Background: an optimization exercise with open tools, aiming at small area. Do not read the settings as production practice. At most, simulation tests tie the RTL to the original design; equivalence was not proved. Not every run is shown, and edits may drop behaviour that the tests do not exercise. Only the layout flow was run in runs 4 and 5; the RTL was not checked for function there.

[flow/run.sh]
#!/bin/bash
# synth_recipe.tcl (not shown) runs the flow's synth.tcl, then flattens the netlist and writes it again
# the make line also repeats each setting of config.mk as NAME=value (left out here)
make -C /OpenROAD-flow-scripts/flow DESIGN_CONFIG=/design/flow/config.mk WORK_HOME=/design/flow/orfs CLKGATE_MAP_FILE= SYNTH_SCRIPT=/design/flow/synth_recipe.tcl finish
[flow/config.mk]
export PLATFORM = sky130hd
export DESIGN_NAME = Guitar_Villains
export DESIGN_NICKNAME = Guitar_Villains
export VERILOG_FILES = /design/flow/design.v
export SDC_FILE = /design/flow/constraint.sdc
export NUM_CORES = 4
export LEC_CHECK = 0
export CAP_MARGIN = 20
export CORE_MARGIN = 2
export CORE_UTILIZATION = 40
export SLEW_MARGIN = 20
[flow/constraint.sdc]
create_clock -name core_clock -period 20.0 [get_ports {clk}]
set_input_delay 4.0000 -clock core_clock [delete_from_list [all_inputs] [get_ports {clk}]]
set_output_delay 4.0000 -clock core_clock [all_outputs]
set_load 0.01 [all_outputs]
[flow/design.v]
module bcd9comp1 (
  input logic [3:0] in,
  output logic [3:0] out
);
  always_comb
    case (in)
      4'b0000: out = 4'b1001;
      4'b0001: out = 4'b1000;
      4'b0010: out = 4'b0111;
      4'b0011: out = 4'b0110;
      4'b0100: out = 4'b0101;
      4'b0101: out = 4'b0100;
      4'b0110: out = 4'b0011;
      4'b0111: out = 4'b0010;
      4'b1000: out = 4'b0001;
      4'b1001: out = 4'b0000;
      default: out = 4'b0000;
    endcase
endmodule
module bcdadd1 (
  input logic [3:0] a, b,
  input logic ci,
  output logic [3:0] s,
  output logic co
);
  logic[4:0] result; 
  assign result = {1'b0, a} + {1'b0, b} + {4'b0, ci} ;
  assign {co, s} = (result[4] == 1'b1 || result[3:0] > 4'd9) ? result + 6 : result;
endmodule
module bcdadd4 (
  input logic [15:0] a, b,
  input logic ci,
  output logic [15:0] s,
  output logic co
);
  wire [2:0] x;
  bcdadd1 add1(.a(a[3:0]), .b(b[3:0]), .ci(ci), .s(s[3:0]), .co(x[0]));
  bcdadd1 add2(.a(a[7:4]), .b(b[7:4]), .ci(x[0]), .s(s[7:4]), .co(x[1]));
  bcdadd1 add3(.a(a[11:8]), .b(b[11:8]), .ci(x[1]), .s(s[11:8]), .co(x[2]));
  bcdadd1 add4(.a(a[15:12]), .b(b[15:12]), .ci(x[2]), .s(s[15:12]), .co(co));
endmodule
module bcdaddsub4 (
  input logic [15:0] a, b,
  input logic op,
  output logic [15:0] s
);
  logic [15:0] x;
  logic[15:0] z;
  logic co;
  bcd9comp1 comp(.in(b[3:0]), .out(x[3:0]));
  bcd9comp1 comp1(.in(b[7:4]), .out(x[7:4]));
  bcd9comp1 comp2(.in(b[11:8]), .out(x[11:8]));
  bcd9comp1 comp3(.in(b[15:12]), .out(x[15:12]));
  always_comb begin
    if(op)
      z = x; 
    else 
      z = b; 
  end
  bcdadd4 addsub(.a(a), .b(z), .ci(op), .s(s), .co(co));
endmodule
module bcdssdec (
    input logic enable,
    input logic [7:0] in,
    output logic [13:0] out
);
logic [6:0] SEG7 [15:0];
always_comb begin
    SEG7[4'b0000] = 7'b0111111;
    SEG7[4'b0001] = 7'b0000110;
    SEG7[4'b0010] = 7'b1011011;
    SEG7[4'b0011] = 7'b1001111;
    SEG7[4'b0100] = 7'b1100110;
    SEG7[4'b0101] = 7'b1101101;
    SEG7[4'b0110] = 7'b1111101;
    SEG7[4'b0111] = 7'b0000111;
    SEG7[4'b1000] = 7'b1111111;
    SEG7[4'b1001] = 7'b1100111;
    SEG7[4'b1010] = 7'b0000000;
    SEG7[4'b1011] = 7'b0000000;
    SEG7[4'b1100] = 7'b0000000;
    SEG7[4'b1101] = 7'b0000000;
    SEG7[4'b1110] = 7'b0000000;
    SEG7[4'b1111] = 7'b0000000;
end
assign out = (enable) ? {SEG7[in[7:4]], SEG7[in[3:0]]} : 0;
endmodule
module clk_div(
  input logic clk, n_rst,
  input logic [22:0] lim,
  input logic [2:0]mode,
  output logic hzX,
  output logic [22:0] counter
);
  logic [16:0] count;
  assign counter = {6'b0, count};
  always_ff @ (posedge clk, negedge n_rst) begin
    if (~n_rst) begin
      count <= 0;
      hzX <= 0;
    end
    else begin
      if ((counter == lim) && (mode == 3'd4)) begin
        count <= 0;
        hzX <= 1'b1;
      end
      else begin
        count <= count + 1;
        hzX <= 1'b0;
      end
    end
  end
endmodule
module diff_speed(
    input logic clk,
    input logic n_rst,
    input logic [2:0]mode,
    input logic pushed_1,
    output logic [22:0]diff_speed,
    output logic [1:0]level 
);
    localparam EASY = 2'd1;
    localparam MEDIUM = 2'd2;
    localparam HARD = 2'd3;
    localparam DIFF = 3'd3;
    logic [1:0]nxt_lvl;
    logic pb_1out;
    sync_posedgeqiao u4(.clk(clk), .n_rst(n_rst), .button(pushed_1), .posout(pb_1out));
    always_ff @(posedge clk, negedge n_rst)
    begin
        if(n_rst == 1'b0) begin
            level <= EASY;
        end
        else begin
            level <= nxt_lvl;
        end
    end
    always_comb begin
        if (mode == DIFF) begin
            if (pb_1out == 1'b1) begin
                case(level)
                    EASY: begin
                        nxt_lvl = MEDIUM;
                    end
                    MEDIUM: begin
                        nxt_lvl = HARD;
                    end
                    HARD: begin
                        nxt_lvl = EASY;
                    end
                    default: begin
                        nxt_lvl = EASY;
                    end
                endcase
            end
            else begin
                nxt_lvl = level;
            end
        end
        else begin
            nxt_lvl = level;
        end
    end
    always_comb begin
        if (level == EASY)
            diff_speed = 23'd50000;
        else if (level == MEDIUM)
            diff_speed = 23'd40000;
        else if (level == HARD)
            diff_speed = 23'd30000;
        else 
            diff_speed = 23'd50000;
    end
endmodule
module finish_counter (
    input logic clk, beat_clk, n_rst,
    output logic finish
);
logic [5:0] nxt_pulse, fin_pulse;
always_comb begin
    if ((beat_clk == 1'd1) && (fin_pulse != 6'd41))
        nxt_pulse = fin_pulse + 1;
    else if (fin_pulse == 6'd41)
        nxt_pulse = 6'b0;
    else   
        nxt_pulse = fin_pulse;
end
always_ff @ (posedge clk, negedge n_rst) begin
    if (!n_rst)
        fin_pulse <= 6'b0;
    else   
        fin_pulse <= nxt_pulse;
end
always_comb begin
    if (fin_pulse == 6'd41)
        finish = 1'b1;
    else
        finish = 1'b0;
end
endmodule
`default_nettype none
module hit_scanning_and_scoring(
  input logic clk, n_rst, pushed,
  input logic [2:0] mode,
  input logic [38:0] padded_notes,
  input logic [22:0] counter, lim,
  output logic [15:0] num_misses, num_hits, 
  output logic missed, good
);
  logic [2:0] next_acc, acc;
  logic [22:0] counts, next_count;
  logic [15:0] next_num_misses, next_num_hits;
  logic [15:0] add_hit, add_miss;
  logic [22:0] next_flash_counter_1, flash_counter_1, next_flash_counter_2, flash_counter_2;
  logic start_count, next_start_count, hit, next_hit, check, next_missed, next_good;
  negedge_det check_hit(.clk(clk), .n_rst(n_rst), .in(start_count), .neg_edge(check));  
  always_ff @ (posedge clk, negedge n_rst) begin
    if (~n_rst) begin
      counts <= 0;
      hit <= 0;
      start_count <= 0;
      num_misses <= 0;
      num_hits <= 0;
      acc <= 1;
      good <= 0;
      missed <= 0;
      flash_counter_1 <= 0;
      flash_counter_2 <= 0;
    end
    else begin
      acc <= next_acc;
      counts <= next_count;
      hit <= next_hit;
      start_count <= next_start_count;
      num_misses <= next_num_misses;
      num_hits <= next_num_hits;
      good <= next_good;
      missed <= next_missed;
      flash_counter_1 <= next_flash_counter_1;
      flash_counter_2 <= next_flash_counter_2;
    end
  end
  bcdaddsub4 addhit(.a(num_hits), .b({13'b0, acc}), .op(1'b0), .s(add_hit));
  bcdaddsub4 addmiss(.a(num_misses), .b(16'b1), .op(1'b0), .s(add_miss));
  always_comb begin
    next_num_misses = num_misses;
    next_num_hits = num_hits;
    next_hit = hit;
    next_acc = acc;
    next_good = good;
    next_missed = missed;
    next_flash_counter_2 = 0;
    next_flash_counter_1 = 0;
    if (mode == 3'd1) begin
      next_num_misses = 0;
      next_num_hits = 0;
    end
    if (good) begin
      if (flash_counter_1 == 10000) begin
        next_flash_counter_1 = 0;
        next_good = 0;
      end
      else
        next_flash_counter_1 = flash_counter_1 + 1;
    end
    if (missed) begin
      if (flash_counter_2 == 10000) begin
        next_flash_counter_2 = 0;
        next_missed = 0;
      end
      else
        next_flash_counter_2 = flash_counter_2 + 1;
    end
    if (padded_notes[37]) begin
      if (counter == lim - 23'd11000)
        next_start_count = 1'b1;
      else if (counter == 23'd11000)
        next_start_count = 1'b0;
      else
        next_start_count = start_count;
    end
    else if (counter == 11000)
      next_start_count = 1'b0;
    else
      next_start_count = start_count;
    if (start_count) begin
      next_count = counter + 1;
      if (pushed)
        next_good = 1'b1;
    end
    else begin
      next_count = 0;
      if (pushed)
        next_missed = 1'b1;
    end
    if ((counts >= 1 && counts <= 60000) || (counts >= 16000 && counts <= 22000)) begin
      if (pushed) begin
        next_hit = 1'b1;
        next_acc = 3;
      end
    end
    else if ((counts >= 6001 && counts <= 9000) || (counts >= 13000 && counts <= 1599)) begin
      if (pushed) begin
        next_hit = 1'b1;
        next_acc = 5;
      end
    end
    else if ((counts >= 9001) && (counts <= 12999)) begin
      if (pushed) begin
        next_hit = 1'b1;
        next_acc = 7;
      end
    end 
    else if (pushed) begin
        next_num_misses = num_misses + 1;
    end
    if (check) begin
      next_hit = 1'b0;
      if(hit)
        next_num_hits = add_hit;
      else
        next_num_misses = add_miss;
    end
  end
endmodule
module main_game (
  input logic [31 : 0] notes1, notes2,
  input logic [2:0] mode,
  input logic clk, n_rst, button_1, button_2, 
  input logic [22:0] diff,
  output logic [13:0] out,
  output logic [7:0] num_misses, num_hits, score,
  output logic hit, missed, beat_clk, flash_on, is_neg
);
  logic [38 : 0] padded_notes1, padded_notes2;
  logic [22:0] counter; 
  logic [23:0] flash_counter, next_flash_counter;
  logic [15:0] num_hits_1, num_misses_1, num_hits_2, num_misses_2, total_num_hits, total_num_misses, total_score;
  logic [3:0] nine_cmp1, nine_cmp2;
  logic [15:0] disp_neg;
  logic scroll, pushed_1, pushed_2, hit_1, hit_2, missed_1, missed_2;
  clk_div speed(.clk(clk), .n_rst(n_rst), .lim(diff), .hzX(scroll), .counter(counter), .mode(mode));
  sync_posedge edge_button_1(.mode(mode), .clk(clk), .n_rst(n_rst), .button(button_1), .posout(pushed_1));
  sync_posedge edge_button_2(.mode(mode), .clk(clk), .n_rst(n_rst), .button(button_2), .posout(pushed_2));
  scroll_and_display play_song(.mode(mode), .clk(clk), .n_rst(n_rst), .scroll(scroll), .notes1(notes1), .notes2(notes2), .padded_notes1(padded_notes1), .padded_notes2(padded_notes2), .out(out));
  hit_scanning_and_scoring scoring_button_1(.clk(clk), .n_rst(n_rst), .pushed(pushed_1), .mode(mode), .lim(diff), .padded_notes(padded_notes1), .counter(counter), .num_misses(num_misses_1), .num_hits(num_hits_1), .missed(missed_1), .good(hit_1));
  hit_scanning_and_scoring scoring_button_2(.clk(clk), .n_rst(n_rst), .pushed(pushed_2), .mode(mode), .lim(diff), .padded_notes(padded_notes2), .counter(counter), .num_misses(num_misses_2), .num_hits(num_hits_2), .missed(missed_2), .good(hit_2));
  assign beat_clk = scroll;
  bcdadd4 addhits(.a(num_hits_1), .b(num_hits_2), .ci(0), .s(total_num_hits), .co());
  bcdadd4 addmisses(.a(num_misses_1), .b(num_misses_2), .ci(0), .s(total_num_misses), .co());
  assign num_hits = (total_num_hits > 16'h99) ? 8'h99 : total_num_hits[7:0];
  assign num_misses = (total_num_misses > 16'h99) ? 8'h99 : total_num_misses[7:0];
  bcdaddsub4 calc_score(.a(total_num_hits), .b(total_num_misses), .op(1'b1), .s(total_score));
  bcd9comp1 comp(.in(total_score[3:0]), .out(nine_cmp1));
  bcd9comp1 comp1(.in(total_score[7:4]), .out(nine_cmp2));
  bcdadd4 make_neg(.a({8'b0, nine_cmp2, nine_cmp1}), .b(16'b0), .ci(1'b1), .s(disp_neg), .co());
  always_ff @ (posedge clk, negedge n_rst) begin
    if (~n_rst)
      flash_counter <= 0;
    else
      flash_counter <= next_flash_counter;
  end
  always_comb begin
    flash_on = 1'b1;
    is_neg = 0;
    next_flash_counter = flash_counter;  
    if (total_score > 16'h99 && total_score < 16'h5000)   
      score = 8'h99;
    else if (total_score >= 16'h5000) begin
      is_neg = 1'b1;
      if (flash_counter == 99999)  
        next_flash_counter = 0;
      else 
        next_flash_counter = flash_counter + 1;
      if (flash_counter < 49999) 
        flash_on = 1'b1;
      else
        flash_on = 1'b0;
      if (total_score <= 16'h9999 && total_score >= 16'h9901)
        score = disp_neg[7:0];  
      else
        score = 8'h99;  
    end
    else 
      score = total_score[7:0];  
  end
  assign missed  = missed_1 | missed_2;
  assign hit = hit_1 | hit_2;
endmodule
module negedge_det(
    input logic clk, n_rst, in,
    output logic neg_edge
);
  logic edge_1, edge_2;
  always_ff @ (posedge clk, negedge n_rst) begin
    if (~n_rst) begin
      edge_1 <= 0;
      edge_2 <= 0;
    end
    else begin
      edge_1 <= in;
      edge_2 <= edge_1;
    end
  end
  assign neg_edge = ~edge_1 & edge_2;
endmodule
module NEW_high_score_check (
    input logic clk, n_rst, score_tog, flash, is_neg,
    input logic [7:0] score, hits, misses,
    input logic [2:0] mode,
    output logic [13:0] SS_disp,
    output logic red, green
);
logic [7:0] next_high, highest_score;
logic [6:0] SEG7 [15:0];
localparam FINISH = 3'd6;
always_comb begin
    if (mode == FINISH) begin  
        if (score > highest_score && ~is_neg)
            next_high = score;
        else
            next_high = highest_score;
    end
    else   
        next_high = highest_score;
end
always_ff @ (posedge clk, negedge n_rst) begin
    if (!n_rst)
        highest_score <= 0;
    else
        highest_score <= next_high;
end
logic [1:0] nxt_mode, score_mode;
logic sync_edg_det;
sync_posedgeqiao u1(.clk(clk), .n_rst(n_rst), .button(score_tog), .posout(sync_edg_det));
localparam curr_score = 2'd0;
localparam hi_score = 2'd1;
localparam hit = 2'd2;
localparam miss = 2'd3;
always_comb begin
    SEG7[4'b0000] = 7'b0111111;
    SEG7[4'b0001] = 7'b0000110;
    SEG7[4'b0010] = 7'b1011011;
    SEG7[4'b0011] = 7'b1001111;
    SEG7[4'b0100] = 7'b1100110;
    SEG7[4'b0101] = 7'b1101101;
    SEG7[4'b0110] = 7'b1111101;
    SEG7[4'b0111] = 7'b0000111;
    SEG7[4'b1000] = 7'b1111111;
    SEG7[4'b1001] = 7'b1100111;
    SEG7[4'b1010] = 7'b0000000;
    SEG7[4'b1011] = 7'b0000000;
    SEG7[4'b1100] = 7'b0000000;
    SEG7[4'b1101] = 7'b0000000;
    SEG7[4'b1110] = 7'b0000000;
    SEG7[4'b1111] = 7'b0000000;
end
always_ff @ (posedge clk, negedge n_rst) begin
    if (!n_rst)
        score_mode <= curr_score;
    else 
        score_mode <= nxt_mode;
end
always_comb begin 
    case (score_mode)
        curr_score : begin
            SS_disp = (flash) ? {SEG7[score[7:4]], SEG7[score[3:0]]} : 0;
            red = 0;
            green = 0;
        end
        hi_score : begin
            SS_disp = {SEG7[highest_score[7:4]], SEG7[highest_score[3:0]]};
            red = 1;
            green = 1;
        end
        hit : begin
            SS_disp = {SEG7[hits[7:4]], SEG7[hits[3:0]]};
            red = 0;
            green = 1;
        end
        miss: begin
            SS_disp = {SEG7[misses[7:4]], SEG7[misses[3:0]]};
            red = 1;
            green = 0;
        end
        default: begin 
            SS_disp = {SEG7[score[7:4]], SEG7[score[3:0]]};
            red = 0;
            green = 0;
        end
    endcase
end
always_comb begin
    case (score_mode)
        curr_score : begin
            if (sync_edg_det == 1)
                nxt_mode = hi_score;
            else
                nxt_mode = curr_score;
        end
        hi_score : begin
            if (sync_edg_det == 1)
                nxt_mode = hit;
            else
                nxt_mode = hi_score;
        end
        hit : begin
            if (sync_edg_det == 1)
                nxt_mode = miss;
            else
                nxt_mode = hit;
        end
        miss : begin
            if (sync_edg_det == 1)
                nxt_mode = curr_score;
            else
                nxt_mode = miss;
        end
    endcase
end
endmodule
module note_led_display (
    input logic [2:0] mode, 
    input logic nrst, clk, 
    input logic [31:0] next_note1, next_note2, 
    input logic [4:0] next_idx1, next_idx2,
    output logic [6:0] display_note1 , display_note2);
    logic [6:0] next_d1, next_d2;
    always_ff @(posedge clk, negedge nrst) begin
        if(nrst == 1'b0) begin
            display_note1 <= 7'b0;
            display_note2 <= 7'b0;
        end
        else begin
            display_note1 <= next_d1;
            display_note2 <= next_d2;
        end
    end
    always_comb begin
        next_d1 = display_note1;
        next_d2 = display_note2;
        if(mode == 3'd2) begin 
            case(next_idx2)
            0: next_d2 = {next_note2[0], 6'b0};
            1: next_d2 = {next_note2[1:0], 5'b0};
            2: next_d2 = {next_note2[2:0], 4'b0};
            3: next_d2 = {next_note2[3:0], 3'b0};
            4: next_d2 = {next_note2[4:0], 2'b0};
            5: next_d2 = {next_note2[5:0], 1'b0};
            default: begin
                next_d2[0] = next_note2[next_idx2 - 6];
                next_d2[1] = next_note2[next_idx2 - 5];
                next_d2[2] = next_note2[next_idx2 - 4];
                next_d2[3] = next_note2[next_idx2 - 3];
                next_d2[4] = next_note2[next_idx2 - 2];
                next_d2[5] = next_note2[next_idx2 - 1];
                next_d2[6] = next_note2[next_idx2];
            end
            endcase
            case(next_idx1)
            0: next_d1 = {next_note1[0], 6'b0};
            1: next_d1 = {next_note1[1:0], 5'b0};
            2: next_d1 = {next_note1[2:0], 4'b0};
            3: next_d1 = {next_note1[3:0], 3'b0};
            4: next_d1 = {next_note1[4:0], 2'b0};
            5: next_d1 = {next_note1[5:0], 1'b0};
            default: begin
                next_d1[0] = next_note1[next_idx1 - 6];
                next_d1[1] = next_note1[next_idx1 - 5];
                next_d1[2] = next_note1[next_idx1 - 4];
                next_d1[3] = next_note1[next_idx1 - 3];
                next_d1[4] = next_note1[next_idx1 - 2];
                next_d1[5] = next_note1[next_idx1 - 1];
                next_d1[6] = next_note1[next_idx1];
            end
            endcase
        end
        else begin
            next_d1 = 0;
            next_d2 = 0;
        end
    end
    endmodule
module scroll_and_display (
    input logic clk, n_rst, scroll,
    input logic [31:0] notes1, notes2,
    input logic [2:0] mode,
    output logic [38:0] padded_notes1, padded_notes2,
    output logic [13:0] out
);
  logic [38 : 0] shift1, shift2;
  logic [6:0] curr1, curr2;
  always_ff @ (posedge clk, negedge n_rst) begin
    if (~n_rst) begin
      padded_notes1 <= {7'b0, 32'hcccccccc};
      padded_notes2 <= {7'b0, 32'hAAAAAAAA};
    end
    else begin
      padded_notes1 <= shift1;
      padded_notes2 <= shift2;
    end
  end
  always_comb begin
    if(mode == 3'd3) begin 
      shift1 = {7'b0, notes1};
      shift2 = {7'b0, notes2};   
    end
    else begin
      shift1 = padded_notes1;
      shift2 = padded_notes2;   
    end   
    if(mode == 3'd4) begin
      if (scroll) begin
        shift1 = padded_notes1 << 1;
        shift2 = padded_notes2 << 1;
      end
      else begin
        shift1 = padded_notes1;
        shift2 = padded_notes2;
      end
    end
    curr1 = padded_notes1[38: 32];
    curr2 = padded_notes2[38: 32];
    out = {curr2, curr1};
  end
endmodule
module song_display ( output logic toggle_green, toggle_red, input logic clk, nrst, toggle, input logic [2:0] mode,
                     input logic [1:0] note, output logic [31:0] note1, note2, output logic [6:0] units, tens, output logic [6:0] display_note1 , display_note2) ;
    logic toggle_state, next_green, next_red;
    logic [4:0] position;
    song_editor um (.clk(clk), .nrst(nrst), .toggle(toggle), .note(note), .note1(note1), 
                    .display_note1(display_note1), .display_note2(display_note2), 
                    .note2(note2), .position(position), .toggle_state(toggle_state), .mode(mode));
    ssdec mi6 (.in(position), .out(units), .tens(tens));
    always_ff @(posedge clk, negedge nrst) begin
        if(nrst == 1'b0) begin
            toggle_green <= 0;
            toggle_red <= 0;
        end
        else begin
            toggle_green <= next_green;
            toggle_red <= next_red;
        end
    end
    always_comb begin
        if(mode == 3'd2) begin
        next_green = ~toggle_state;
        next_red = toggle_state;
        end
        else begin
            next_green = 1'b0;
            next_red = 1'b0;
        end
    end
endmodule
module song_editor (  
    input logic clk, nrst, toggle, 
    input logic [2:0] mode,
    input logic [1:0] note,
    output logic [31:0] note1, note2, 
    output logic [6:0] display_note1 , display_note2,
    output logic [4:0] position, 
    output logic toggle_state
);
logic [31:0] next_note1, next_note2;
logic [4:0] idx_note1, idx_note2, next_idx1, next_idx2;
logic next_toggle;
logic [4:0] next_position;
logic [1:0] boton_e;
logic boton02e;
parameter [31:0] initial1 = 32'hcccccccc;
parameter [31:0] initial2 = 32'hAAAAAAAA;
sync_edge_det boton0e ( .clk(clk), .Rst(nrst), .button_i(note[0]), .sig_f(boton_e[0]));
sync_edge_det boton1e ( .clk(clk), .Rst(nrst), .button_i(note[1]), .sig_f(boton_e[1]));
sync_edge_det boton2e ( .clk(clk), .Rst(nrst), .button_i(toggle), .sig_f(boton02e));
note_led_display drum (.clk(clk), .nrst(nrst), .next_note1(next_note1), .next_note2(next_note2), .mode(mode),
                         .next_idx1(next_idx1), .next_idx2(next_idx2), .display_note1(display_note1), .display_note2(display_note2));
always_ff @(posedge clk, negedge nrst) begin
    if(nrst == 0) begin     
        idx_note1 <= 5'd31;
        idx_note2 <= 5'd31;
        position <= 5'd31;
        toggle_state <= 1'b0;
        note1 <= initial1;
        note2 <= initial2;
    end
    else begin
        idx_note1 <= next_idx1;
        idx_note2 <= next_idx2;
        position <= next_position;
        toggle_state <= next_toggle;
        note1 <= next_note1;
        note2 <= next_note2;
    end
end
always_comb begin
    if(mode == 3'd2) begin
    next_toggle = toggle_state;
        if(boton02e) begin
            next_toggle = ~toggle_state;
        end
        next_note1 = note1; 
        next_idx1 = idx_note1;
        next_note2 = note2; 
        next_idx2 = idx_note2;
        next_position = position;
        if(toggle_state) begin
            next_note1[idx_note1] = note1[idx_note1]; 
            next_idx1 = idx_note1;
            next_position = idx_note2;
            case(boton_e)
                1: begin next_note2[idx_note2] = 1'b0; next_idx2 = idx_note2 - 1; end
                2: begin next_note2[idx_note2] = 1'b1; next_idx2 = idx_note2 - 1;end
                default: begin next_note2[idx_note2] = note2[idx_note2] ; next_idx2 = idx_note2; end
            endcase  
        end
    else begin
        next_note2[idx_note2] = note2[idx_note2]; 
        next_idx2 = idx_note2;
        next_position = idx_note1;
        case(boton_e)
            1: begin next_note1[idx_note1] = 1'b0; next_idx1 = idx_note1 - 1; end
            2: begin next_note1[idx_note1] = 1'b1; next_idx1 = idx_note1 - 1; end
            default: begin next_note1[idx_note1] = note1[idx_note1] ; next_idx1 = idx_note1; end
        endcase
    end
end 
else begin 
    next_idx1 = 5'd31;
    next_idx2 = 5'd31;
    next_position = 5'd31;
    next_toggle = 1'b0;
    next_note1 = note1;
    next_note2 = note2;
end
end
endmodule
module ssdec (input logic [4:0] in, output logic [6:0] out, tens);
always_comb begin
case(in)
0: out = 7'b0111111;
1: out = 7'b0000110;
2: out = 7'b1011011;
3: out = 7'b1001111;
4: out = 7'b1100110;
5: out = 7'b1101101;
6: out = 7'b1111101;
7: out = 7'b0000111;
8: out = 7'b1111111;
9: out = 7'b1100111;
10: out = 7'b0111111;
11: out = 7'b0000110;
12: out = 7'b1011011;
13: out = 7'b1001111;
14: out = 7'b1100110;
15: out = 7'b1101101;
16: out = 7'b1111101;
17: out = 7'b0000111;
18: out = 7'b1111111;
19: out = 7'b1100111;
20: out = 7'b0111111;
21: out = 7'b0000110;
22: out = 7'b1011011;
23: out = 7'b1001111;
24: out = 7'b1100110;
25: out = 7'b1101101;
26: out = 7'b1111101;
27: out = 7'b0000111;
28: out = 7'b1111111;
29: out = 7'b1100111;
30: out = 7'b0111111;
31: out = 7'b0000110;
default: out = 7'b0;
endcase
if (in < 5'd10) begin
    tens = 7'b0111111;
end
else if(in < 5'd20)begin
    tens = 7'b0000110;
end
else if(in < 5'd30)begin
    tens = 7'b1011011;
end
else begin
    tens = 7'b1001111;
end
end
endmodule
module state_fsm(
    input logic clk,
    input logic n_rst,
    input logic pushed_3,
    input logic pushed_4,
    input logic fin_check,
    output logic [2:0]mode
);
    localparam IDLE = 3'd1;
    localparam EDIT = 3'd2;
    localparam DIFF = 3'd3;
    localparam RUN = 3'd4;
    localparam PAUSE = 3'd5;
    localparam FINISH = 3'd6;
    logic [2:0]nxt_mode;
    logic pb_3out;
    logic pb_4out;
    sync_posedgeqiao u2(.clk(clk), .n_rst(n_rst), .button(pushed_3), .posout(pb_3out));
    sync_posedgeqiao u3(.clk(clk), .n_rst(n_rst), .button(pushed_4), .posout(pb_4out));
    always_ff @( posedge clk, negedge n_rst)
    begin
        if (~n_rst) begin
            mode <= IDLE;
        end
        else begin
            mode <= nxt_mode;
        end
    end
    always_comb 
    begin
        if(pb_3out == 1'b1) begin
            case(mode)
                IDLE:
                    nxt_mode = EDIT;
                EDIT:
                    nxt_mode = DIFF;
                DIFF:
                    nxt_mode = RUN;
                RUN:
                    nxt_mode = PAUSE;
                PAUSE:
                    nxt_mode = RUN;
                FINISH:
                    nxt_mode = IDLE;
                default:
                    nxt_mode = IDLE;
            endcase
        end
        else if (pb_4out == 1'b1) begin
            if (mode != EDIT)
                nxt_mode = FINISH;
            else
                nxt_mode = mode;
        end
        else begin
            if(fin_check == 1'b1)
                nxt_mode = FINISH;
            else
                nxt_mode = mode;
        end
    end
endmodule
module sync_edge_det( input logic clk, Rst, button_i, output logic sig_f);
logic sync_b, edge_1, edge_2;
always_ff @(posedge clk, negedge Rst) begin
if(Rst == 1'b0) begin
    sync_b <= 1'b0;
    edge_1 <= 1'b0;
    edge_2 <= 1'b0;
end
else begin
    sync_b <= button_i;
    edge_1 <= sync_b;
    edge_2 <= edge_1;
end
end
assign sig_f = edge_1 & (~edge_2);
endmodule
module sync_posedge(
    input logic clk, n_rst, button,
    input logic [2:0] mode,
    output logic posout
);
    logic sync_out, edge_1, edge_2;  
    logic [22:0] counter, next_count;
    always_ff @ (posedge clk, negedge n_rst) begin
        if (~n_rst) begin
            sync_out <= 0;
            edge_1 <= 0;
            edge_2 <= 0;
            counter <= 0;
        end
        else begin
            sync_out <= button;
            edge_1 <= sync_out;
            edge_2 <= edge_1;
            counter <= next_count;
        end
    end
    always_comb begin
        next_count = 0;
        posout = 0;
        if (mode == 3'd4) begin
            posout = edge_1 & ~edge_2;
        end
    end
endmodule
module sync_posedgeqiao(
    input logic clk,
    input logic n_rst,
    input logic button,
    output logic posout
);
    logic Q1;
    logic Q2;
    logic sync_pb;
    always_ff @(posedge clk, negedge n_rst)
    begin
        if (n_rst == 1'b0)
        begin
            sync_pb <= 0;
            Q1 <= 0;
            Q2 <= 0;
        end
        else
        begin
            sync_pb <= button;
            Q1 <= sync_pb;
            Q2 <= Q1;
        end
    end
    assign posout = Q1 & ~Q2;
endmodule
module Guitar_Villains(
    input logic clk,
    input logic n_rst,
    input logic [3:0]button,
    input logic chip_select,
    output logic [6:0]top_row,
    output logic [6:0]bottom_row,
    output logic red_disp,
    output logic green_disp,
    output logic [6:0]ss0,
    output logic [6:0]ss1
);
  logic button2_act, button3_act;     
  logic [22:0]diff_speed;
  logic finishpulse;
  logic beat_clk;
  logic [31:0]notes[1:0];   
  logic [13:0]finish_vals;
  logic [2:0]mode; 
  logic [1:0]level;
  logic [7:0]score;
  logic [7:0]num_misses;
  logic [7:0]num_hits;
  logic toggle_state;
  logic [4:0]position;
  logic [13:0] curr_score;
  logic [13:0]outputs;
  logic hit;
  logic missed;
  logic flash_on;
  logic is_neg;
  logic toggle1;
  logic toggle2;
  logic [6:0]ed_disp1;
  logic [6:0]ed_disp2;
  logic [6:0]units;
  logic [6:0]tens;
  logic o_red;
  logic o_green;
  localparam IDLE = 3'd1;
  localparam EDIT = 3'd2;
  localparam DIFF = 3'd3;
  localparam RUN = 3'd4;
  localparam PAUSE = 3'd5;
  localparam FINISH = 3'd6;
  always_comb begin
    if(~chip_select) begin
      button2_act = button[2];
      button3_act= button[3]; 
  end
  else begin
    button2_act = 0;
    button3_act= 0; 
  end
  end
  always_comb begin
    if(~chip_select) begin
    case(mode)
      IDLE: begin
        green_disp = 1'b0;
        red_disp = 1'b0;
        top_row = 7'b1111111;
        bottom_row = 7'b1111111;
        ss1 = 7'b0;
        ss0 = 7'b0;
      end
      EDIT: begin
        green_disp = toggle1;
        red_disp = toggle2;
        top_row = ed_disp2;
        bottom_row = ed_disp1;
        ss0 = units;
        ss1 = tens;
      end
      DIFF: begin
        top_row = 7'b0;
        red_disp = 1'b0;
        green_disp = 1'b0;
        bottom_row = 7'b0;
        case(level)
          2'd1:
          begin
            ss0 = 7'b0000110;
            ss1 = 7'b1011110;
          end
          2'd2:
          begin
            ss0 = 7'b1011011;
            ss1 = 7'b1011110;
          end
          2'd3:
          begin
            ss0 = 7'b1001111;
            ss1 = 7'b1011110;
          end
          default:
          begin
            ss0 = 7'b0;
            ss1 = 7'b0;
          end
        endcase
      end
      RUN: begin
        green_disp = hit;
        red_disp = missed;
        top_row = outputs[6:0];
        bottom_row = outputs[13:7];
        {ss1, ss0} = curr_score;
      end
      PAUSE: begin
        green_disp = hit;
        red_disp = missed;
        top_row = outputs[6:0];
        bottom_row = outputs[13:7];
        {ss1, ss0} = curr_score;
      end
      FINISH: begin
        green_disp = o_green;
        red_disp = o_red;
        {ss1, ss0} = finish_vals;
        top_row = 7'b0;
        bottom_row = 7'b0;
      end
      default: begin
        green_disp = 1'b0;
        red_disp = 1'b0;
        top_row = 7'b0;
        bottom_row = 7'b0;
        ss1 = 7'b0;
        ss0 = 7'b0;
      end
    endcase
    end 
    else begin
       green_disp = 1'b0;
        red_disp = 1'b0;
        top_row = 7'b0;
        bottom_row = 7'b0;
        ss1 = 7'b0;
        ss0 = 7'b0;
    end
  end
  finish_counter pulseout(.clk(clk), .n_rst(n_rst), .beat_clk(beat_clk), .finish(finishpulse));
  state_fsm modetrans(.clk(clk), .n_rst(n_rst), .pushed_3(button2_act), .pushed_4(button3_act), .fin_check(finishpulse), .mode(mode));
  diff_speed lvls(.clk(clk), .n_rst(n_rst), .mode(mode), .pushed_1(button[1]), .diff_speed(diff_speed), .level(level));
  main_game game(.clk(clk), .n_rst(n_rst), .mode(mode), .notes1(notes[0]), .notes2(notes[1]), .diff(diff_speed), .button_1(button[0]), .button_2(button[1]), .out(outputs), .num_misses(num_misses), .num_hits(num_hits), .hit(hit), .missed(missed), .score(score), .beat_clk(beat_clk), .flash_on(flash_on), .is_neg(is_neg));
  bcdssdec curr_score_disp(.enable(flash_on), .in(score), .out(curr_score));
  NEW_high_score_check highest_score(.clk(clk), .n_rst(n_rst), .flash(flash_on), .is_neg(is_neg), .score(score), .mode(mode), .score_tog(button[0]), .hits(num_hits), .misses(num_misses), .SS_disp(finish_vals), .red(o_red), .green(o_green));
  song_display disp_song( .clk(clk), .nrst(n_rst), .toggle_green(toggle1), .toggle_red(toggle2), .toggle(button[3]), .note(button[1:0]), .mode(mode), .note1(notes[0]), .note2(notes[1]), .display_note1(ed_disp1), .display_note2(ed_disp2), .units(units), .tens(tens));
endmodule
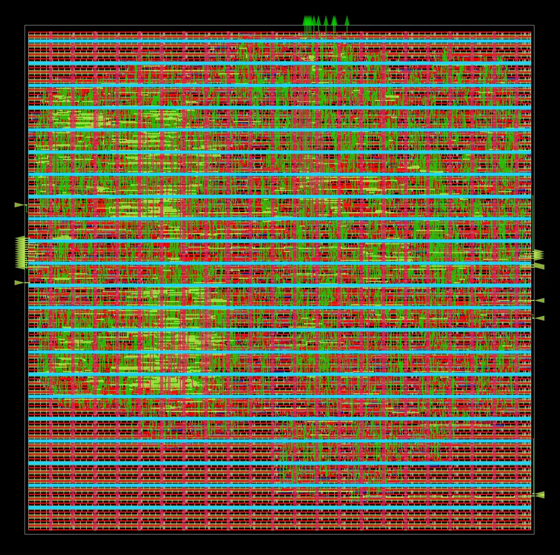
(run_1/top_view.png)
Non-Filler Instances: 5808
Total Wirelength: 113000 um

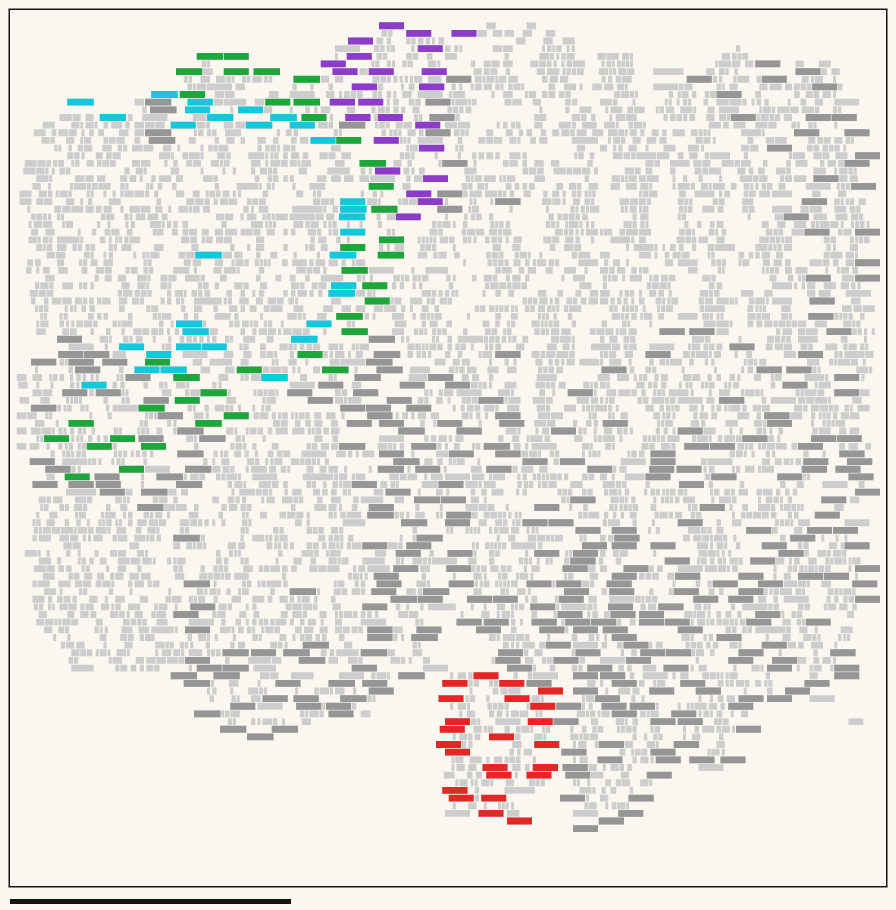
(run_1/ff_map.png)
Scale bar: 100 um.
- green: game.play_song.padded_notes2 (placed flops 39)
- cyan: disp_song.um.note2 (placed flops 32)
- red: game.scoring_button_2.flash_counter_2 (placed flops 23; where bottom centre)
- purple: game.flash_counter (placed flops 24; where top centre)

==> impl_metrics.env, run 1 <==
export IMPL_antenna_cells=1
export IMPL_hp_class="flip-flop to flip-flop"
export IMPL_yosys_area_share_simple_pct=21.7
export IMPL_syn_inst=4633
export IMPL_wire_per_inst_um=19.4
export IMPL_final_nonclk_buf_share_pct=1.92
export IMPL_track_usage_pct=22.6
export IMPL_ys_warnings_count=25
export IMPL_slew_headroom_pct=24.0
export IMPL_drive_above_1_share_pct=8.24
export IMPL_path_clk_slew_ns=0.06
export IMPL_ys_top_cells_by_area="dfrtp_1 (25%), ha_1 (5.9%), dfstp_2 (5.6%), nand2_1 (4.8%), o21ai_0 (4.7%)"
export IMPL_grt_pass1_vias=32682
export IMPL_top_regs="game.play_song.padded_notes1 x39, game.play_song.padded_notes2 x39"
export IMPL_die_y_um=312
export IMPL_drv_cap=0
export IMPL_path_depth=43
export IMPL_cts_made_buffers=55
export IMPL_final_period_utilization_pct=81.7
export IMPL_final_clk_cell_share_pct=4.57
export IMPL_worstHoldPathCells=0
export IMPL_yosysTopAreaCell="dfrtp_1"
export IMPL_areaGrowthSynthToFinish_pct=8.09
export IMPL_wl_met1_um=51500
export IMPL_synthMuxAreaShare_pct=6.28
export IMPL_drtIter0Drc=3214
export IMPL_post_route_util_pct=43.7
export IMPL_layout_nets=4716
export IMPL_grt_pass1_wl_um=182000
export IMPL_synth_most_common_cell="nand2_1"
export IMPL_slowest_delay_ns=0.66
export IMPL_worst_hold_slack_ns=0.314
export IMPL_drc=0
export IMPL_fmax_ghz=0.0612
export IMPL_setup_tns_ns=0
export IMPL_ios=37
export IMPL_drv_slew=0
export IMPL_dpl_hpwl_um=81400
export IMPL_met1_usage_pct=31.7
export IMPL_critPathCaptureType="output port"
export IMPL_grt_start_max_net_pins=169
export IMPL_synthTopCellsByCount="nand2_1 (486), nor2_1 (457), dfrtp_1 (379)"
export IMPL_ys_flop_type="dfrtp_1"
export IMPL_synth_cell_type_count=123
export IMPL_die_w_um=312
export IMPL_layout_common_cells="nand2_1 (486), nor2_1 (456), dfrtp_1 (379)"
export IMPL_clock_skew_final_ns=0.0637
export IMPL_final_min_clock_period_ns=16.34
export IMPL_critical_path_top_delay_family="adder cells"
export IMPL_dp_slack_ns=4.47
export IMPL_design_seq_count=460
export IMPL_layout_commonest_cell="nand2_1"
export IMPL_taps=1254
export IMPL_multi_input_gates=3717
export IMPL_crit_required_ns=16.00
export IMPL_path_buf_inv=6
export IMPL_cp_data_arrival_time_ns=12.34
export IMPL_dr_pass1_iters=6
export IMPL_nClkBuffers=78
export IMPL_status="finished clean"
export IMPL_dr_total_vias=34615
export IMPL_multi_input_area_mm2=0.0244
export IMPL_finalSetupViolations=0
export IMPL_cts_max_path_buffers=3
export IMPL_netlist_area_mm2=0.0378
export IMPL_startpoint="game.scoring_button_2.num_misses[1]$_DFF_PN0_"
export IMPL_reg2reg_from="game.scoring_button_2.num_misses[1]$_DFF_PN0_"
export IMPL_met2_length_um=50000
export IMPL_largestClassByArea="multi-input gates"
export IMPL_tightestPinTransition_ns=1.13
export IMPL_postCtsHoldBufs=0
export IMPL_crit_end="ss0[3]"
export IMPL_seqCellArea_mm2=0.0116
export IMPL_cts_sinks=460
export IMPL_viasPerCell=5.96
export IMPL_multi_input_area_share_pct=59.6
export IMPL_root_buffer="clkbuf_16"
export IMPL_core_area_mm2=0.0936
export IMPL_top_layer_used="met4"
export IMPL_min_from="disp_song.um.boton2e.sync_b$_DFF_PN0_"
export IMPL_worstSetupStartpointType="flip-flop"
export IMPL_die_area_mm2=0.0971
export IMPL_synth_edf_count=0
export IMPL_synth_compound_area_share_pct=23.4
export IMPL_yosys_area_share_adder_pct=7.21
export IMPL_antenna_found_initial=0
export IMPL_reg2reg_depth=48
export IMPL_synth_top_family_by_area="compound AO/OA/AOI/OAI gates"
export IMPL_cp_common_cell="fa_1"
export IMPL_final_fill_count=9370
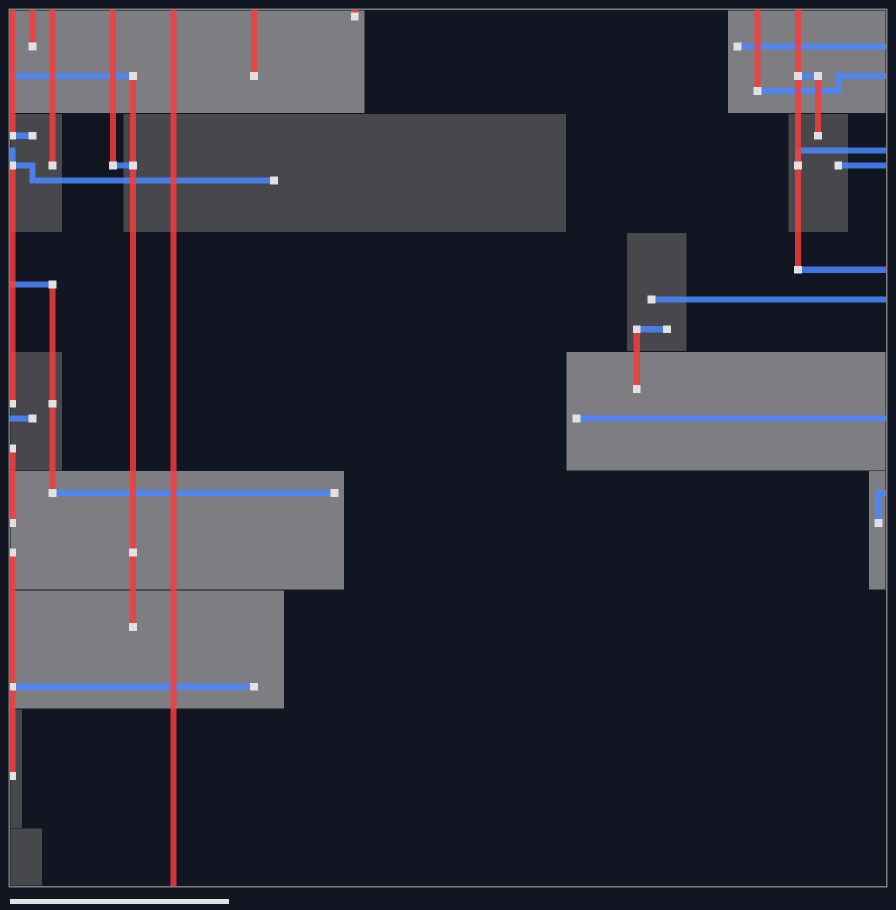
(run_1/closeup.png)
Scale bar: 5 um. Window x 146 to 166, y 83 to 103 um. Cells in grey, sequential cells in the stronger grey; small squares are vias.
- blue: M1
- red: M2
- cells with their middle in the window: 9
- sequential cells in the window: 4
- most frequent: dfrtp_1 (3), nand2_1 (2)
- netlist names of flops here include: game.play_song.padded_notes1 (3), game.speed.count (1)

==> run_1/clock_wires.png <==
Scale bar: 100 um.
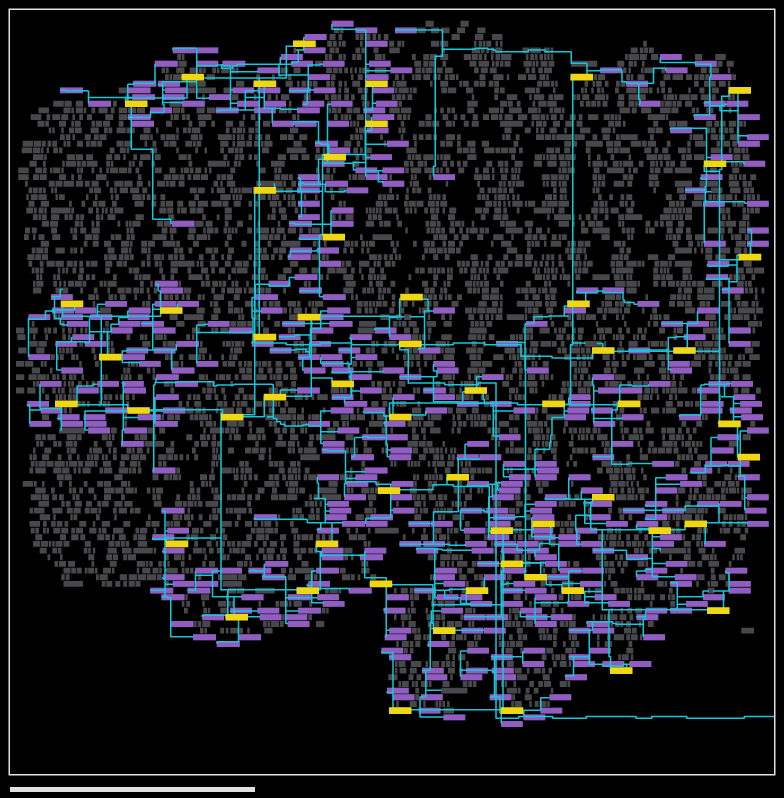

## Run 2: files that changed since run 1, shown whole
==> flow/design.v <==
module gv_sync (
  input  logic clk, n_rst, in,
  output logic edge_o
);
  logic s1, s2, s3;
  always_ff @(posedge clk, negedge n_rst)
    if (!n_rst) {s1, s2, s3} <= 3'b0;
    else        {s1, s2, s3} <= {in, s1, s2};
  assign edge_o = s2 & ~s3;
endmodule
module gv_row (
  input  logic        clk, n_rst,
  input  logic        pushed,       
  input  logic        idle,
  input  logic        p37,          
  input  logic        set_win,      
  input  logic        clr_win,      
  input  logic        cnt_le,       
  output logic [15:0] nh, nm,
  output logic        good, missed
);
  logic sc, win, hit, ne1, ne2, chk;
  logic [13:0] fcg, fcm;
  function automatic [4:0] bcdadd1(input [3:0] a, input [3:0] b, input ci);
    logic [4:0] r;
    r = {1'b0, a} + {1'b0, b} + {4'b0, ci};
    bcdadd1 = (r[4] || r[3:0] > 4'd9) ? r + 5'd6 : r;
  endfunction
  function automatic [15:0] bcdinc(input [15:0] a);
    logic [4:0] d0, d1, d2, d3;
    d0 = bcdadd1(a[3:0], 4'd1, 1'b0);
    d1 = bcdadd1(a[7:4], 4'd0, d0[4]);
    d2 = bcdadd1(a[11:8], 4'd0, d1[4]);
    d3 = bcdadd1(a[15:12], 4'd0, d2[4]);
    bcdinc = {d3[3:0], d2[3:0], d1[3:0], d0[3:0]};
  endfunction
  function automatic [15:0] bcdadd3(input [15:0] a);
    logic [4:0] d0, d1, d2, d3;
    d0 = bcdadd1(a[3:0], 4'd3, 1'b0);
    d1 = bcdadd1(a[7:4], 4'd0, d0[4]);
    d2 = bcdadd1(a[11:8], 4'd0, d1[4]);
    d3 = bcdadd1(a[15:12], 4'd0, d2[4]);
    bcdadd3 = {d3[3:0], d2[3:0], d1[3:0], d0[3:0]};
  endfunction
  assign chk = ~ne1 & ne2;
  always_ff @(posedge clk, negedge n_rst) begin
    if (!n_rst) begin
      sc <= 0; win <= 0; hit <= 0; ne1 <= 0; ne2 <= 0;
      nh <= 0; nm <= 0; good <= 0; missed <= 0; fcg <= 0; fcm <= 0;
    end else begin
      if (p37 && set_win) sc <= 1'b1;
      else if (clr_win)   sc <= 1'b0;
      win <= sc & cnt_le;
      ne1 <= sc;
      ne2 <= ne1;
      if (chk) hit <= 1'b0;
      else if (pushed && win) hit <= 1'b1;
      if (chk && hit) nh <= bcdadd3(nh);
      else if (idle)  nh <= 16'd0;
      if (chk && !hit)          nm <= bcdinc(nm);
      else if (pushed && !win)  nm <= nm + 16'd1;
      else if (idle)            nm <= 16'd0;
      if (sc && pushed) good <= 1'b1;
      else if (good && fcg == 14'd10000) good <= 1'b0;
      fcg <= (good && fcg != 14'd10000) ? fcg + 14'd1 : 14'd0;
      if (!sc && pushed) missed <= 1'b1;
      else if (missed && fcm == 14'd10000) missed <= 1'b0;
      fcm <= (missed && fcm != 14'd10000) ? fcm + 14'd1 : 14'd0;
    end
  end
endmodule
module gv_notes #(parameter logic [31:0] INIT = 32'h0) (
  input  logic       clk, n_rst,
  input  logic       edit, run, diff, pause, first,
  input  logic       entry,      
  input  logic       b,          
  input  logic       scroll,     
  input  logic       done,       
  output logic [4:0] idx,
  output logic [6:0] v,          
  output logic [6:0] w           
);
  logic [31:0] n;
  logic [4:0] sel;
  logic rd;
  assign sel = edit ? idx - 5'd7 : idx;
  assign rd = n[sel];
  always_ff @(posedge clk, negedge n_rst) begin
    if (!n_rst) begin
      n <= INIT; idx <= 5'd31; v <= 7'd0; w <= 7'd0;
    end else begin
      if (entry) n[idx] <= b;
      if (edit) begin
        if (entry) idx <= idx - 5'd1;
      end else if (run) begin
        if (scroll && !done) idx <= idx - 5'd1;
      end else if (!pause)
        idx <= 5'd31;
      if (diff) v <= 7'd0;
      else if (scroll) v <= {v[5:0], rd & ~done};
      if (!edit) w <= 7'd0;
      else if (first) w <= entry ? n[30:24] : n[31:25];
      else if (entry) begin
        if (idx == 5'd0) w <= n[31:25];
        else w <= {w[5:0], (idx >= 5'd7) ? rd : 1'b0};
      end
    end
  end
endmodule
module Guitar_Villains(
    input logic clk,
    input logic n_rst,
    input logic [3:0]button,
    input logic chip_select,
    output logic [6:0]top_row,
    output logic [6:0]bottom_row,
    output logic red_disp,
    output logic green_disp,
    output logic [6:0]ss0,
    output logic [6:0]ss1
);
  localparam IDLE = 3'd1;
  localparam EDIT = 3'd2;
  localparam DIFF = 3'd3;
  localparam RUN = 3'd4;
  localparam PAUSE = 3'd5;
  localparam FINISH = 3'd6;
  function automatic [4:0] bcdadd1(input [3:0] a, input [3:0] b, input ci);
    logic [4:0] r;
    r = {1'b0, a} + {1'b0, b} + {4'b0, ci};
    bcdadd1 = (r[4] || r[3:0] > 4'd9) ? r + 5'd6 : r;
  endfunction
  function automatic [15:0] bcdadd4(input [15:0] a, input [15:0] b, input ci);
    logic [4:0] d0, d1, d2, d3;
    d0 = bcdadd1(a[3:0], b[3:0], ci);
    d1 = bcdadd1(a[7:4], b[7:4], d0[4]);
    d2 = bcdadd1(a[11:8], b[11:8], d1[4]);
    d3 = bcdadd1(a[15:12], b[15:12], d2[4]);
    bcdadd4 = {d3[3:0], d2[3:0], d1[3:0], d0[3:0]};
  endfunction
  function automatic [3:0] comp9(input [3:0] a);
    comp9 = (a <= 4'd9) ? 4'd9 - a : 4'd0;
  endfunction
  function automatic [6:0] seg7(input [3:0] a);
    case (a)
      4'd0: seg7 = 7'b0111111;
      4'd1: seg7 = 7'b0000110;
      4'd2: seg7 = 7'b1011011;
      4'd3: seg7 = 7'b1001111;
      4'd4: seg7 = 7'b1100110;
      4'd5: seg7 = 7'b1101101;
      4'd6: seg7 = 7'b1111101;
      4'd7: seg7 = 7'b0000111;
      4'd8: seg7 = 7'b1111111;
      4'd9: seg7 = 7'b1100111;
      default: seg7 = 7'b0000000;
    endcase
  endfunction
  logic e0, e1, e2, e3, e3r;
  gv_sync sy0 (.clk(clk), .n_rst(n_rst), .in(button[0]), .edge_o(e0));
  gv_sync sy1 (.clk(clk), .n_rst(n_rst), .in(button[1]), .edge_o(e1));
  gv_sync sy2 (.clk(clk), .n_rst(n_rst), .in(button[2] & ~chip_select), .edge_o(e2));
  gv_sync sy3 (.clk(clk), .n_rst(n_rst), .in(button[3] & ~chip_select), .edge_o(e3));
  gv_sync sy4 (.clk(clk), .n_rst(n_rst), .in(button[3]), .edge_o(e3r));
  logic [2:0] mode;
  logic m_idle, m_edit, m_diff, m_run, m_pause, m_fin;
  assign m_idle  = mode == IDLE;
  assign m_edit  = mode == EDIT;
  assign m_diff  = mode == DIFF;
  assign m_run   = mode == RUN;
  assign m_pause = mode == PAUSE;
  assign m_fin   = mode == FINISH;
  logic [5:0] fp;
  logic finish;
  assign finish = fp == 6'd41;
  always_ff @(posedge clk, negedge n_rst) begin
    if (!n_rst) mode <= IDLE;
    else if (e2) begin
      case (mode)
        IDLE: mode <= EDIT;
        EDIT: mode <= DIFF;
        DIFF: mode <= RUN;
        RUN: mode <= PAUSE;
        PAUSE: mode <= RUN;
        default: mode <= IDLE;
      endcase
    end else if (e3) begin
      if (!m_edit) mode <= FINISH;
    end else if (finish) mode <= FINISH;
  end
  logic [1:0] level;
  always_ff @(posedge clk, negedge n_rst) begin
    if (!n_rst) level <= 2'd1;
    else if (m_diff && e1) level <= (level == 2'd1) ? 2'd2 : (level == 2'd2) ? 2'd3 : 2'd1;
  end
  logic [16:0] cnt;
  logic hz;
  logic at_lim, set_win, clr_win, cnt_le;
  always_comb begin
    case (level)
      2'd2: begin at_lim = cnt == 17'd40000; set_win = cnt == 17'd29000; end
      2'd3: begin at_lim = cnt == 17'd30000; set_win = cnt == 17'd19000; end
      default: begin at_lim = cnt == 17'd50000; set_win = cnt == 17'd39000; end
    endcase
  end
  assign clr_win = cnt == 17'd11000;
  assign cnt_le = cnt <= 17'd59999;
  always_ff @(posedge clk, negedge n_rst) begin
    if (!n_rst) begin
      cnt <= 0; hz <= 0;
    end else begin
      hz <= at_lim & m_run;
      cnt <= (at_lim & m_run) ? 17'd0 : cnt + 17'd1;
    end
  end
  always_ff @(posedge clk, negedge n_rst) begin
    if (!n_rst) fp <= 0;
    else if (finish) fp <= 0;
    else if (hz) fp <= fp + 6'd1;
  end
  logic ts, tg, tr, first;
  logic [4:0] idx1, idx2, position;
  logic [6:0] v1, v2, w1, w2;
  logic done, scroll;
  logic ent, ent1, ent2;
  assign scroll = m_run & hz;
  assign ent = m_edit & (e0 ^ e1);
  assign ent1 = ent & ~ts;
  assign ent2 = ent & ts;
  assign first = ~(tg | tr);
  gv_notes #(.INIT(32'hcccccccc)) nt1 (.clk(clk), .n_rst(n_rst), .edit(m_edit), .run(m_run), .diff(m_diff),
    .pause(m_pause), .first(first), .entry(ent1), .b(e1), .scroll(scroll), .done(done), .idx(idx1), .v(v1), .w(w1));
  gv_notes #(.INIT(32'haaaaaaaa)) nt2 (.clk(clk), .n_rst(n_rst), .edit(m_edit), .run(m_run), .diff(m_diff),
    .pause(m_pause), .first(first), .entry(ent2), .b(e1), .scroll(scroll), .done(done), .idx(idx2), .v(v2), .w(w2));
  always_ff @(posedge clk, negedge n_rst) begin
    if (!n_rst) begin
      ts <= 0; tg <= 0; tr <= 0; position <= 5'd31; done <= 0;
    end else begin
      ts <= m_edit & (ts ^ e3r);
      tg <= m_edit & ~ts;
      tr <= m_edit & ts;
      position <= m_edit ? (ts ? idx2 : idx1) : 5'd31;
      if (m_diff) done <= 1'b0;
      else if (scroll && idx1 == 5'd0) done <= 1'b1;
    end
  end
  logic [15:0] nh1, nm1, nh2, nm2;
  logic good1, good2, missed1, missed2;
  gv_row r1 (.clk(clk), .n_rst(n_rst), .pushed(m_run & e0), .idle(m_idle), .p37(v1[5]),
    .set_win(set_win), .clr_win(clr_win), .cnt_le(cnt_le), .nh(nh1), .nm(nm1), .good(good1), .missed(missed1));
  gv_row r2 (.clk(clk), .n_rst(n_rst), .pushed(m_run & e1), .idle(m_idle), .p37(v2[5]),
    .set_win(set_win), .clr_win(clr_win), .cnt_le(cnt_le), .nh(nh2), .nm(nm2), .good(good2), .missed(missed2));
  logic [15:0] th, tm, tsc, tm9;
  logic [7:0] hits8, misses8, score, dneg;
  logic is_neg, flash_on;
  logic [16:0] fc;
  assign th = bcdadd4(nh1, nh2, 1'b0);
  assign tm = bcdadd4(nm1, nm2, 1'b0);
  assign tm9 = {comp9(tm[15:12]), comp9(tm[11:8]), comp9(tm[7:4]), comp9(tm[3:0])};
  assign tsc = bcdadd4(th, tm9, 1'b1);
  assign hits8 = (th > 16'h99) ? 8'h99 : th[7:0];
  assign misses8 = (tm > 16'h99) ? 8'h99 : tm[7:0];
  logic [15:0] dn16;
  assign dn16 = bcdadd4({8'b0, comp9(tsc[7:4]), comp9(tsc[3:0])}, 16'b0, 1'b1);
  assign dneg = dn16[7:0];
  assign is_neg = tsc >= 16'h5000;
  assign flash_on = ~is_neg | (fc < 17'd49999);
  always_comb begin
    if (tsc > 16'h99 && tsc < 16'h5000) score = 8'h99;
    else if (is_neg) score = (tsc <= 16'h9999 && tsc >= 16'h9901) ? dneg : 8'h99;
    else score = tsc[7:0];
  end
  always_ff @(posedge clk, negedge n_rst) begin
    if (!n_rst) fc <= 0;
    else if (is_neg) fc <= (fc == 17'd99999) ? 17'd0 : fc + 17'd1;
  end
  logic [7:0] hs;
  logic [1:0] sm;
  always_ff @(posedge clk, negedge n_rst) begin
    if (!n_rst) begin
      hs <= 0; sm <= 0;
    end else begin
      if (m_fin && score > hs && !is_neg) hs <= score;
      if (e0) sm <= sm + 2'd1;
    end
  end
  logic [7:0] dv;
  logic den;
  logic [3:0] pu;
  logic [1:0] pt;
  always_comb begin
    if (position >= 5'd30) begin pt = 2'd3; pu = position - 5'd30; end
    else if (position >= 5'd20) begin pt = 2'd2; pu = position - 5'd20; end
    else if (position >= 5'd10) begin pt = 2'd1; pu = position - 5'd10; end
    else begin pt = 2'd0; pu = position[3:0]; end
  end
  always_comb begin
    dv = score;
    den = flash_on;
    if (m_edit) begin
      dv = {2'b0, pt, pu}; den = 1'b1;
    end else if (m_fin) begin
      case (sm)
        2'd1: begin dv = hs; den = 1'b1; end
        2'd2: begin dv = hits8; den = 1'b1; end
        2'd3: begin dv = misses8; den = 1'b1; end
        default: ;
      endcase
    end
  end
  always_comb begin
    top_row = 7'b0; bottom_row = 7'b0; red_disp = 1'b0; green_disp = 1'b0;
    ss0 = 7'b0; ss1 = 7'b0;
    if (!chip_select) begin
      case (mode)
        IDLE: begin top_row = 7'h7f; bottom_row = 7'h7f; end
        EDIT: begin
          green_disp = tg; red_disp = tr; top_row = w2; bottom_row = w1;
          ss0 = seg7(dv[3:0]); ss1 = seg7(dv[7:4]);
        end
        DIFF: begin
          ss0 = seg7({2'b0, level}); ss1 = 7'b1011110;
        end
        RUN, PAUSE: begin
          green_disp = good1 | good2; red_disp = missed1 | missed2;
          top_row = v1; bottom_row = v2;
          if (den) begin ss0 = seg7(dv[3:0]); ss1 = seg7(dv[7:4]); end
        end
        FINISH: begin
          green_disp = (sm == 2'd1) | (sm == 2'd2);
          red_disp = (sm == 2'd1) | (sm == 2'd3);
          if (den) begin ss0 = seg7(dv[3:0]); ss1 = seg7(dv[7:4]); end
        end
        default: ;
      endcase
    end
  end
endmodule
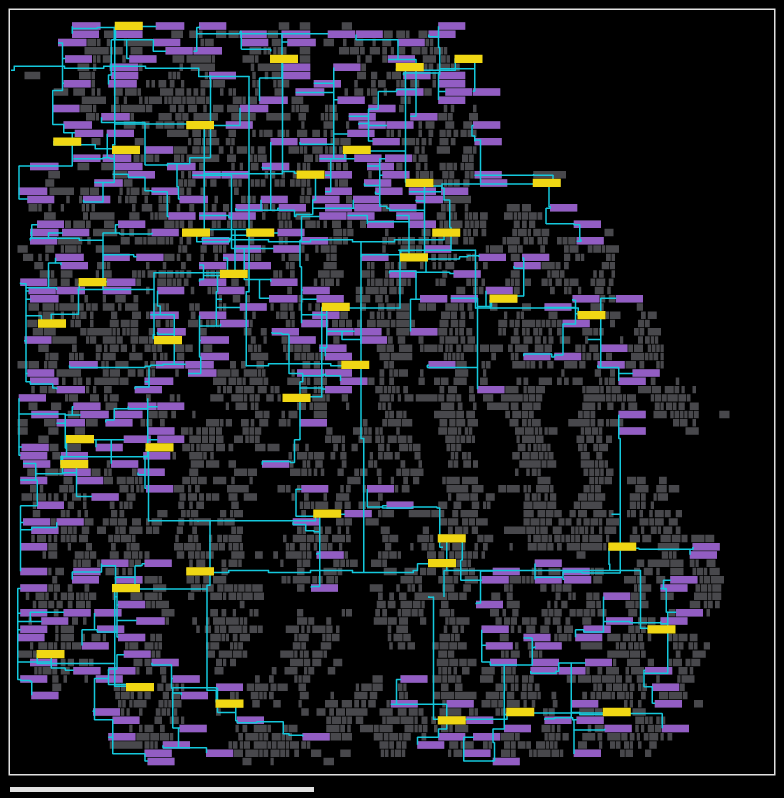
(run_2/clock_wires.png)
Scale bar: 100 um.
- purple: flip-flops (count 316)
- yellow: clock-net drivers (count 40)
- cyan: clock wires (length 4920 um)
- flops lie: all over the die
- routed clock nets: 41

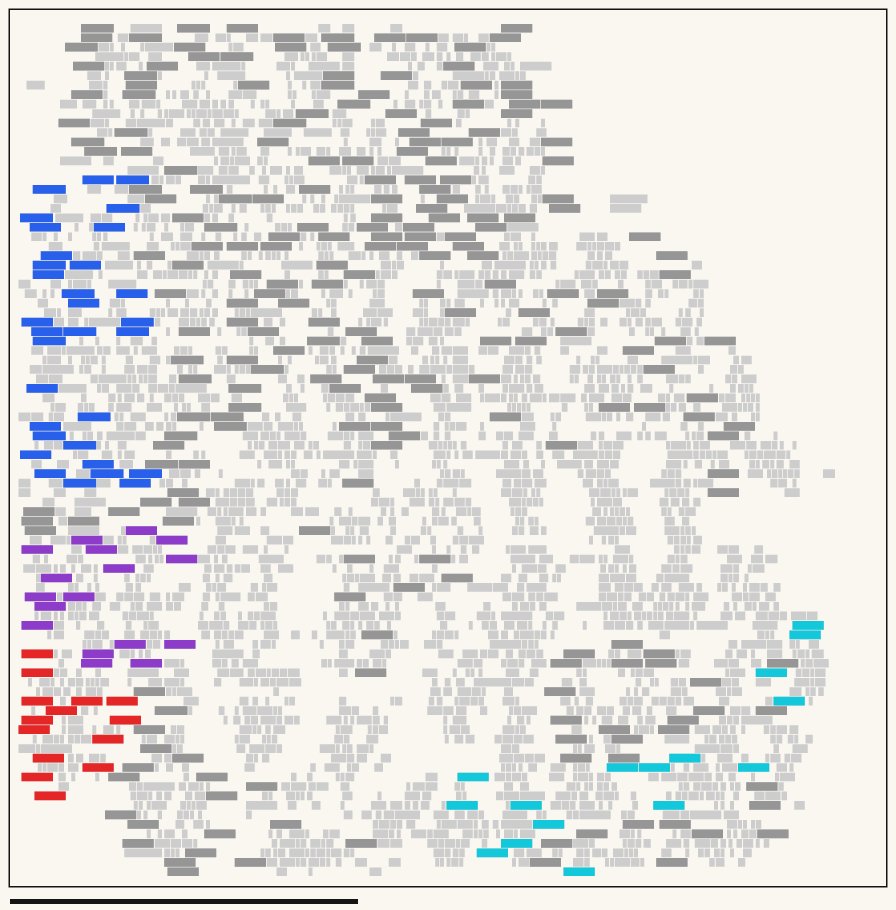
(run_2/ff_map.png)
Scale bar: 100 um.
sequential share of cell area: 29.6%
Reg area: 0.00797 mm2
Final Util: 44.5%

==> run 2 against run 1 <==
  * Still clean on timing, DRC and antenna
  * Clock skew down 0.038 ns
  * Area after synthesis down 35%
  * Critical path depth down 4
  * Worst setup slack worse by 1.1 ns
  * Die area down 35%
  * Utilization up 0.80 points
  * Hold slack better by 0.038 ns
  * Critical endpoint is now ss1[0]
==> impl_metrics.env, run 2 <==
export IMPL_synthMuxAreaShare_pct=5.37
export IMPL_taps=782
export IMPL_postCtsHoldBufs=0
export IMPL_tightestPinTransition_ns=0.990
export IMPL_nClkBuffers=58
export IMPL_hp_class="flip-flop to flip-flop"
export IMPL_reg2reg_depth=44
export IMPL_stdcell_count=3693
export IMPL_synth_most_common_cell="nand2_1"
export IMPL_yosys_area_share_adder_pct=10.1
export IMPL_met2_length_um=30400
export IMPL_grt_start_max_net_pins=158
export IMPL_clock_skew_final_ns=0.0260
export IMPL_final_clk_cell_share_pct=5.05
export IMPL_drv_slew=0
export IMPL_slowest_delay_ns=0.66
export IMPL_drc=0
export IMPL_worstSetupStartpointType="flip-flop"
export IMPL_final_fill_count=5761
export IMPL_status="finished clean"
export IMPL_multi_input_gates=2312
export IMPL_final_min_clock_period_ns=17.45
export IMPL_top_layer_used="met5"
export IMPL_reg2reg_from="r1.nm[0]$_DFFE_PN0P_"
export IMPL_met1_usage_pct=27.8
export IMPL_path_depth=39
export IMPL_final_period_utilization_pct=87.3
export IMPL_syn_inst=2897
export IMPL_cts_sinks=316
export IMPL_drive_above_1_share_pct=8.21
export IMPL_yosys_area_share_simple_pct=21.7
export IMPL_startpoint="r1.nm[0]$_DFFE_PN0P_"
export IMPL_antenna_found_initial=1
export IMPL_layout_common_cells="nand2_1 (332), nor2_1 (329), dfrtp_1 (267)"
export IMPL_drv_cap=0
export IMPL_cp_data_arrival_time_ns=13.45
export IMPL_top_regs="nt1.n x32, nt2.n x32"
export IMPL_multi_input_area_share_pct=57.5
export IMPL_setup_tns_ns=0
export IMPL_crit_end="ss1[0]"
export IMPL_drtIter0Drc=1690
export IMPL_dr_pass1_iters=5
export IMPL_dpl_hpwl_um=48500
export IMPL_multi_input_area_mm2=0.0155
export IMPL_wl_met1_um=30400
export IMPL_layout_nets=3073
export IMPL_synthTopCellsByCount="nand2_1 (332), nor2_1 (330), dfrtp_1 (267)"
export IMPL_cp_common_cell="fa_1"
export IMPL_synth_edf_count=0
export IMPL_die_area_mm2=0.0632
export IMPL_path_clk_slew_ns=0.06
export IMPL_critical_path_top_delay_family="adder cells"
export IMPL_root_buffer="clkbuf_16"
export IMPL_largestClassByArea="multi-input gates"
export IMPL_synth_top_family_by_area="simple AND/OR/NAND/NOR gates"
export IMPL_yosysTopAreaCell="dfrtp_1"
export IMPL_ys_flop_type="dfrtp_1"
export IMPL_design_seq_count=316
export IMPL_netlist_area_mm2=0.0245
export IMPL_cts_max_path_buffers=3
export IMPL_cts_made_buffers=40
export IMPL_ys_top_cells_by_area="dfrtp_1 (27%), ha_1 (8.4%), dfstp_2 (5.3%), nand2_1 (5.1%), nor2_1 (5.1%)"
export IMPL_grt_pass1_vias=20345
export IMPL_critPathCaptureType="output port"
export IMPL_finalSetupViolations=0
export IMPL_layout_commonest_cell="nand2_1"
export IMPL_synth_compound_area_share_pct=19.5
export IMPL_slew_headroom_pct=33.6
export IMPL_ys_warnings_count=5
export IMPL_dr_total_vias=21240
export IMPL_areaGrowthSynthToFinish_pct=9.90
export IMPL_antenna_cells=0
export IMPL_ios=37
export IMPL_worstHoldPathCells=0
export IMPL_synth_cell_type_count=98
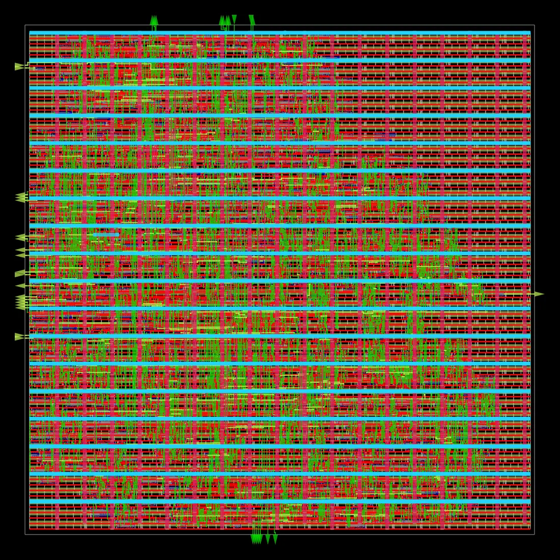
(run_2/top_view.png)
final instance area: 0.0269 mm2
Total Wirelength: 65700 um
Die Ht: 251 um

==> run_2/closeup.png <==
Scale bar: 5 um. Window x 116 to 136, y 65 to 85 um. Cells in grey, sequential cells in the stronger grey; small squares are vias.
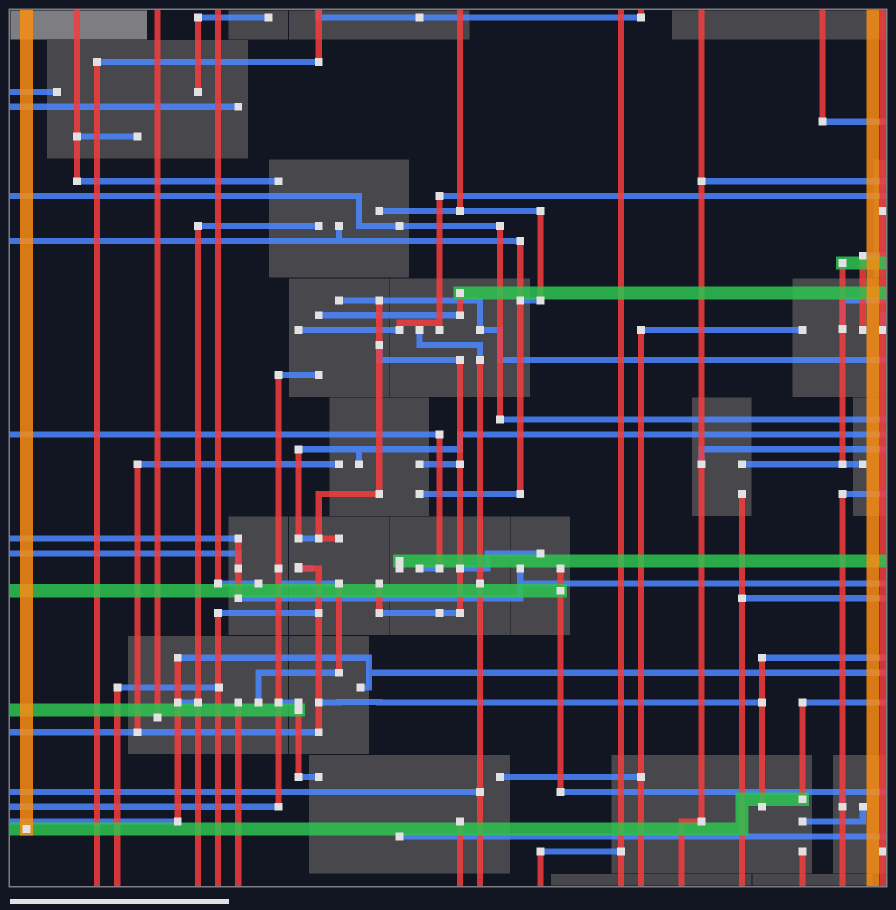

## Run 3: files that changed since run 2, shown whole
==> flow/design.v <==
module gv_sync (
  input  logic clk, n_rst, in,
  output logic edge_o
);
  logic s1, s2, s3;
  always_ff @(posedge clk, negedge n_rst)
    if (!n_rst) {s1, s2, s3} <= 3'b0;
    else        {s1, s2, s3} <= {in, s1, s2};
  assign edge_o = s2 & ~s3;
endmodule
module gv_row (
  input  logic        clk, n_rst,
  input  logic        pushed,       
  input  logic        idle,
  input  logic        p37,          
  input  logic        set_win,      
  input  logic        clr_win,      
  input  logic        cnt_le,       
  output logic [15:0] nh, nm,
  output logic        good, missed
);
  logic sc, win, hit, ne1, ne2, chk, g_end, m_end;
  logic [13:0] fcg, fcm;
  logic [15:0] nh_inc, nm_inc;
  always_comb begin
    logic c;
    logic [3:0] d;
    d = nh[3:0];
    c = d >= 4'd7;
    nh_inc[3:0] = c ? d - 4'd7 : d + 4'd3;
    for (int k = 1; k < 4; k++) begin
      d = nh[4*k +: 4];
      nh_inc[4*k +: 4] = c ? ((d == 4'd9) ? 4'd0 : d + 4'd1) : d;
      c = c & (d == 4'd9);
    end
  end
  logic bcd_mode;
  assign bcd_mode = chk & ~hit;
  always_comb begin
    logic c, ov;
    logic [4:0] r;
    c = 1'b1;
    for (int k = 0; k < 4; k++) begin
      r = {1'b0, nm[4*k +: 4]} + {4'b0, c};
      ov = r[4] | (r[3] & (r[2] | r[1]));
      if (bcd_mode) begin
        nm_inc[4*k +: 4] = ov ? r[3:0] + 4'd6 : r[3:0];
        c = ov;
      end else begin
        nm_inc[4*k +: 4] = r[3:0];
        c = r[4];
      end
    end
  end
  function automatic [13:0] step14(input [13:0] a);
    step14 = {a[12:0], ~(a[13] ^ a[12])};
  endfunction
  assign chk = ~ne1 & ne2;
  assign g_end = fcg == 14'h184b;
  assign m_end = fcm == 14'h184b;
  always_ff @(posedge clk, negedge n_rst) begin
    if (!n_rst) begin
      sc <= 0; hit <= 0; ne1 <= 0; ne2 <= 0;
      nh <= 0; nm <= 0; good <= 0; missed <= 0;
    end else begin
      if (p37 && set_win) sc <= 1'b1;
      else if (clr_win)   sc <= 1'b0;
      ne1 <= sc;
      ne2 <= ne1;
      if (chk) hit <= 1'b0;
      else if (pushed && win) hit <= 1'b1;
      if (chk && hit) nh <= nh_inc;
      else if (idle)  nh <= 16'd0;
      if ((chk && !hit) || (pushed && !win)) nm <= nm_inc;
      else if (idle) nm <= 16'd0;
      if (sc && pushed) good <= 1'b1;
      else if (good && g_end) good <= 1'b0;
      if (!sc && pushed) missed <= 1'b1;
      else if (missed && m_end) missed <= 1'b0;
    end
  end
  always_ff @(posedge clk) begin
    win <= sc & cnt_le;
    fcg <= (good && !g_end) ? step14(fcg) : 14'd0;
    fcm <= (missed && !m_end) ? step14(fcm) : 14'd0;
  end
endmodule
module gv_notes #(parameter logic [31:0] INIT = 32'h0) (
  input  logic       clk, n_rst,
  input  logic       edit, clr, load24, load31, first,
  input  logic       entry,      
  input  logic       b,          
  input  logic       scroll,     
  input  logic       done,       
  input  logic       diff,
  output logic [4:0] p,
  output logic [6:0] x,
  output logic       p37
);
  logic [31:0] n;
  logic rd, dec;
  logic [4:0] pm1;
  assign rd = n[p];
  assign dec = entry | (scroll & ~done);
  always_comb begin
    logic bw;
    bw = 1'b1;
    for (int k = 0; k < 5; k++) begin
      pm1[k] = p[k] ^ bw;
      bw = bw & ~p[k];
    end
  end
  always_ff @(posedge clk, negedge n_rst) begin
    if (!n_rst) begin
      n <= INIT; p37 <= 1'b0;
    end else begin
      for (int j = 0; j < 32; j++)
        if (entry && p == 5'((j + 25) % 32)) n[j] <= b;
      if (diff) p37 <= 1'b0;
      else if (scroll) p37 <= x[4];
    end
  end
  always_ff @(posedge clk) begin
    if (load24) p <= 5'd24;
    else if (load31) p <= 5'd31;
    else if (dec) p <= pm1;
    if (clr) x <= 7'd0;
    else if (scroll) x <= {x[5:0], rd & ~done};
    else if (edit) begin
      if (first) x <= entry ? n[30:24] : n[31:25];
      else if (entry) begin
        if (p == 5'd25) x <= n[31:25];
        else x <= {x[5:0], (p <= 5'd24) ? rd : 1'b0};
      end
    end
  end
endmodule
module Guitar_Villains(
    input logic clk,
    input logic n_rst,
    input logic [3:0]button,
    input logic chip_select,
    output logic [6:0]top_row,
    output logic [6:0]bottom_row,
    output logic red_disp,
    output logic green_disp,
    output logic [6:0]ss0,
    output logic [6:0]ss1
);
  localparam IDLE = 3'd1;
  localparam EDIT = 3'd2;
  localparam DIFF = 3'd3;
  localparam RUN = 3'd4;
  localparam PAUSE = 3'd5;
  localparam FINISH = 3'd6;
  function automatic [4:0] bcdadd1(input [3:0] a, input [3:0] b, input ci);
    logic [4:0] r;
    logic ov;
    r = {1'b0, a} + {1'b0, b} + {4'b0, ci};
    ov = r[4] | (r[3] & (r[2] | r[1]));
    bcdadd1 = ov ? r + 5'd6 : r;
  endfunction
  function automatic [4:0] bcdadd1v(input [3:0] a, input [3:0] b, input ci);
    logic [4:0] r;
    logic ov;
    r = {1'b0, a} + {1'b0, b} + {4'b0, ci};
    ov = r[4] | (r[3] & (r[2] | r[1]));
    bcdadd1v = {ov, ov ? r[3:0] + 4'd6 : r[3:0]};
  endfunction
  function automatic [15:0] bcdadd4(input [15:0] a, input [15:0] b, input ci);
    logic [4:0] d0, d1, d2, d3;
    d0 = bcdadd1(a[3:0], b[3:0], ci);
    d1 = bcdadd1(a[7:4], b[7:4], d0[4]);
    d2 = bcdadd1(a[11:8], b[11:8], d1[4]);
    d3 = bcdadd1(a[15:12], b[15:12], d2[4]);
    bcdadd4 = {d3[3:0], d2[3:0], d1[3:0], d0[3:0]};
  endfunction
  function automatic [15:0] bcdadd4v(input [15:0] a, input [15:0] b, input ci);
    logic [4:0] d0, d1, d2, d3;
    d0 = bcdadd1v(a[3:0], b[3:0], ci);
    d1 = bcdadd1v(a[7:4], b[7:4], d0[4]);
    d2 = bcdadd1v(a[11:8], b[11:8], d1[4]);
    d3 = bcdadd1v(a[15:12], b[15:12], d2[4]);
    bcdadd4v = {d3[3:0], d2[3:0], d1[3:0], d0[3:0]};
  endfunction
  function automatic [3:0] comp9(input [3:0] a);
    comp9 = (a <= 4'd9) ? 4'd9 - a : 4'd0;
  endfunction
  function automatic [6:0] seg7(input [3:0] a);
    case (a)
      4'd0: seg7 = 7'b0111111;
      4'd1: seg7 = 7'b0000110;
      4'd2: seg7 = 7'b1011011;
      4'd3: seg7 = 7'b1001111;
      4'd4: seg7 = 7'b1100110;
      4'd5: seg7 = 7'b1101101;
      4'd6: seg7 = 7'b1111101;
      4'd7: seg7 = 7'b0000111;
      4'd8: seg7 = 7'b1111111;
      4'd9: seg7 = 7'b1100111;
      default: seg7 = 7'b0000000;
    endcase
  endfunction
  logic e0, e1, e2, e3, e3r;
  gv_sync sy0 (.clk(clk), .n_rst(n_rst), .in(button[0]), .edge_o(e0));
  gv_sync sy1 (.clk(clk), .n_rst(n_rst), .in(button[1]), .edge_o(e1));
  gv_sync sy2 (.clk(clk), .n_rst(n_rst), .in(button[2] & ~chip_select), .edge_o(e2));
  gv_sync sy3 (.clk(clk), .n_rst(n_rst), .in(button[3] & ~chip_select), .edge_o(e3));
  gv_sync sy4 (.clk(clk), .n_rst(n_rst), .in(button[3]), .edge_o(e3r));
  logic [2:0] mode;
  logic [1:0] level;
  logic m_idle, m_edit, m_diff, m_run, m_pause, m_fin;
  assign m_idle  = mode == IDLE;
  assign m_edit  = mode == EDIT;
  assign m_diff  = mode == DIFF;
  assign m_run   = mode == RUN;
  assign m_pause = mode == PAUSE;
  assign m_fin   = mode == FINISH;
  logic [5:0] fp;
  logic finish;
  assign finish = fp == 6'h34;
  always_ff @(posedge clk, negedge n_rst) begin
    if (!n_rst) mode <= IDLE;
    else if (e2) begin
      case (mode)
        IDLE: mode <= EDIT;
        EDIT: mode <= DIFF;
        DIFF: mode <= RUN;
        RUN: mode <= PAUSE;
        PAUSE: mode <= RUN;
        default: mode <= IDLE;
      endcase
    end else if (e3) begin
      if (!m_edit) mode <= FINISH;
    end else if (finish) mode <= FINISH;
  end
  always_ff @(posedge clk, negedge n_rst) begin
    if (!n_rst) level <= 2'd1;
    else if (m_diff && e1) level <= (level == 2'd1) ? 2'd2 : (level == 2'd2) ? 2'd3 : 2'd1;
  end
  localparam logic [16:0] C50000 = 17'h05de1, C40000 = 17'h13ec6, C30000 = 17'h06390;
  localparam logic [16:0] C39000 = 17'h0581d, C29000 = 17'h0f637, C19000 = 17'h10d19;
  localparam logic [16:0] C11000 = 17'h1c182, C59999 = 17'h12d38, CLAST = 17'h10000;
  logic [16:0] cnt, cnt_step;
  logic hz, ge60k;
  logic at_lim, set_win, clr_win;
  always_comb begin
    case (level)
      2'd2: begin at_lim = cnt == C40000; set_win = cnt == C29000; end
      2'd3: begin at_lim = cnt == C30000; set_win = cnt == C19000; end
      default: begin at_lim = cnt == C50000; set_win = cnt == C39000; end
    endcase
  end
  assign clr_win = cnt == C11000;
  assign cnt_step = {cnt[15:0], ~(cnt[16] ^ cnt[13]) ^ (&cnt[15:0])};
  always_ff @(posedge clk, negedge n_rst) begin
    if (!n_rst) begin
      cnt <= 0; hz <= 0; ge60k <= 0;
    end else begin
      hz <= at_lim & m_run;
      cnt <= (at_lim & m_run) ? 17'd0 : cnt_step;
      ge60k <= (cnt == C59999) | (ge60k & (cnt != CLAST));
    end
  end
  always_ff @(posedge clk, negedge n_rst) begin
    if (!n_rst) fp <= 0;
    else if (finish) fp <= 0;
    else if (hz) fp <= {fp[4:0], ~(fp[5] ^ fp[4])};
  end
  logic ts, tg, tr, first;
  logic [4:0] p1, p2, position;
  logic [6:0] x1, x2;
  logic p37_1, p37_2;
  logic done, scroll, xclr, load24;
  logic ent, ent1, ent2;
  assign scroll = m_run & hz;
  assign ent = m_edit & (e0 ^ e1);
  assign ent1 = ent & ~ts;
  assign ent2 = ent & ts;
  assign first = ~(tg | tr);
  assign load24 = m_idle | m_fin;
  assign xclr = load24 | m_diff;
  gv_notes #(.INIT(32'hcccccccc)) nt1 (.clk(clk), .n_rst(n_rst), .edit(m_edit), .clr(xclr),
    .load24(load24), .load31(m_diff), .first(first), .entry(ent1), .b(e1), .scroll(scroll),
    .done(done), .diff(m_diff), .p(p1), .x(x1), .p37(p37_1));
  gv_notes #(.INIT(32'haaaaaaaa)) nt2 (.clk(clk), .n_rst(n_rst), .edit(m_edit), .clr(xclr),
    .load24(load24), .load31(m_diff), .first(first), .entry(ent2), .b(e1), .scroll(scroll),
    .done(done), .diff(m_diff), .p(p2), .x(x2), .p37(p37_2));
  always_ff @(posedge clk) begin
    ts <= m_edit & (ts ^ e3r);
    tg <= m_edit & ~ts;
    tr <= m_edit & ts;
    position <= m_edit ? (ts ? p2 : p1) : 5'd24;
    if (m_diff) done <= 1'b0;
    else if (scroll && p1 == 5'd0) done <= 1'b1;
  end
  logic [15:0] nh1, nm1, nh2, nm2;
  logic good1, good2, missed1, missed2;
  gv_row r1 (.clk(clk), .n_rst(n_rst), .pushed(m_run & e0), .idle(m_idle), .p37(p37_1),
    .set_win(set_win), .clr_win(clr_win), .cnt_le(~ge60k), .nh(nh1), .nm(nm1), .good(good1), .missed(missed1));
  gv_row r2 (.clk(clk), .n_rst(n_rst), .pushed(m_run & e1), .idle(m_idle), .p37(p37_2),
    .set_win(set_win), .clr_win(clr_win), .cnt_le(~ge60k), .nh(nh2), .nm(nm2), .good(good2), .missed(missed2));
  logic [15:0] th, tm, tsc, tm9;
  logic [7:0] hits8, misses8, score, dneg;
  logic is_neg, flash_on, fl;
  logic [16:0] fc;
  assign th = bcdadd4v(nh1, nh2, 1'b0);
  assign tm = bcdadd4(nm1, nm2, 1'b0);
  assign tm9 = {comp9(tm[15:12]), comp9(tm[11:8]), comp9(tm[7:4]), comp9(tm[3:0])};
  assign tsc = bcdadd4v(th, tm9, 1'b1);
  assign hits8 = (th[15:8] != 8'h00) ? 8'h99 : th[7:0];
  assign misses8 = (tm > 16'h99) ? 8'h99 : tm[7:0];
  logic [4:0] dn0, dn1;
  assign dn0 = bcdadd1v(comp9(tsc[3:0]), 4'd0, 1'b1);
  assign dn1 = bcdadd1v(comp9(tsc[7:4]), 4'd0, dn0[4]);
  assign dneg = {dn1[3:0], dn0[3:0]};
  assign is_neg = tsc[15:12] >= 4'd5;
  assign flash_on = ~is_neg | ~fl;
  always_comb begin
    if (tsc[15:8] == 8'h00) score = tsc[7:0];
    else if (tsc[15:8] == 8'h99 && tsc[7:0] != 8'h00) score = dneg;
    else score = 8'h99;
  end
  always_ff @(posedge clk, negedge n_rst) begin
    if (!n_rst) begin
      fc <= 0; fl <= 0;
    end else if (is_neg) begin
      fc <= (fc == 17'h0546b) ? 17'd0 : {fc[15:0], ~(fc[16] ^ fc[13])};
      if (fc == 17'h0546b) fl <= 1'b0;
      else if (fc == 17'h12ef0) fl <= 1'b1;
    end
  end
  logic [7:0] hs;
  logic [1:0] sm;
  always_ff @(posedge clk, negedge n_rst) begin
    if (!n_rst) begin
      hs <= 0; sm <= 0;
    end else begin
      if (m_fin && score > hs && !is_neg) hs <= score;
      if (e0) sm <= sm + 2'd1;
    end
  end
  logic [7:0] dv, pbcd;
  logic den;
  always_comb begin
    case (position)    
      5'd0: pbcd = 8'h07;  5'd1: pbcd = 8'h08;  5'd2: pbcd = 8'h09;  5'd3: pbcd = 8'h10;
      5'd4: pbcd = 8'h11;  5'd5: pbcd = 8'h12;  5'd6: pbcd = 8'h13;  5'd7: pbcd = 8'h14;
      5'd8: pbcd = 8'h15;  5'd9: pbcd = 8'h16;  5'd10: pbcd = 8'h17; 5'd11: pbcd = 8'h18;
      5'd12: pbcd = 8'h19; 5'd13: pbcd = 8'h20; 5'd14: pbcd = 8'h21; 5'd15: pbcd = 8'h22;
      5'd16: pbcd = 8'h23; 5'd17: pbcd = 8'h24; 5'd18: pbcd = 8'h25; 5'd19: pbcd = 8'h26;
      5'd20: pbcd = 8'h27; 5'd21: pbcd = 8'h28; 5'd22: pbcd = 8'h29; 5'd23: pbcd = 8'h30;
      5'd24: pbcd = 8'h31; 5'd25: pbcd = 8'h00; 5'd26: pbcd = 8'h01; 5'd27: pbcd = 8'h02;
      5'd28: pbcd = 8'h03; 5'd29: pbcd = 8'h04; 5'd30: pbcd = 8'h05; default: pbcd = 8'h06;
    endcase
  end
  always_comb begin
    dv = score;
    den = flash_on;
    if (m_edit) begin
      dv = pbcd; den = 1'b1;
    end else if (m_fin) begin
      case (sm)
        2'd1: begin dv = hs; den = 1'b1; end
        2'd2: begin dv = hits8; den = 1'b1; end
        2'd3: begin dv = misses8; den = 1'b1; end
        default: ;
      endcase
    end
  end
  always_comb begin
    top_row = 7'b0; bottom_row = 7'b0; red_disp = 1'b0; green_disp = 1'b0;
    ss0 = 7'b0; ss1 = 7'b0;
    if (!chip_select) begin
      case (mode)
        IDLE: begin top_row = 7'h7f; bottom_row = 7'h7f; end
        EDIT: begin
          green_disp = tg; red_disp = tr; top_row = x2; bottom_row = x1;
          ss0 = seg7(dv[3:0]); ss1 = seg7(dv[7:4]);
        end
        DIFF: begin
          ss0 = seg7({2'b0, level}); ss1 = 7'b1011110;
        end
        RUN, PAUSE: begin
          green_disp = good1 | good2; red_disp = missed1 | missed2;
          top_row = x1; bottom_row = x2;
          if (den) begin ss0 = seg7(dv[3:0]); ss1 = seg7(dv[7:4]); end
        end
        FINISH: begin
          green_disp = (sm == 2'd1) | (sm == 2'd2);
          red_disp = (sm == 2'd1) | (sm == 2'd3);
          if (den) begin ss0 = seg7(dv[3:0]); ss1 = seg7(dv[7:4]); end
        end
        default: ;
      endcase
    end
  end
endmodule
==> flow/config.mk <==
export PLATFORM = sky130hd
export DESIGN_NAME = Guitar_Villains
export DESIGN_NICKNAME = Guitar_Villains
export VERILOG_FILES = /design/flow/design.v
export SDC_FILE = /design/flow/constraint.sdc
export NUM_CORES = 4
export LEC_CHECK = 0
export ABC_AREA = 1
export CAP_MARGIN = 20
export CORE_MARGIN = 2
export CORE_UTILIZATION = 40
export SLEW_MARGIN = 20
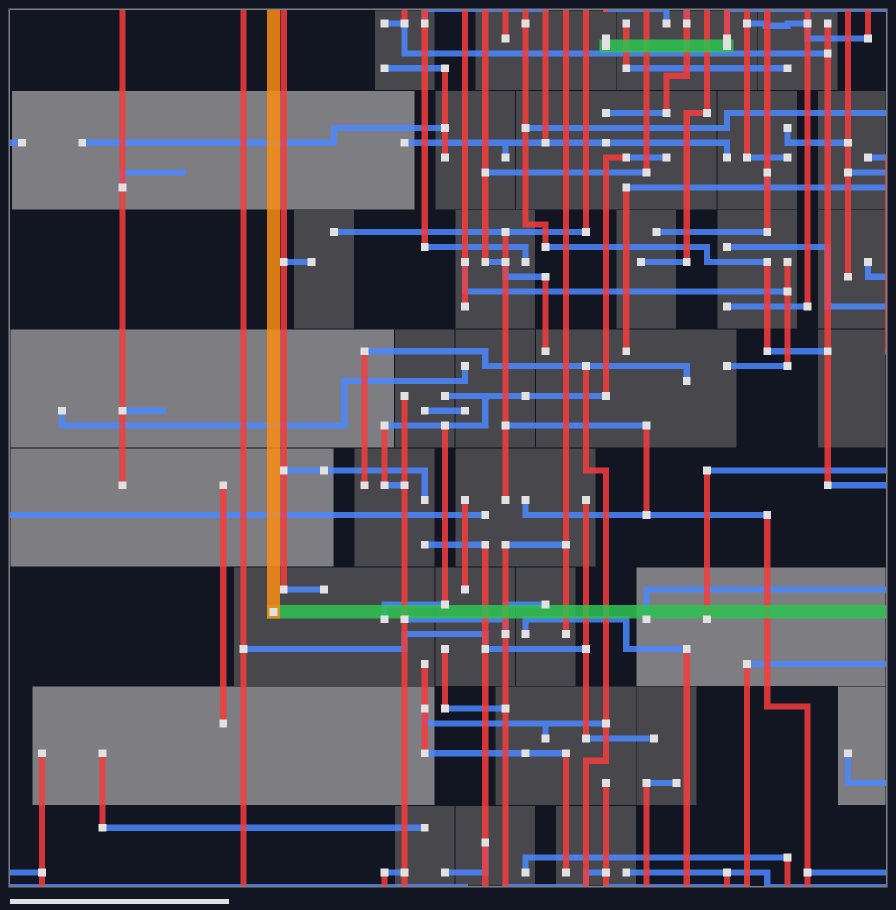
(run_3/closeup.png)
Scale bar: 5 um. Window x 103 to 123, y 58 to 78 um. Cells in grey, sequential cells in the stronger grey; small squares are vias.
- red: M2
- blue: M1
- orange: M4
- green: M3
- most frequent: nand3_1 (6), dfrtp_1 (5), a21oi_1 (4)
- netlist names of flops here include: r1.nm (3), r2.nm (2)
- sequential cells in the window: 5
- cells with their middle in the window: 29

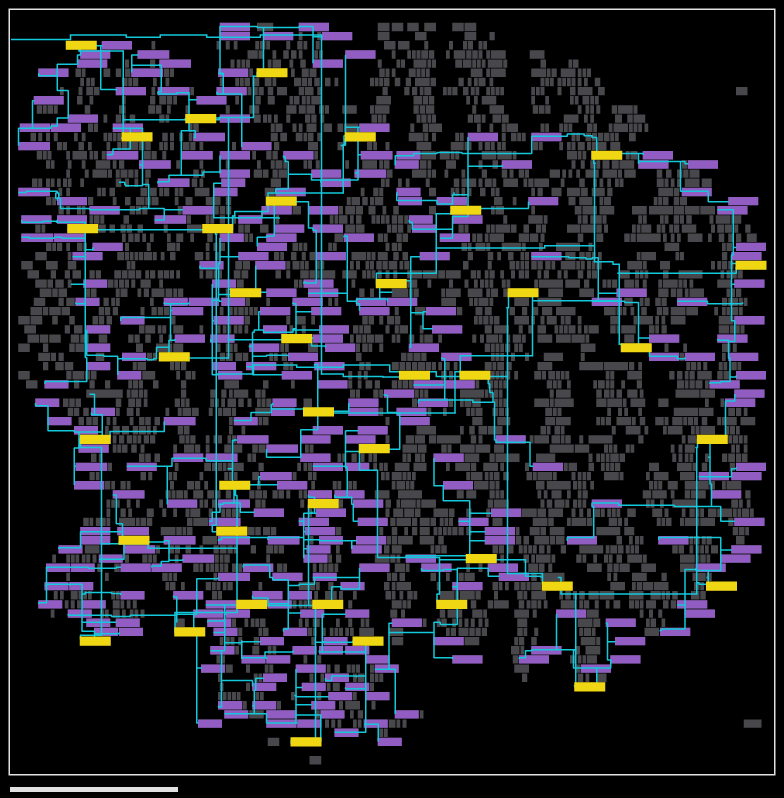
(run_3/clock_wires.png)
Scale bar: 50 um.
- yellow: clock-net drivers (count 38)
- cyan: clock wires (length 4860 um)
- purple: flip-flops (count 307)
- routed clock nets: 39
- flops lie: all over the die

==> run 3 against run 2 <==
  * Still clean
  * Hold slack got worse by 0.0075 ns
  * Sequential share of layout area increased by 3.2 points
  * First-iteration DRC count decreased by 35%
  * Clock skew decreased by 0.0038 ns
  * Non-clock buffer count decreased by 17
  * Via count decreased by 18%
  * Die area decreased by 19%
  * Critical path depth increased by 31
  * Critical endpoint unchanged
  * Largest cell class unchanged
==> impl_metrics.env, run 3 <==
export IMPL_synth_most_common_cell="nand2_1"
export IMPL_final_clk_cell_share_pct=5.44
export IMPL_largestClassByArea="multi-input gates"
export IMPL_wl_met1_um=22600
export IMPL_drv_cap=0
export IMPL_final_fill_count=4820
export IMPL_grt_start_max_net_pins=90
export IMPL_reg2reg_from="r1.nm[0]$_DFFE_PN0P_"
export IMPL_multi_input_area_share_pct=48.6
export IMPL_yosysTopAreaCell="dfrtp_1"
export IMPL_startpoint="r1.nm[0]$_DFFE_PN0P_"
export IMPL_final_period_utilization_pct=84.9
export IMPL_drt_wl_total_um=49900
export IMPL_cts_tree="yes"
export IMPL_seqCellArea_mm2=0.00726
export IMPL_worstSetupStartpointType="flip-flop"
export IMPL_met1_usage_pct=24.9
export IMPL_status="finished clean"
export IMPL_path_clk_slew_ns=0.06
export IMPL_design_seq_count=307
export IMPL_critical_path_top_delay_family="adder cells"
export IMPL_die_area_mm2=0.0514
export IMPL_ys_top_cells_by_area="dfrtp_1 (23%), ha_1 (10%), dfxtp_1 (9.3%), nand2_1 (8.2%), inv_1 (7.8%)"
export IMPL_antenna_found_initial=1
export IMPL_crit_required_ns=16.00
export IMPL_top_layer_used="met5"
export IMPL_ys_flop_type="dfrtp_1"
export IMPL_path_max_fanout=21
export IMPL_placed_area_mm2=0.0209
export IMPL_root_buffer="clkbuf_16"
export IMPL_multi_input_gates=1849
export IMPL_hp_class="flip-flop to flip-flop"
export IMPL_post_route_util_pct=45.2
export IMPL_final_min_clock_period_ns=16.99
export IMPL_layout_commonest_cell="nand2_1"
export IMPL_drv_slew=0
export IMPL_syn_inst=2642
export IMPL_multi_input_area_mm2=0.0107
export IMPL_layout_nets=2869
export IMPL_met2_length_um=24000
export IMPL_yosys_area_share_simple_pct=22.8
export IMPL_cts_made_buffers=38
export IMPL_yosys_area_share_adder_pct=12.6
export IMPL_dr_pass1_iters=6
export IMPL_clock_skew_final_ns=0.0222
export IMPL_dpl_hpwl_um=37100
export IMPL_drtIter0Drc=1096
export IMPL_drc=0
export IMPL_ant_nets=0
export IMPL_cts_sinks=307
export IMPL_synth_edf_count=0
export IMPL_tightestPinTransition_ns=1.01
export IMPL_worstHoldPathCells=0
export IMPL_stdcell_area_mm2=0.0221
export IMPL_critPathCaptureType="output port"
export IMPL_dr_total_vias=17388
export IMPL_portBuffers=36
export IMPL_top_regs="nt1.n x32, nt2.n x32"
export IMPL_cp_data_arrival_time_ns=12.99
export IMPL_setup_tns_ns=0
export IMPL_antenna_cells=0
export IMPL_areaGrowthSynthToFinish_pct=11.4
export IMPL_layout_common_cells="nand2_1 (435), inv_1 (414), nor2_1 (329)"
export IMPL_crit_end="ss1[0]"
export IMPL_sh_seq_area_pct=32.9
export IMPL_synthTopCellsByCount="nand2_1 (435), inv_1 (414), nor2_1 (330)"
export IMPL_ys_seq_area_share_pct=36.6
export IMPL_synth_cell_type_count=67
export IMPL_slowest_delay_ns=0.64
export IMPL_finalSetupViolations=0
export IMPL_worst_slack_ns=3.01
export IMPL_netlist_area_mm2=0.0198
export IMPL_grt_overflow=0
export IMPL_reg2reg_depth=72
export IMPL_core_area_mm2=0.0490
export IMPL_synth_top_family_by_area="simple AND/OR/NAND/NOR gates"
export IMPL_ios=37
export IMPL_grt_pass1_vias=17161
export IMPL_cts_max_path_buffers=3
export IMPL_synthMuxAreaShare_pct=0.252
export IMPL_synth_compound_area_share_pct=15.7
export IMPL_stdcell_count=3368
export IMPL_cp_common_cell="inv_1"
export IMPL_taps=664
export IMPL_die_y_um=227
export IMPL_slew_headroom_pct=32.5
export IMPL_drive_above_1_share_pct=6.80
export IMPL_ys_warnings_count=5
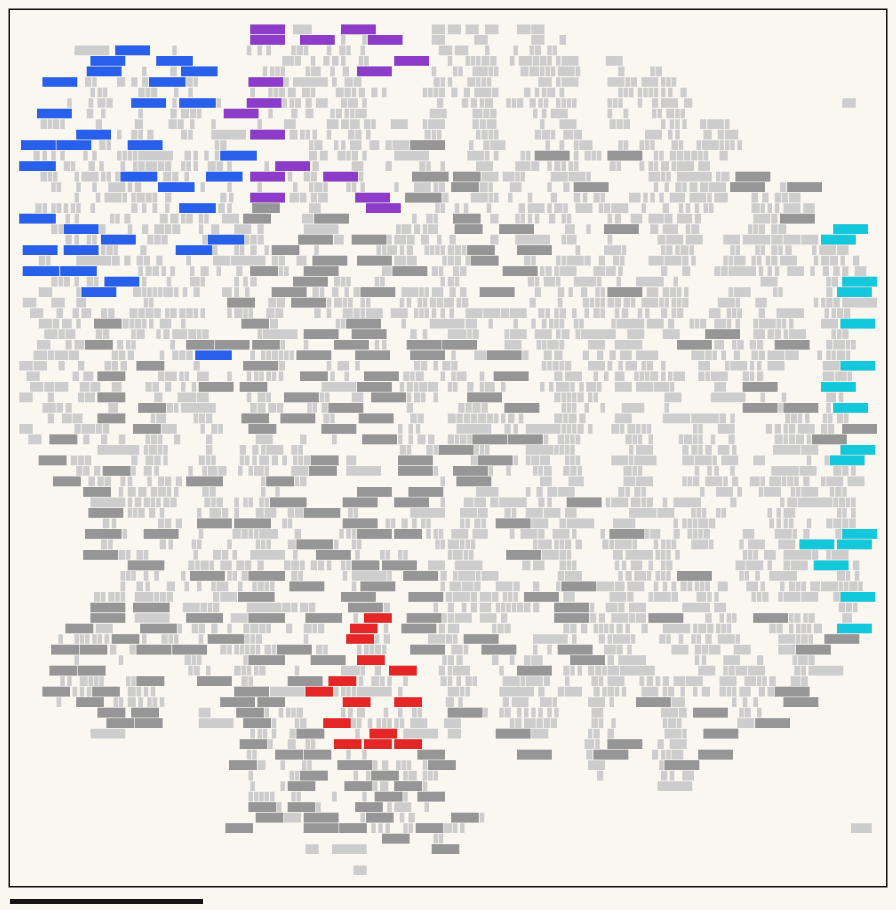
(run_3/ff_map.png)
Scale bar: 50 um.
- red: r2.fcm (placed flops 14; where bottom centre)
- cyan: r1.nh (placed flops 16; where middle right)
- blue: nt1.n (placed flops 32; where upper left)
- purple: cnt (placed flops 17)

==> run_3/top_view.png <==
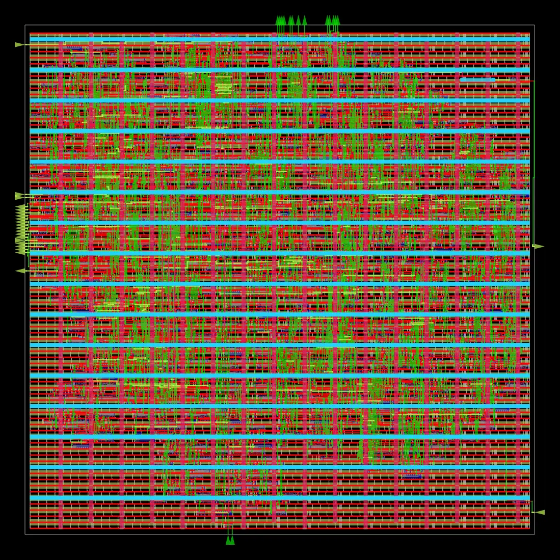

==> run 4: changes to the inputs <==
--- a/flow/design.v
+++ b/flow/design.v
@@ -28,8 +28,14 @@
     d = nh[3:0];
-    c = d >= 4'd7;
-    nh_inc[3:0] = c ? d - 4'd7 : d + 4'd3;
+    c = d[3] | (d[2] & d[1] & d[0]);            
+    nh_inc[0] = ~d[0];
+    nh_inc[1] = c ? (d[3] & d[0]) : ~(d[1] ^ d[0]);
+    nh_inc[2] = ~c & (d[2] ^ (d[1] | d[0]));
+    nh_inc[3] = ~c & d[2] & (d[1] | d[0]);
     for (int k = 1; k < 4; k++) begin
       d = nh[4*k +: 4];
-      nh_inc[4*k +: 4] = c ? ((d == 4'd9) ? 4'd0 : d + 4'd1) : d;
-      c = c & (d == 4'd9);
+      nh_inc[4*k]     = d[0] ^ c;
+      nh_inc[4*k + 1] = d[1] ^ (c & d[0] & ~d[3]);
+      nh_inc[4*k + 2] = d[2] ^ (c & d[1] & d[0]);
+      nh_inc[4*k + 3] = d[3] ^ (c & ((d[2] & d[1] & d[0]) | (d[3] & d[0])));
+      c = c & d[3] & d[0];                       
     end
@@ -39,14 +45,22 @@
   always_comb begin
-    logic c, ov;
-    logic [4:0] r;
+    logic c, ov, c4;
+    logic [3:0] d, r;
     c = 1'b1;
     for (int k = 0; k < 4; k++) begin
-      r = {1'b0, nm[4*k +: 4]} + {4'b0, c};
-      ov = r[4] | (r[3] & (r[2] | r[1]));
+      d = nm[4*k +: 4];
+      r[0] = d[0] ^ c;
+      r[1] = d[1] ^ (c & d[0]);
+      r[2] = d[2] ^ (c & d[1] & d[0]);
+      r[3] = d[3] ^ (c & d[2] & d[1] & d[0]);
+      c4 = c & d[3] & d[2] & d[1] & d[0];
+      ov = c4 | (r[3] & (r[2] | r[1]));
       if (bcd_mode) begin
-        nm_inc[4*k +: 4] = ov ? r[3:0] + 4'd6 : r[3:0];
+        nm_inc[4*k]     = r[0];
+        nm_inc[4*k + 1] = r[1] ^ ov;
+        nm_inc[4*k + 2] = r[2] ^ (ov & ~r[1]);
+        nm_inc[4*k + 3] = r[3] ^ (ov & (r[2] | r[1]));
         c = ov;
       end else begin
-        nm_inc[4*k +: 4] = r[3:0];
-        c = r[4];
+        nm_inc[4*k +: 4] = r;
+        c = c4;
       end
@@ -155,31 +169,28 @@
   localparam FINISH = 3'd6;
-  function automatic [4:0] bcdadd1(input [3:0] a, input [3:0] b, input ci);
-    logic [4:0] r;
-    logic ov;
-    r = {1'b0, a} + {1'b0, b} + {4'b0, ci};
-    ov = r[4] | (r[3] & (r[2] | r[1]));
-    bcdadd1 = ov ? r + 5'd6 : r;
-  endfunction
-  function automatic [4:0] bcdadd1v(input [3:0] a, input [3:0] b, input ci);
-    logic [4:0] r;
-    logic ov;
-    r = {1'b0, a} + {1'b0, b} + {4'b0, ci};
-    ov = r[4] | (r[3] & (r[2] | r[1]));
-    bcdadd1v = {ov, ov ? r[3:0] + 4'd6 : r[3:0]};
-  endfunction
-  function automatic [15:0] bcdadd4(input [15:0] a, input [15:0] b, input ci);
-    logic [4:0] d0, d1, d2, d3;
-    d0 = bcdadd1(a[3:0], b[3:0], ci);
-    d1 = bcdadd1(a[7:4], b[7:4], d0[4]);
-    d2 = bcdadd1(a[11:8], b[11:8], d1[4]);
-    d3 = bcdadd1(a[15:12], b[15:12], d2[4]);
-    bcdadd4 = {d3[3:0], d2[3:0], d1[3:0], d0[3:0]};
+  function automatic [4:0] bdig(input [3:0] a, input [3:0] b, input ci, input weird);
+    logic [4:0] c;
+    logic [3:0] z;
+    logic ov, k;
+    c[0] = ci;
+    for (int i = 0; i < 4; i++) begin
+      z[i] = a[i] ^ b[i] ^ c[i];
+      c[i+1] = (a[i] & b[i]) | (c[i] & (a[i] ^ b[i]));
+    end
+    ov = c[4] | (z[3] & (z[2] | z[1]));
+    k = ov & (z[2] | z[1]);
+    bdig[0] = z[0];
+    bdig[1] = z[1] ^ ov;
+    bdig[2] = z[2] ^ (ov & ~z[1]);
+    bdig[3] = z[3] ^ k;
+    bdig[4] = weird ? ov & ~(c[4] & z[3] & (z[2] | z[1])) : ov;
   endfunction
-  function automatic [15:0] bcdadd4v(input [15:0] a, input [15:0] b, input ci);
-    logic [4:0] d0, d1, d2, d3;
-    d0 = bcdadd1v(a[3:0], b[3:0], ci);
-    d1 = bcdadd1v(a[7:4], b[7:4], d0[4]);
-    d2 = bcdadd1v(a[11:8], b[11:8], d1[4]);
-    d3 = bcdadd1v(a[15:12], b[15:12], d2[4]);
-    bcdadd4v = {d3[3:0], d2[3:0], d1[3:0], d0[3:0]};
+  function automatic [15:0] badd(input [15:0] a, input [15:0] b, input ci, input weird);
+    logic [4:0] d;
+    logic c;
+    c = ci;
+    for (int i = 0; i < 4; i++) begin
+      d = bdig(a[4*i +: 4], b[4*i +: 4], c, weird);
+      badd[4*i +: 4] = d[3:0];
+      c = d[4];
+    end
   endfunction
@@ -306,13 +317,13 @@
   logic [16:0] fc;
-  assign th = bcdadd4v(nh1, nh2, 1'b0);
-  assign tm = bcdadd4(nm1, nm2, 1'b0);
+  assign th = badd(nh1, nh2, 1'b0, 1'b0);
+  assign tm = badd(nm1, nm2, 1'b0, 1'b1);
   assign tm9 = {comp9(tm[15:12]), comp9(tm[11:8]), comp9(tm[7:4]), comp9(tm[3:0])};
-  assign tsc = bcdadd4v(th, tm9, 1'b1);
+  assign tsc = badd(th, tm9, 1'b1, 1'b0);
   assign hits8 = (th[15:8] != 8'h00) ? 8'h99 : th[7:0];
-  assign misses8 = (tm > 16'h99) ? 8'h99 : tm[7:0];
-  logic [4:0] dn0, dn1;
-  assign dn0 = bcdadd1v(comp9(tsc[3:0]), 4'd0, 1'b1);
-  assign dn1 = bcdadd1v(comp9(tsc[7:4]), 4'd0, dn0[4]);
-  assign dneg = {dn1[3:0], dn0[3:0]};
-  assign is_neg = tsc[15:12] >= 4'd5;
+  assign misses8 = ((tm[15:8] != 8'h00) || (tm[7:4] > 4'd9) || (tm[7:4] == 4'd9 && tm[3:0] > 4'd9)) ? 8'h99 : tm[7:0];
+  logic z0;
+  assign z0 = tsc[3:0] == 4'd0;
+  assign dneg[3:0] = z0 ? 4'd0 : 4'd10 - tsc[3:0];
+  assign dneg[7:4] = 4'd9 - tsc[7:4] + {3'b0, z0};
+  assign is_neg = tsc[15] | (tsc[14] & (tsc[13] | tsc[12]));
   assign flash_on = ~is_neg | ~fl;
--- a/flow/config.mk
+++ b/flow/config.mk
@@ -10,3 +10,4 @@
 export CORE_MARGIN = 2
-export CORE_UTILIZATION = 40
+export CORE_UTILIZATION = 60
+export CTS_BUF_LIST = sky130_fd_sc_hd__clkbuf_8
 export SLEW_MARGIN = 20
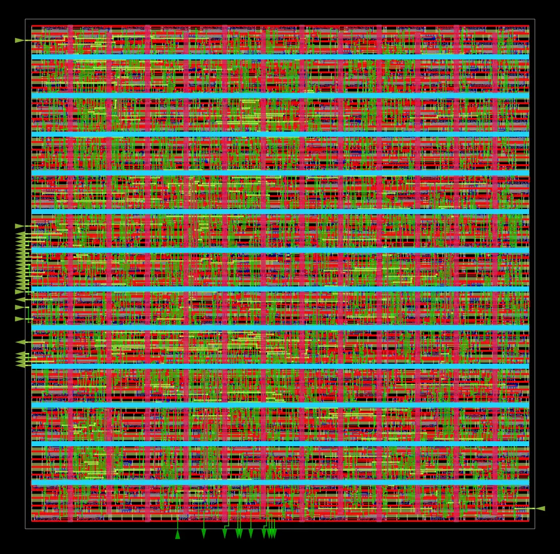
(run_4/top_view.png)
I/O pin count: 37
Die Wd: 179 um
Non-Filler Instances: 2843
row count: 64
die area: 0.0321 mm2

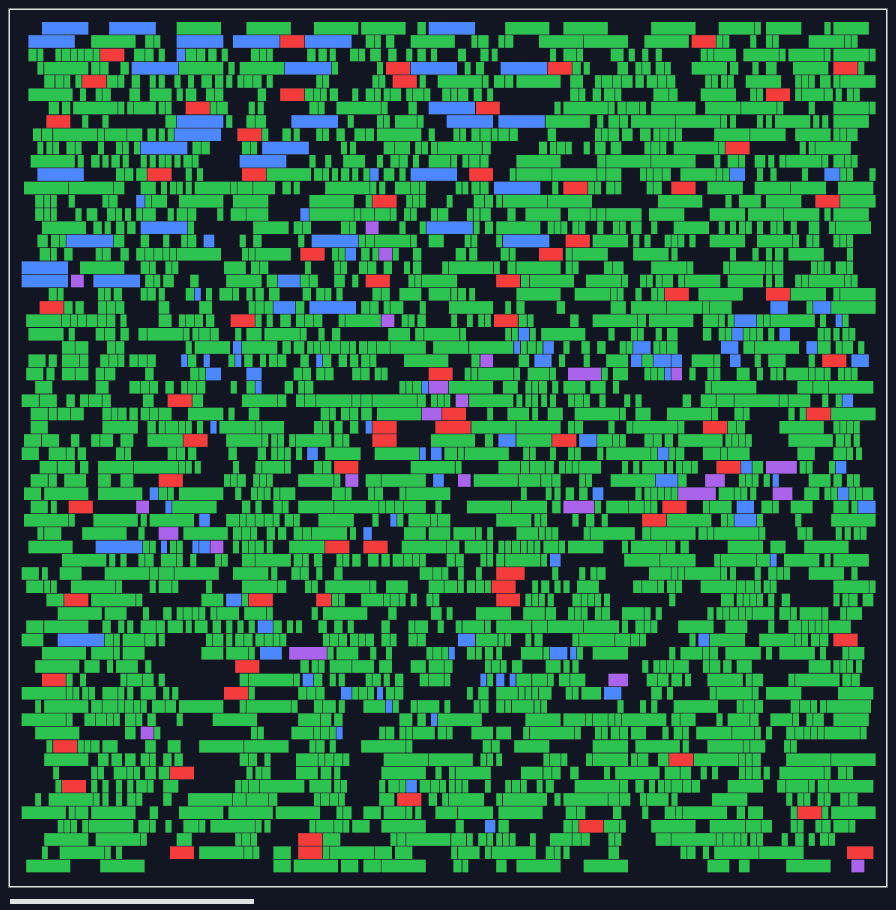
(run_4/sizing.png)
Scale bar: 50 um.
- purple: x3 and x4 (cells 24)
- red: x6 and larger (cells 72)
- green: x1 and smaller (cells 2229)
- blue: x2 (cells 122)

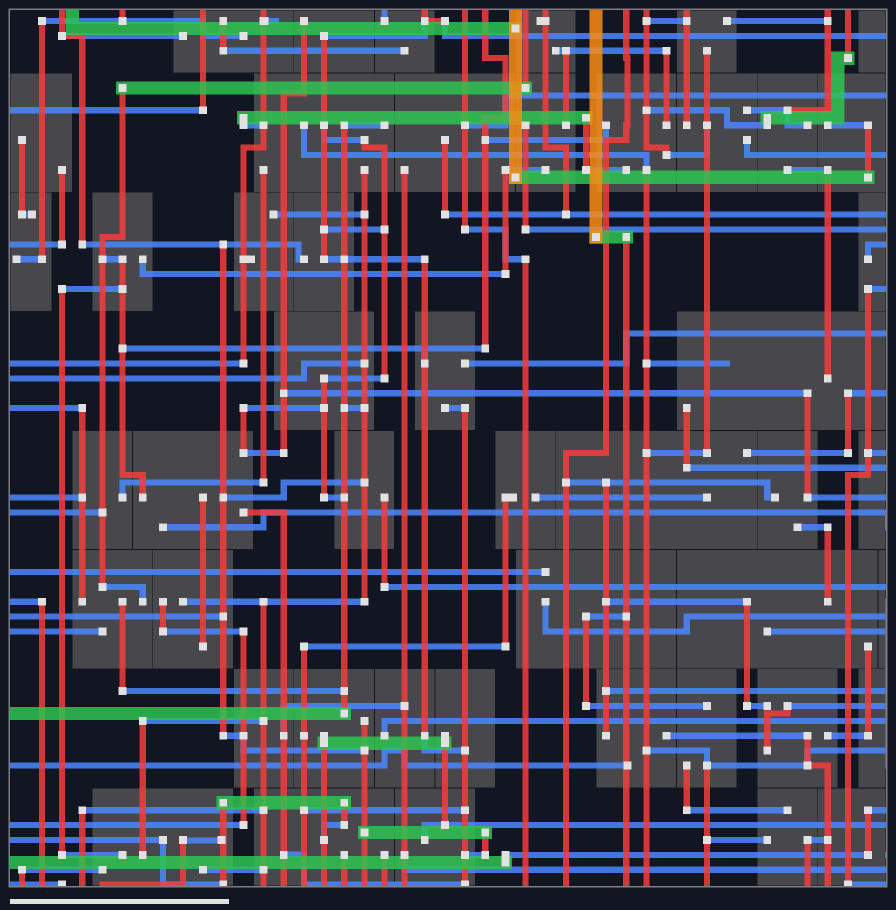
(run_4/closeup.png)
Scale bar: 5 um. Window x 80 to 100, y 44 to 64 um. Cells in grey, sequential cells in the stronger grey; small squares are vias.
- blue: M1
- red: M2
- green: M3
- orange: M4
- sequential cells in the window: 0
- cells with their middle in the window: 40
- most frequent: nand2_1 (11), o21ai_0 (5), inv_1 (5)

==> run 4 against run 3 <==
  * Count of clock-buffer cells in the layout increased by 11
  * Register-to-register slack lost 2.1 ns
  * Cell count fell by 16%
  * Maximum frequency shrank 10%
  * Hold slack better by 0.0027 ns
  * Clock skew rose by 0.0052 ns
  * Critical endpoint is now ss0[3]
==> impl_metrics.env, run 4 <==
export IMPL_portBuffers=36
export IMPL_ys_flop_type="dfrtp_1"
export IMPL_placed_area_mm2=0.0191
export IMPL_ys_seq_area_share_pct=39.5
export IMPL_drc=0
export IMPL_seqCellArea_mm2=0.00726
export IMPL_startpoint="r1.nm[0]$_DFFE_PN0P_"
export IMPL_ys_warnings_count=5
export IMPL_synth_edf_count=0
export IMPL_wl_met1_um=20800
export IMPL_final_fill_count=2611
export IMPL_worst_hold_slack_ns=0.347
export IMPL_top_layer_used="met4"
export IMPL_synth_top_family_by_area="simple AND/OR/NAND/NOR gates"
export IMPL_final_min_clock_period_ns=18.95
export IMPL_finalSetupViolations=0
export IMPL_syn_inst=2362
export IMPL_dr_total_vias=15956
export IMPL_yosys_area_share_simple_pct=20.6
export IMPL_synth_cell_type_count=65
export IMPL_rsz0062_at_grt="no"
export IMPL_cts_made_buffers=53
export IMPL_final_clk_cell_share_pct=5.33
export IMPL_slew_headroom_pct=31.3
export IMPL_layout_nets=2550
export IMPL_grt_overflow=0
export IMPL_yosysTopAreaCell="dfrtp_1"
export IMPL_root_buffer="clkbuf_8"
export IMPL_clock_skew_final_ns=0.0274
export IMPL_grt_pass1_vias=15032
export IMPL_synth_compound_area_share_pct=17.5
export IMPL_drive_above_1_share_pct=8.91
export IMPL_core_area_mm2=0.0304
export IMPL_layout_commonest_cell="nand2_1"
export IMPL_cts_max_path_buffers=3
export IMPL_cts_tree="yes"
export IMPL_path_max_fanout=5
export IMPL_final_period_utilization_pct=94.8
export IMPL_multi_input_gates=1593
export IMPL_crit_required_ns=16.00
export IMPL_cp_common_cell="fa_1"
export IMPL_multi_input_area_mm2=0.00944
export IMPL_multi_input_area_share_pct=46.6
export IMPL_worstHoldPathCells=0
export IMPL_taps=396
export IMPL_dr_pass1_iters=5
export IMPL_dpl_hpwl_um=32600
export IMPL_stdcell_area_mm2=0.0202
export IMPL_status="finished clean"
export IMPL_areaGrowthSynthToFinish_pct=9.94
export IMPL_met2_length_um=20400
export IMPL_setup_tns_ns=0
export IMPL_yosys_area_share_adder_pct=11.3
export IMPL_netlist_area_mm2=0.0184
export IMPL_slowest_delay_ns=0.56
export IMPL_antenna_cells=0
export IMPL_drt_wl_total_um=44700
export IMPL_drtIter0Drc=992
export IMPL_path_depth=62
export IMPL_sh_seq_area_pct=35.9
export IMPL_layout_common_cells="nand2_1 (398), inv_1 (388), nor2_1 (256)"
export IMPL_cts_sinks=307
export IMPL_post_route_util_pct=66.5
export IMPL_crit_end="ss0[3]"
export IMPL_synthMuxAreaShare_pct=0
export IMPL_largestClassByArea="multi-input gates"
export IMPL_design_seq_count=307
export IMPL_synthTopCellsByCount="nand2_1 (398), inv_1 (369), nor2_1 (256)"
export IMPL_ys_top_cells_by_area="dfrtp_1 (25%), dfxtp_1 (10%), nand2_1 (8.1%), inv_1 (7.5%), ha_1 (6.4%)"
export IMPL_ant_nets=0
export IMPL_grt_start_max_net_pins=84
export IMPL_drv_cap=0
export IMPL_top_regs="nt1.n x32, nt2.n x32"
export IMPL_cp_data_arrival_time_ns=14.95
export IMPL_reg2reg_depth=63
export IMPL_critPathCaptureType="output port"
export IMPL_path_clk_slew_ns=0.06
export IMPL_drv_slew=0
export IMPL_min_from="sy0.s1$_DFF_PN0_"
export IMPL_tightestPinTransition_ns=1.02
export IMPL_worstSetupStartpointType="flip-flop"
export IMPL_critical_path_top_delay_family="adder cells"
==> run_4/ff_map.png <==
Scale bar: 50 um.
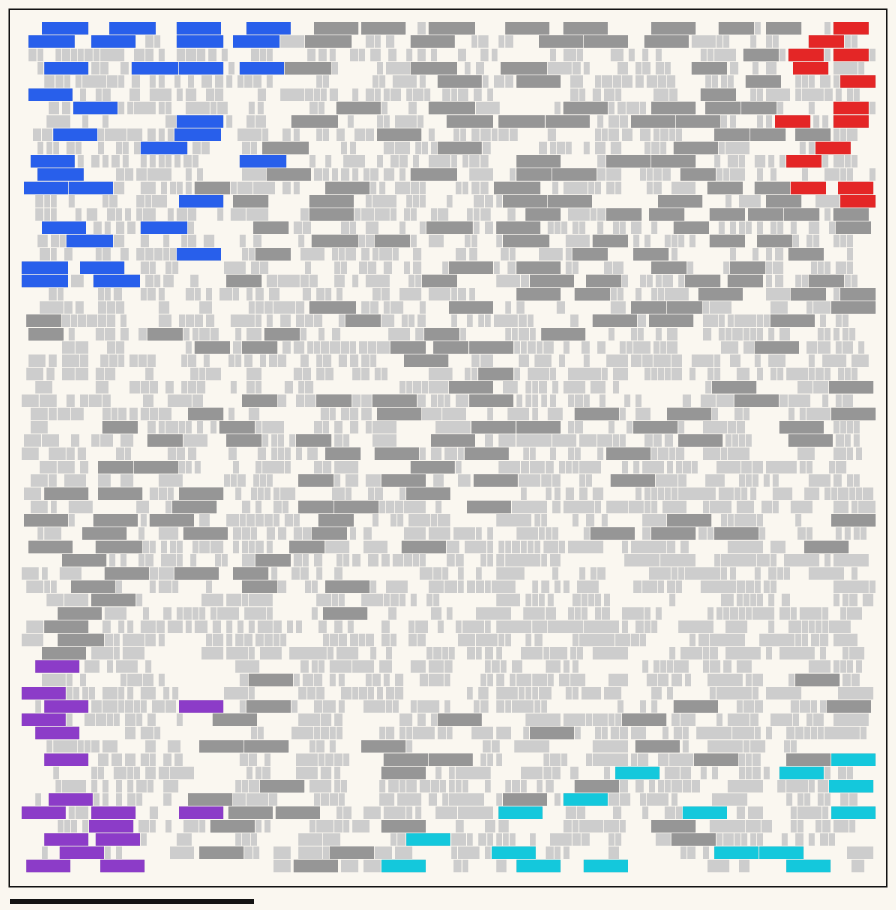

==> run 5: changes to the inputs <==
--- a/flow/config.mk
+++ b/flow/config.mk
@@ -12,2 +12,4 @@
 export CTS_BUF_LIST = sky130_fd_sc_hd__clkbuf_8
+export CTS_CLUSTER_DIAMETER = 80
+export CTS_CLUSTER_SIZE = 15
 export SLEW_MARGIN = 20
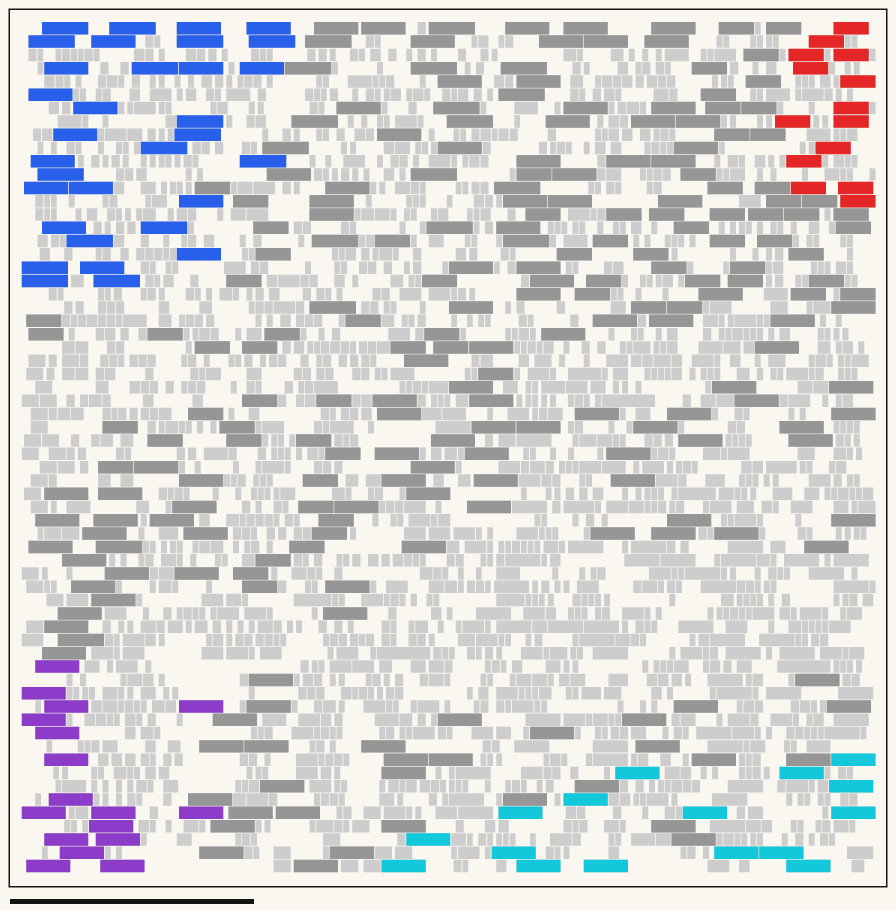
(run_5/ff_map.png)
Scale bar: 50 um.
- purple: cnt (placed flops 17; where lower left)
- blue: nt1.n (placed flops 32; where upper left)
- cyan: r1.nh (placed flops 16)
- red: r2.fcm (placed flops 14; where upper right)

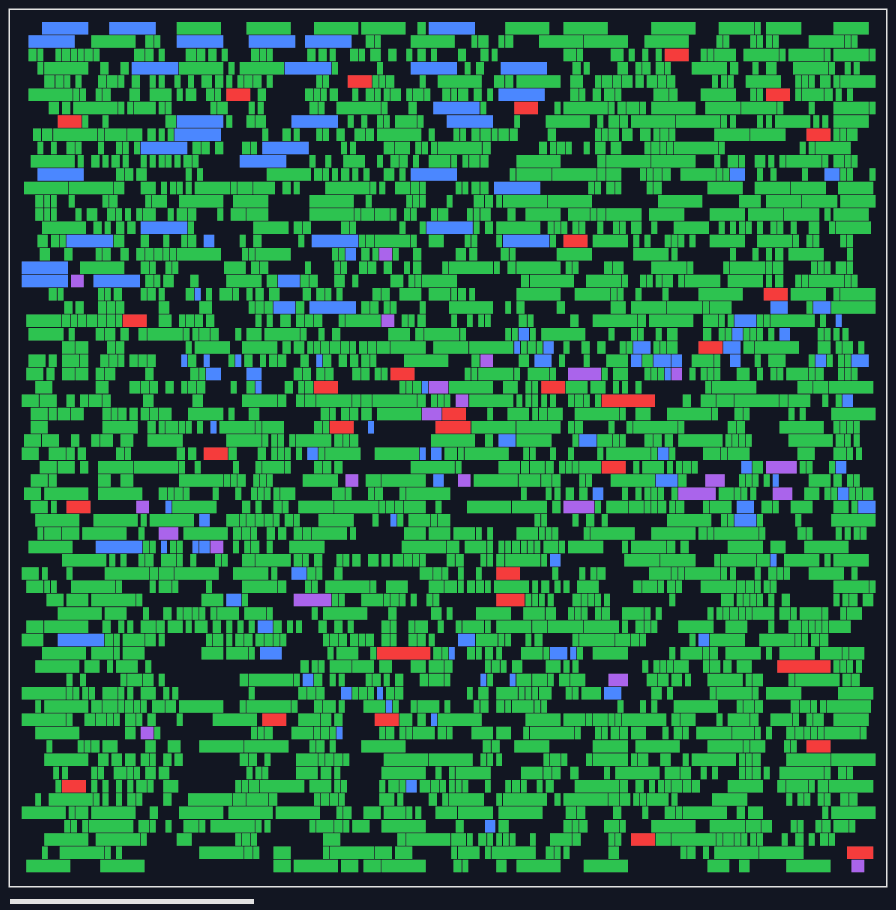
(run_5/sizing.png)
Scale bar: 50 um.
- purple: x3 and x4 (cells 23)
- red: x6 and larger (cells 31)
- green: x1 and smaller (cells 2225)
- blue: x2 (cells 115)

==> run 5 against run 4 <==
  * Worst setup slack worse by 0.0015 ns
  * Non-clock buffer count unchanged
  * Cell count down 1.9%
  * Critical path depth is 1 higher
  * First-iteration DRC count shrank 3.2%
  * Clock skew barely moved
==> impl_metrics.env, run 5 <==
export IMPL_portBuffers=36
export IMPL_critical_path_top_delay_family="adder cells"
export IMPL_final_fill_count=2649
export IMPL_synth_top_family_by_area="simple AND/OR/NAND/NOR gates"
export IMPL_yosysTopAreaCell="dfrtp_1"
export IMPL_die_w_um=179
export IMPL_seqCellArea_mm2=0.00726
export IMPL_drv_cap=0
export IMPL_min_from="sy4.s1$_DFF_PN0_"
export IMPL_wl_met1_um=20600
export IMPL_crit_end="ss1[6]"
export IMPL_h_tree_depth=1
export IMPL_syn_inst=2362
export IMPL_largestClassByArea="multi-input gates"
export IMPL_setup_tns_ns=0
export IMPL_cts_tree="yes"
export IMPL_design_seq_count=307
export IMPL_ys_flop_type="dfrtp_1"
export IMPL_clock_skew_final_ns=0.0269
export IMPL_cp_data_arrival_time_ns=14.95
export IMPL_worst_hold_slack_ns=0.339
export IMPL_cts_max_path_buffers=3
export IMPL_ant_nets=0
export IMPL_slowest_delay_ns=0.60
export IMPL_synth_edf_count=0
export IMPL_ys_warnings_count=5
export IMPL_reg2reg_from="r1.nm[0]$_DFFE_PN0P_"
export IMPL_grt_overflow=0
export IMPL_synth_compound_area_share_pct=17.5
export IMPL_stdcell_area_mm2=0.0197
export IMPL_yosys_area_share_simple_pct=20.6
export IMPL_drtIter0Drc=960
export IMPL_antenna_cells=0
export IMPL_worstHoldPathCells=0
export IMPL_multi_input_area_mm2=0.00944
export IMPL_grt_pass1_vias=14744
export IMPL_synth_cell_type_count=65
export IMPL_cp_common_cell="fa_1"
export IMPL_ys_top_cells_by_area="dfrtp_1 (25%), dfxtp_1 (10%), nand2_1 (8.1%), inv_1 (7.5%), ha_1 (6.4%)"
export IMPL_die_area_mm2=0.0321
export IMPL_path_depth=63
export IMPL_final_clk_cell_share_pct=2.59
export IMPL_status="finished clean"
export IMPL_drive_above_1_share_pct=7.06
export IMPL_fp_row_count=64
export IMPL_ys_seq_area_share_pct=39.5
export IMPL_startpoint="r1.nm[0]$_DFFE_PN0P_"
export IMPL_sh_seq_area_pct=36.9
export IMPL_synthTopCellsByCount="nand2_1 (398), inv_1 (369), nor2_1 (256)"
export IMPL_ios=37
export IMPL_areaGrowthSynthToFinish_pct=6.86
export IMPL_worstSetupStartpointType="flip-flop"
export IMPL_tightestPinTransition_ns=1.05
export IMPL_crit_required_ns=16.00
export IMPL_rsz0062_at_grt="no"
export IMPL_slew_headroom_pct=29.5
export IMPL_dpl_hpwl_um=32600
export IMPL_multi_input_gates=1593
export IMPL_path_clk_slew_ns=0.11
export IMPL_synthMuxAreaShare_pct=0
export IMPL_final_min_clock_period_ns=18.95
export IMPL_finalSetupViolations=0
export IMPL_yosys_area_share_adder_pct=11.3
export IMPL_multi_input_area_share_pct=48.0
export IMPL_layout_nets=2522
export IMPL_final_period_utilization_pct=94.8
export IMPL_layout_commonest_cell="nand2_1"
export IMPL_netlist_area_mm2=0.0184
export IMPL_grt_start_max_net_pins=84
export IMPL_placed_area_mm2=0.0191
export IMPL_top_regs="nt1.n x32, nt2.n x32"
export IMPL_top_layer_used="met4"
export IMPL_drv_slew=0
export IMPL_drc=0
export IMPL_stdcell_count=2790
export IMPL_met2_length_um=19800
export IMPL_core_area_mm2=0.0304
export IMPL_layout_common_cells="nand2_1 (398), inv_1 (385), nor2_1 (256)"
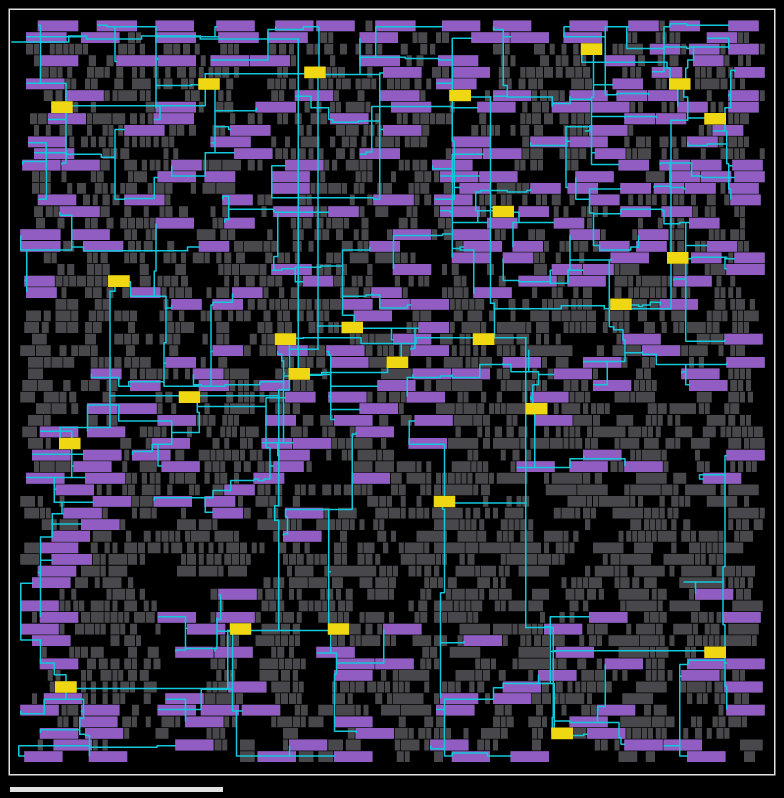
(run_5/clock_wires.png)
Scale bar: 50 um.
- purple: flip-flops (count 307)
- cyan: clock wires (length 3890 um)
- yellow: clock-net drivers (count 25)
- routed clock nets: 26
- flops lie: all over the die

==> what the ideal ports hide <==
No port has a modelled driver above. Below, the same layouts with a new extraction and two added sets of constraints.
Step 1, drivers: a clkbuf_16 drives clk and a buf_2 each remaining input, both assumed.
Step 2, shift: input delay + t, output delay - t, t = (earliest + latest rising clock arrival at the registers) / 2. This alone moves slack from input paths to output paths.
a / b / c = ideal / step 1 / step 2; a / b = the first two.
run	t (ns)	setup slack, ns	worst setup path at the end	worst slew at a driven data input, ns
run 1	0.699	3.658 / 3.590 / 4.288	register to output	0.07
run 2	0.618	2.548 / 2.490 / 3.108	register to output	0.05
run 3	0.609	3.010 / 2.954 / 3.563	register to output	0.05
run 4	0.644	1.049 / 0.999 / 1.643	register to output	0.05
run 5	0.623	1.048 / 0.998 / 1.621	register to output	0.05
After both steps setup and hold are still met in every run listed.
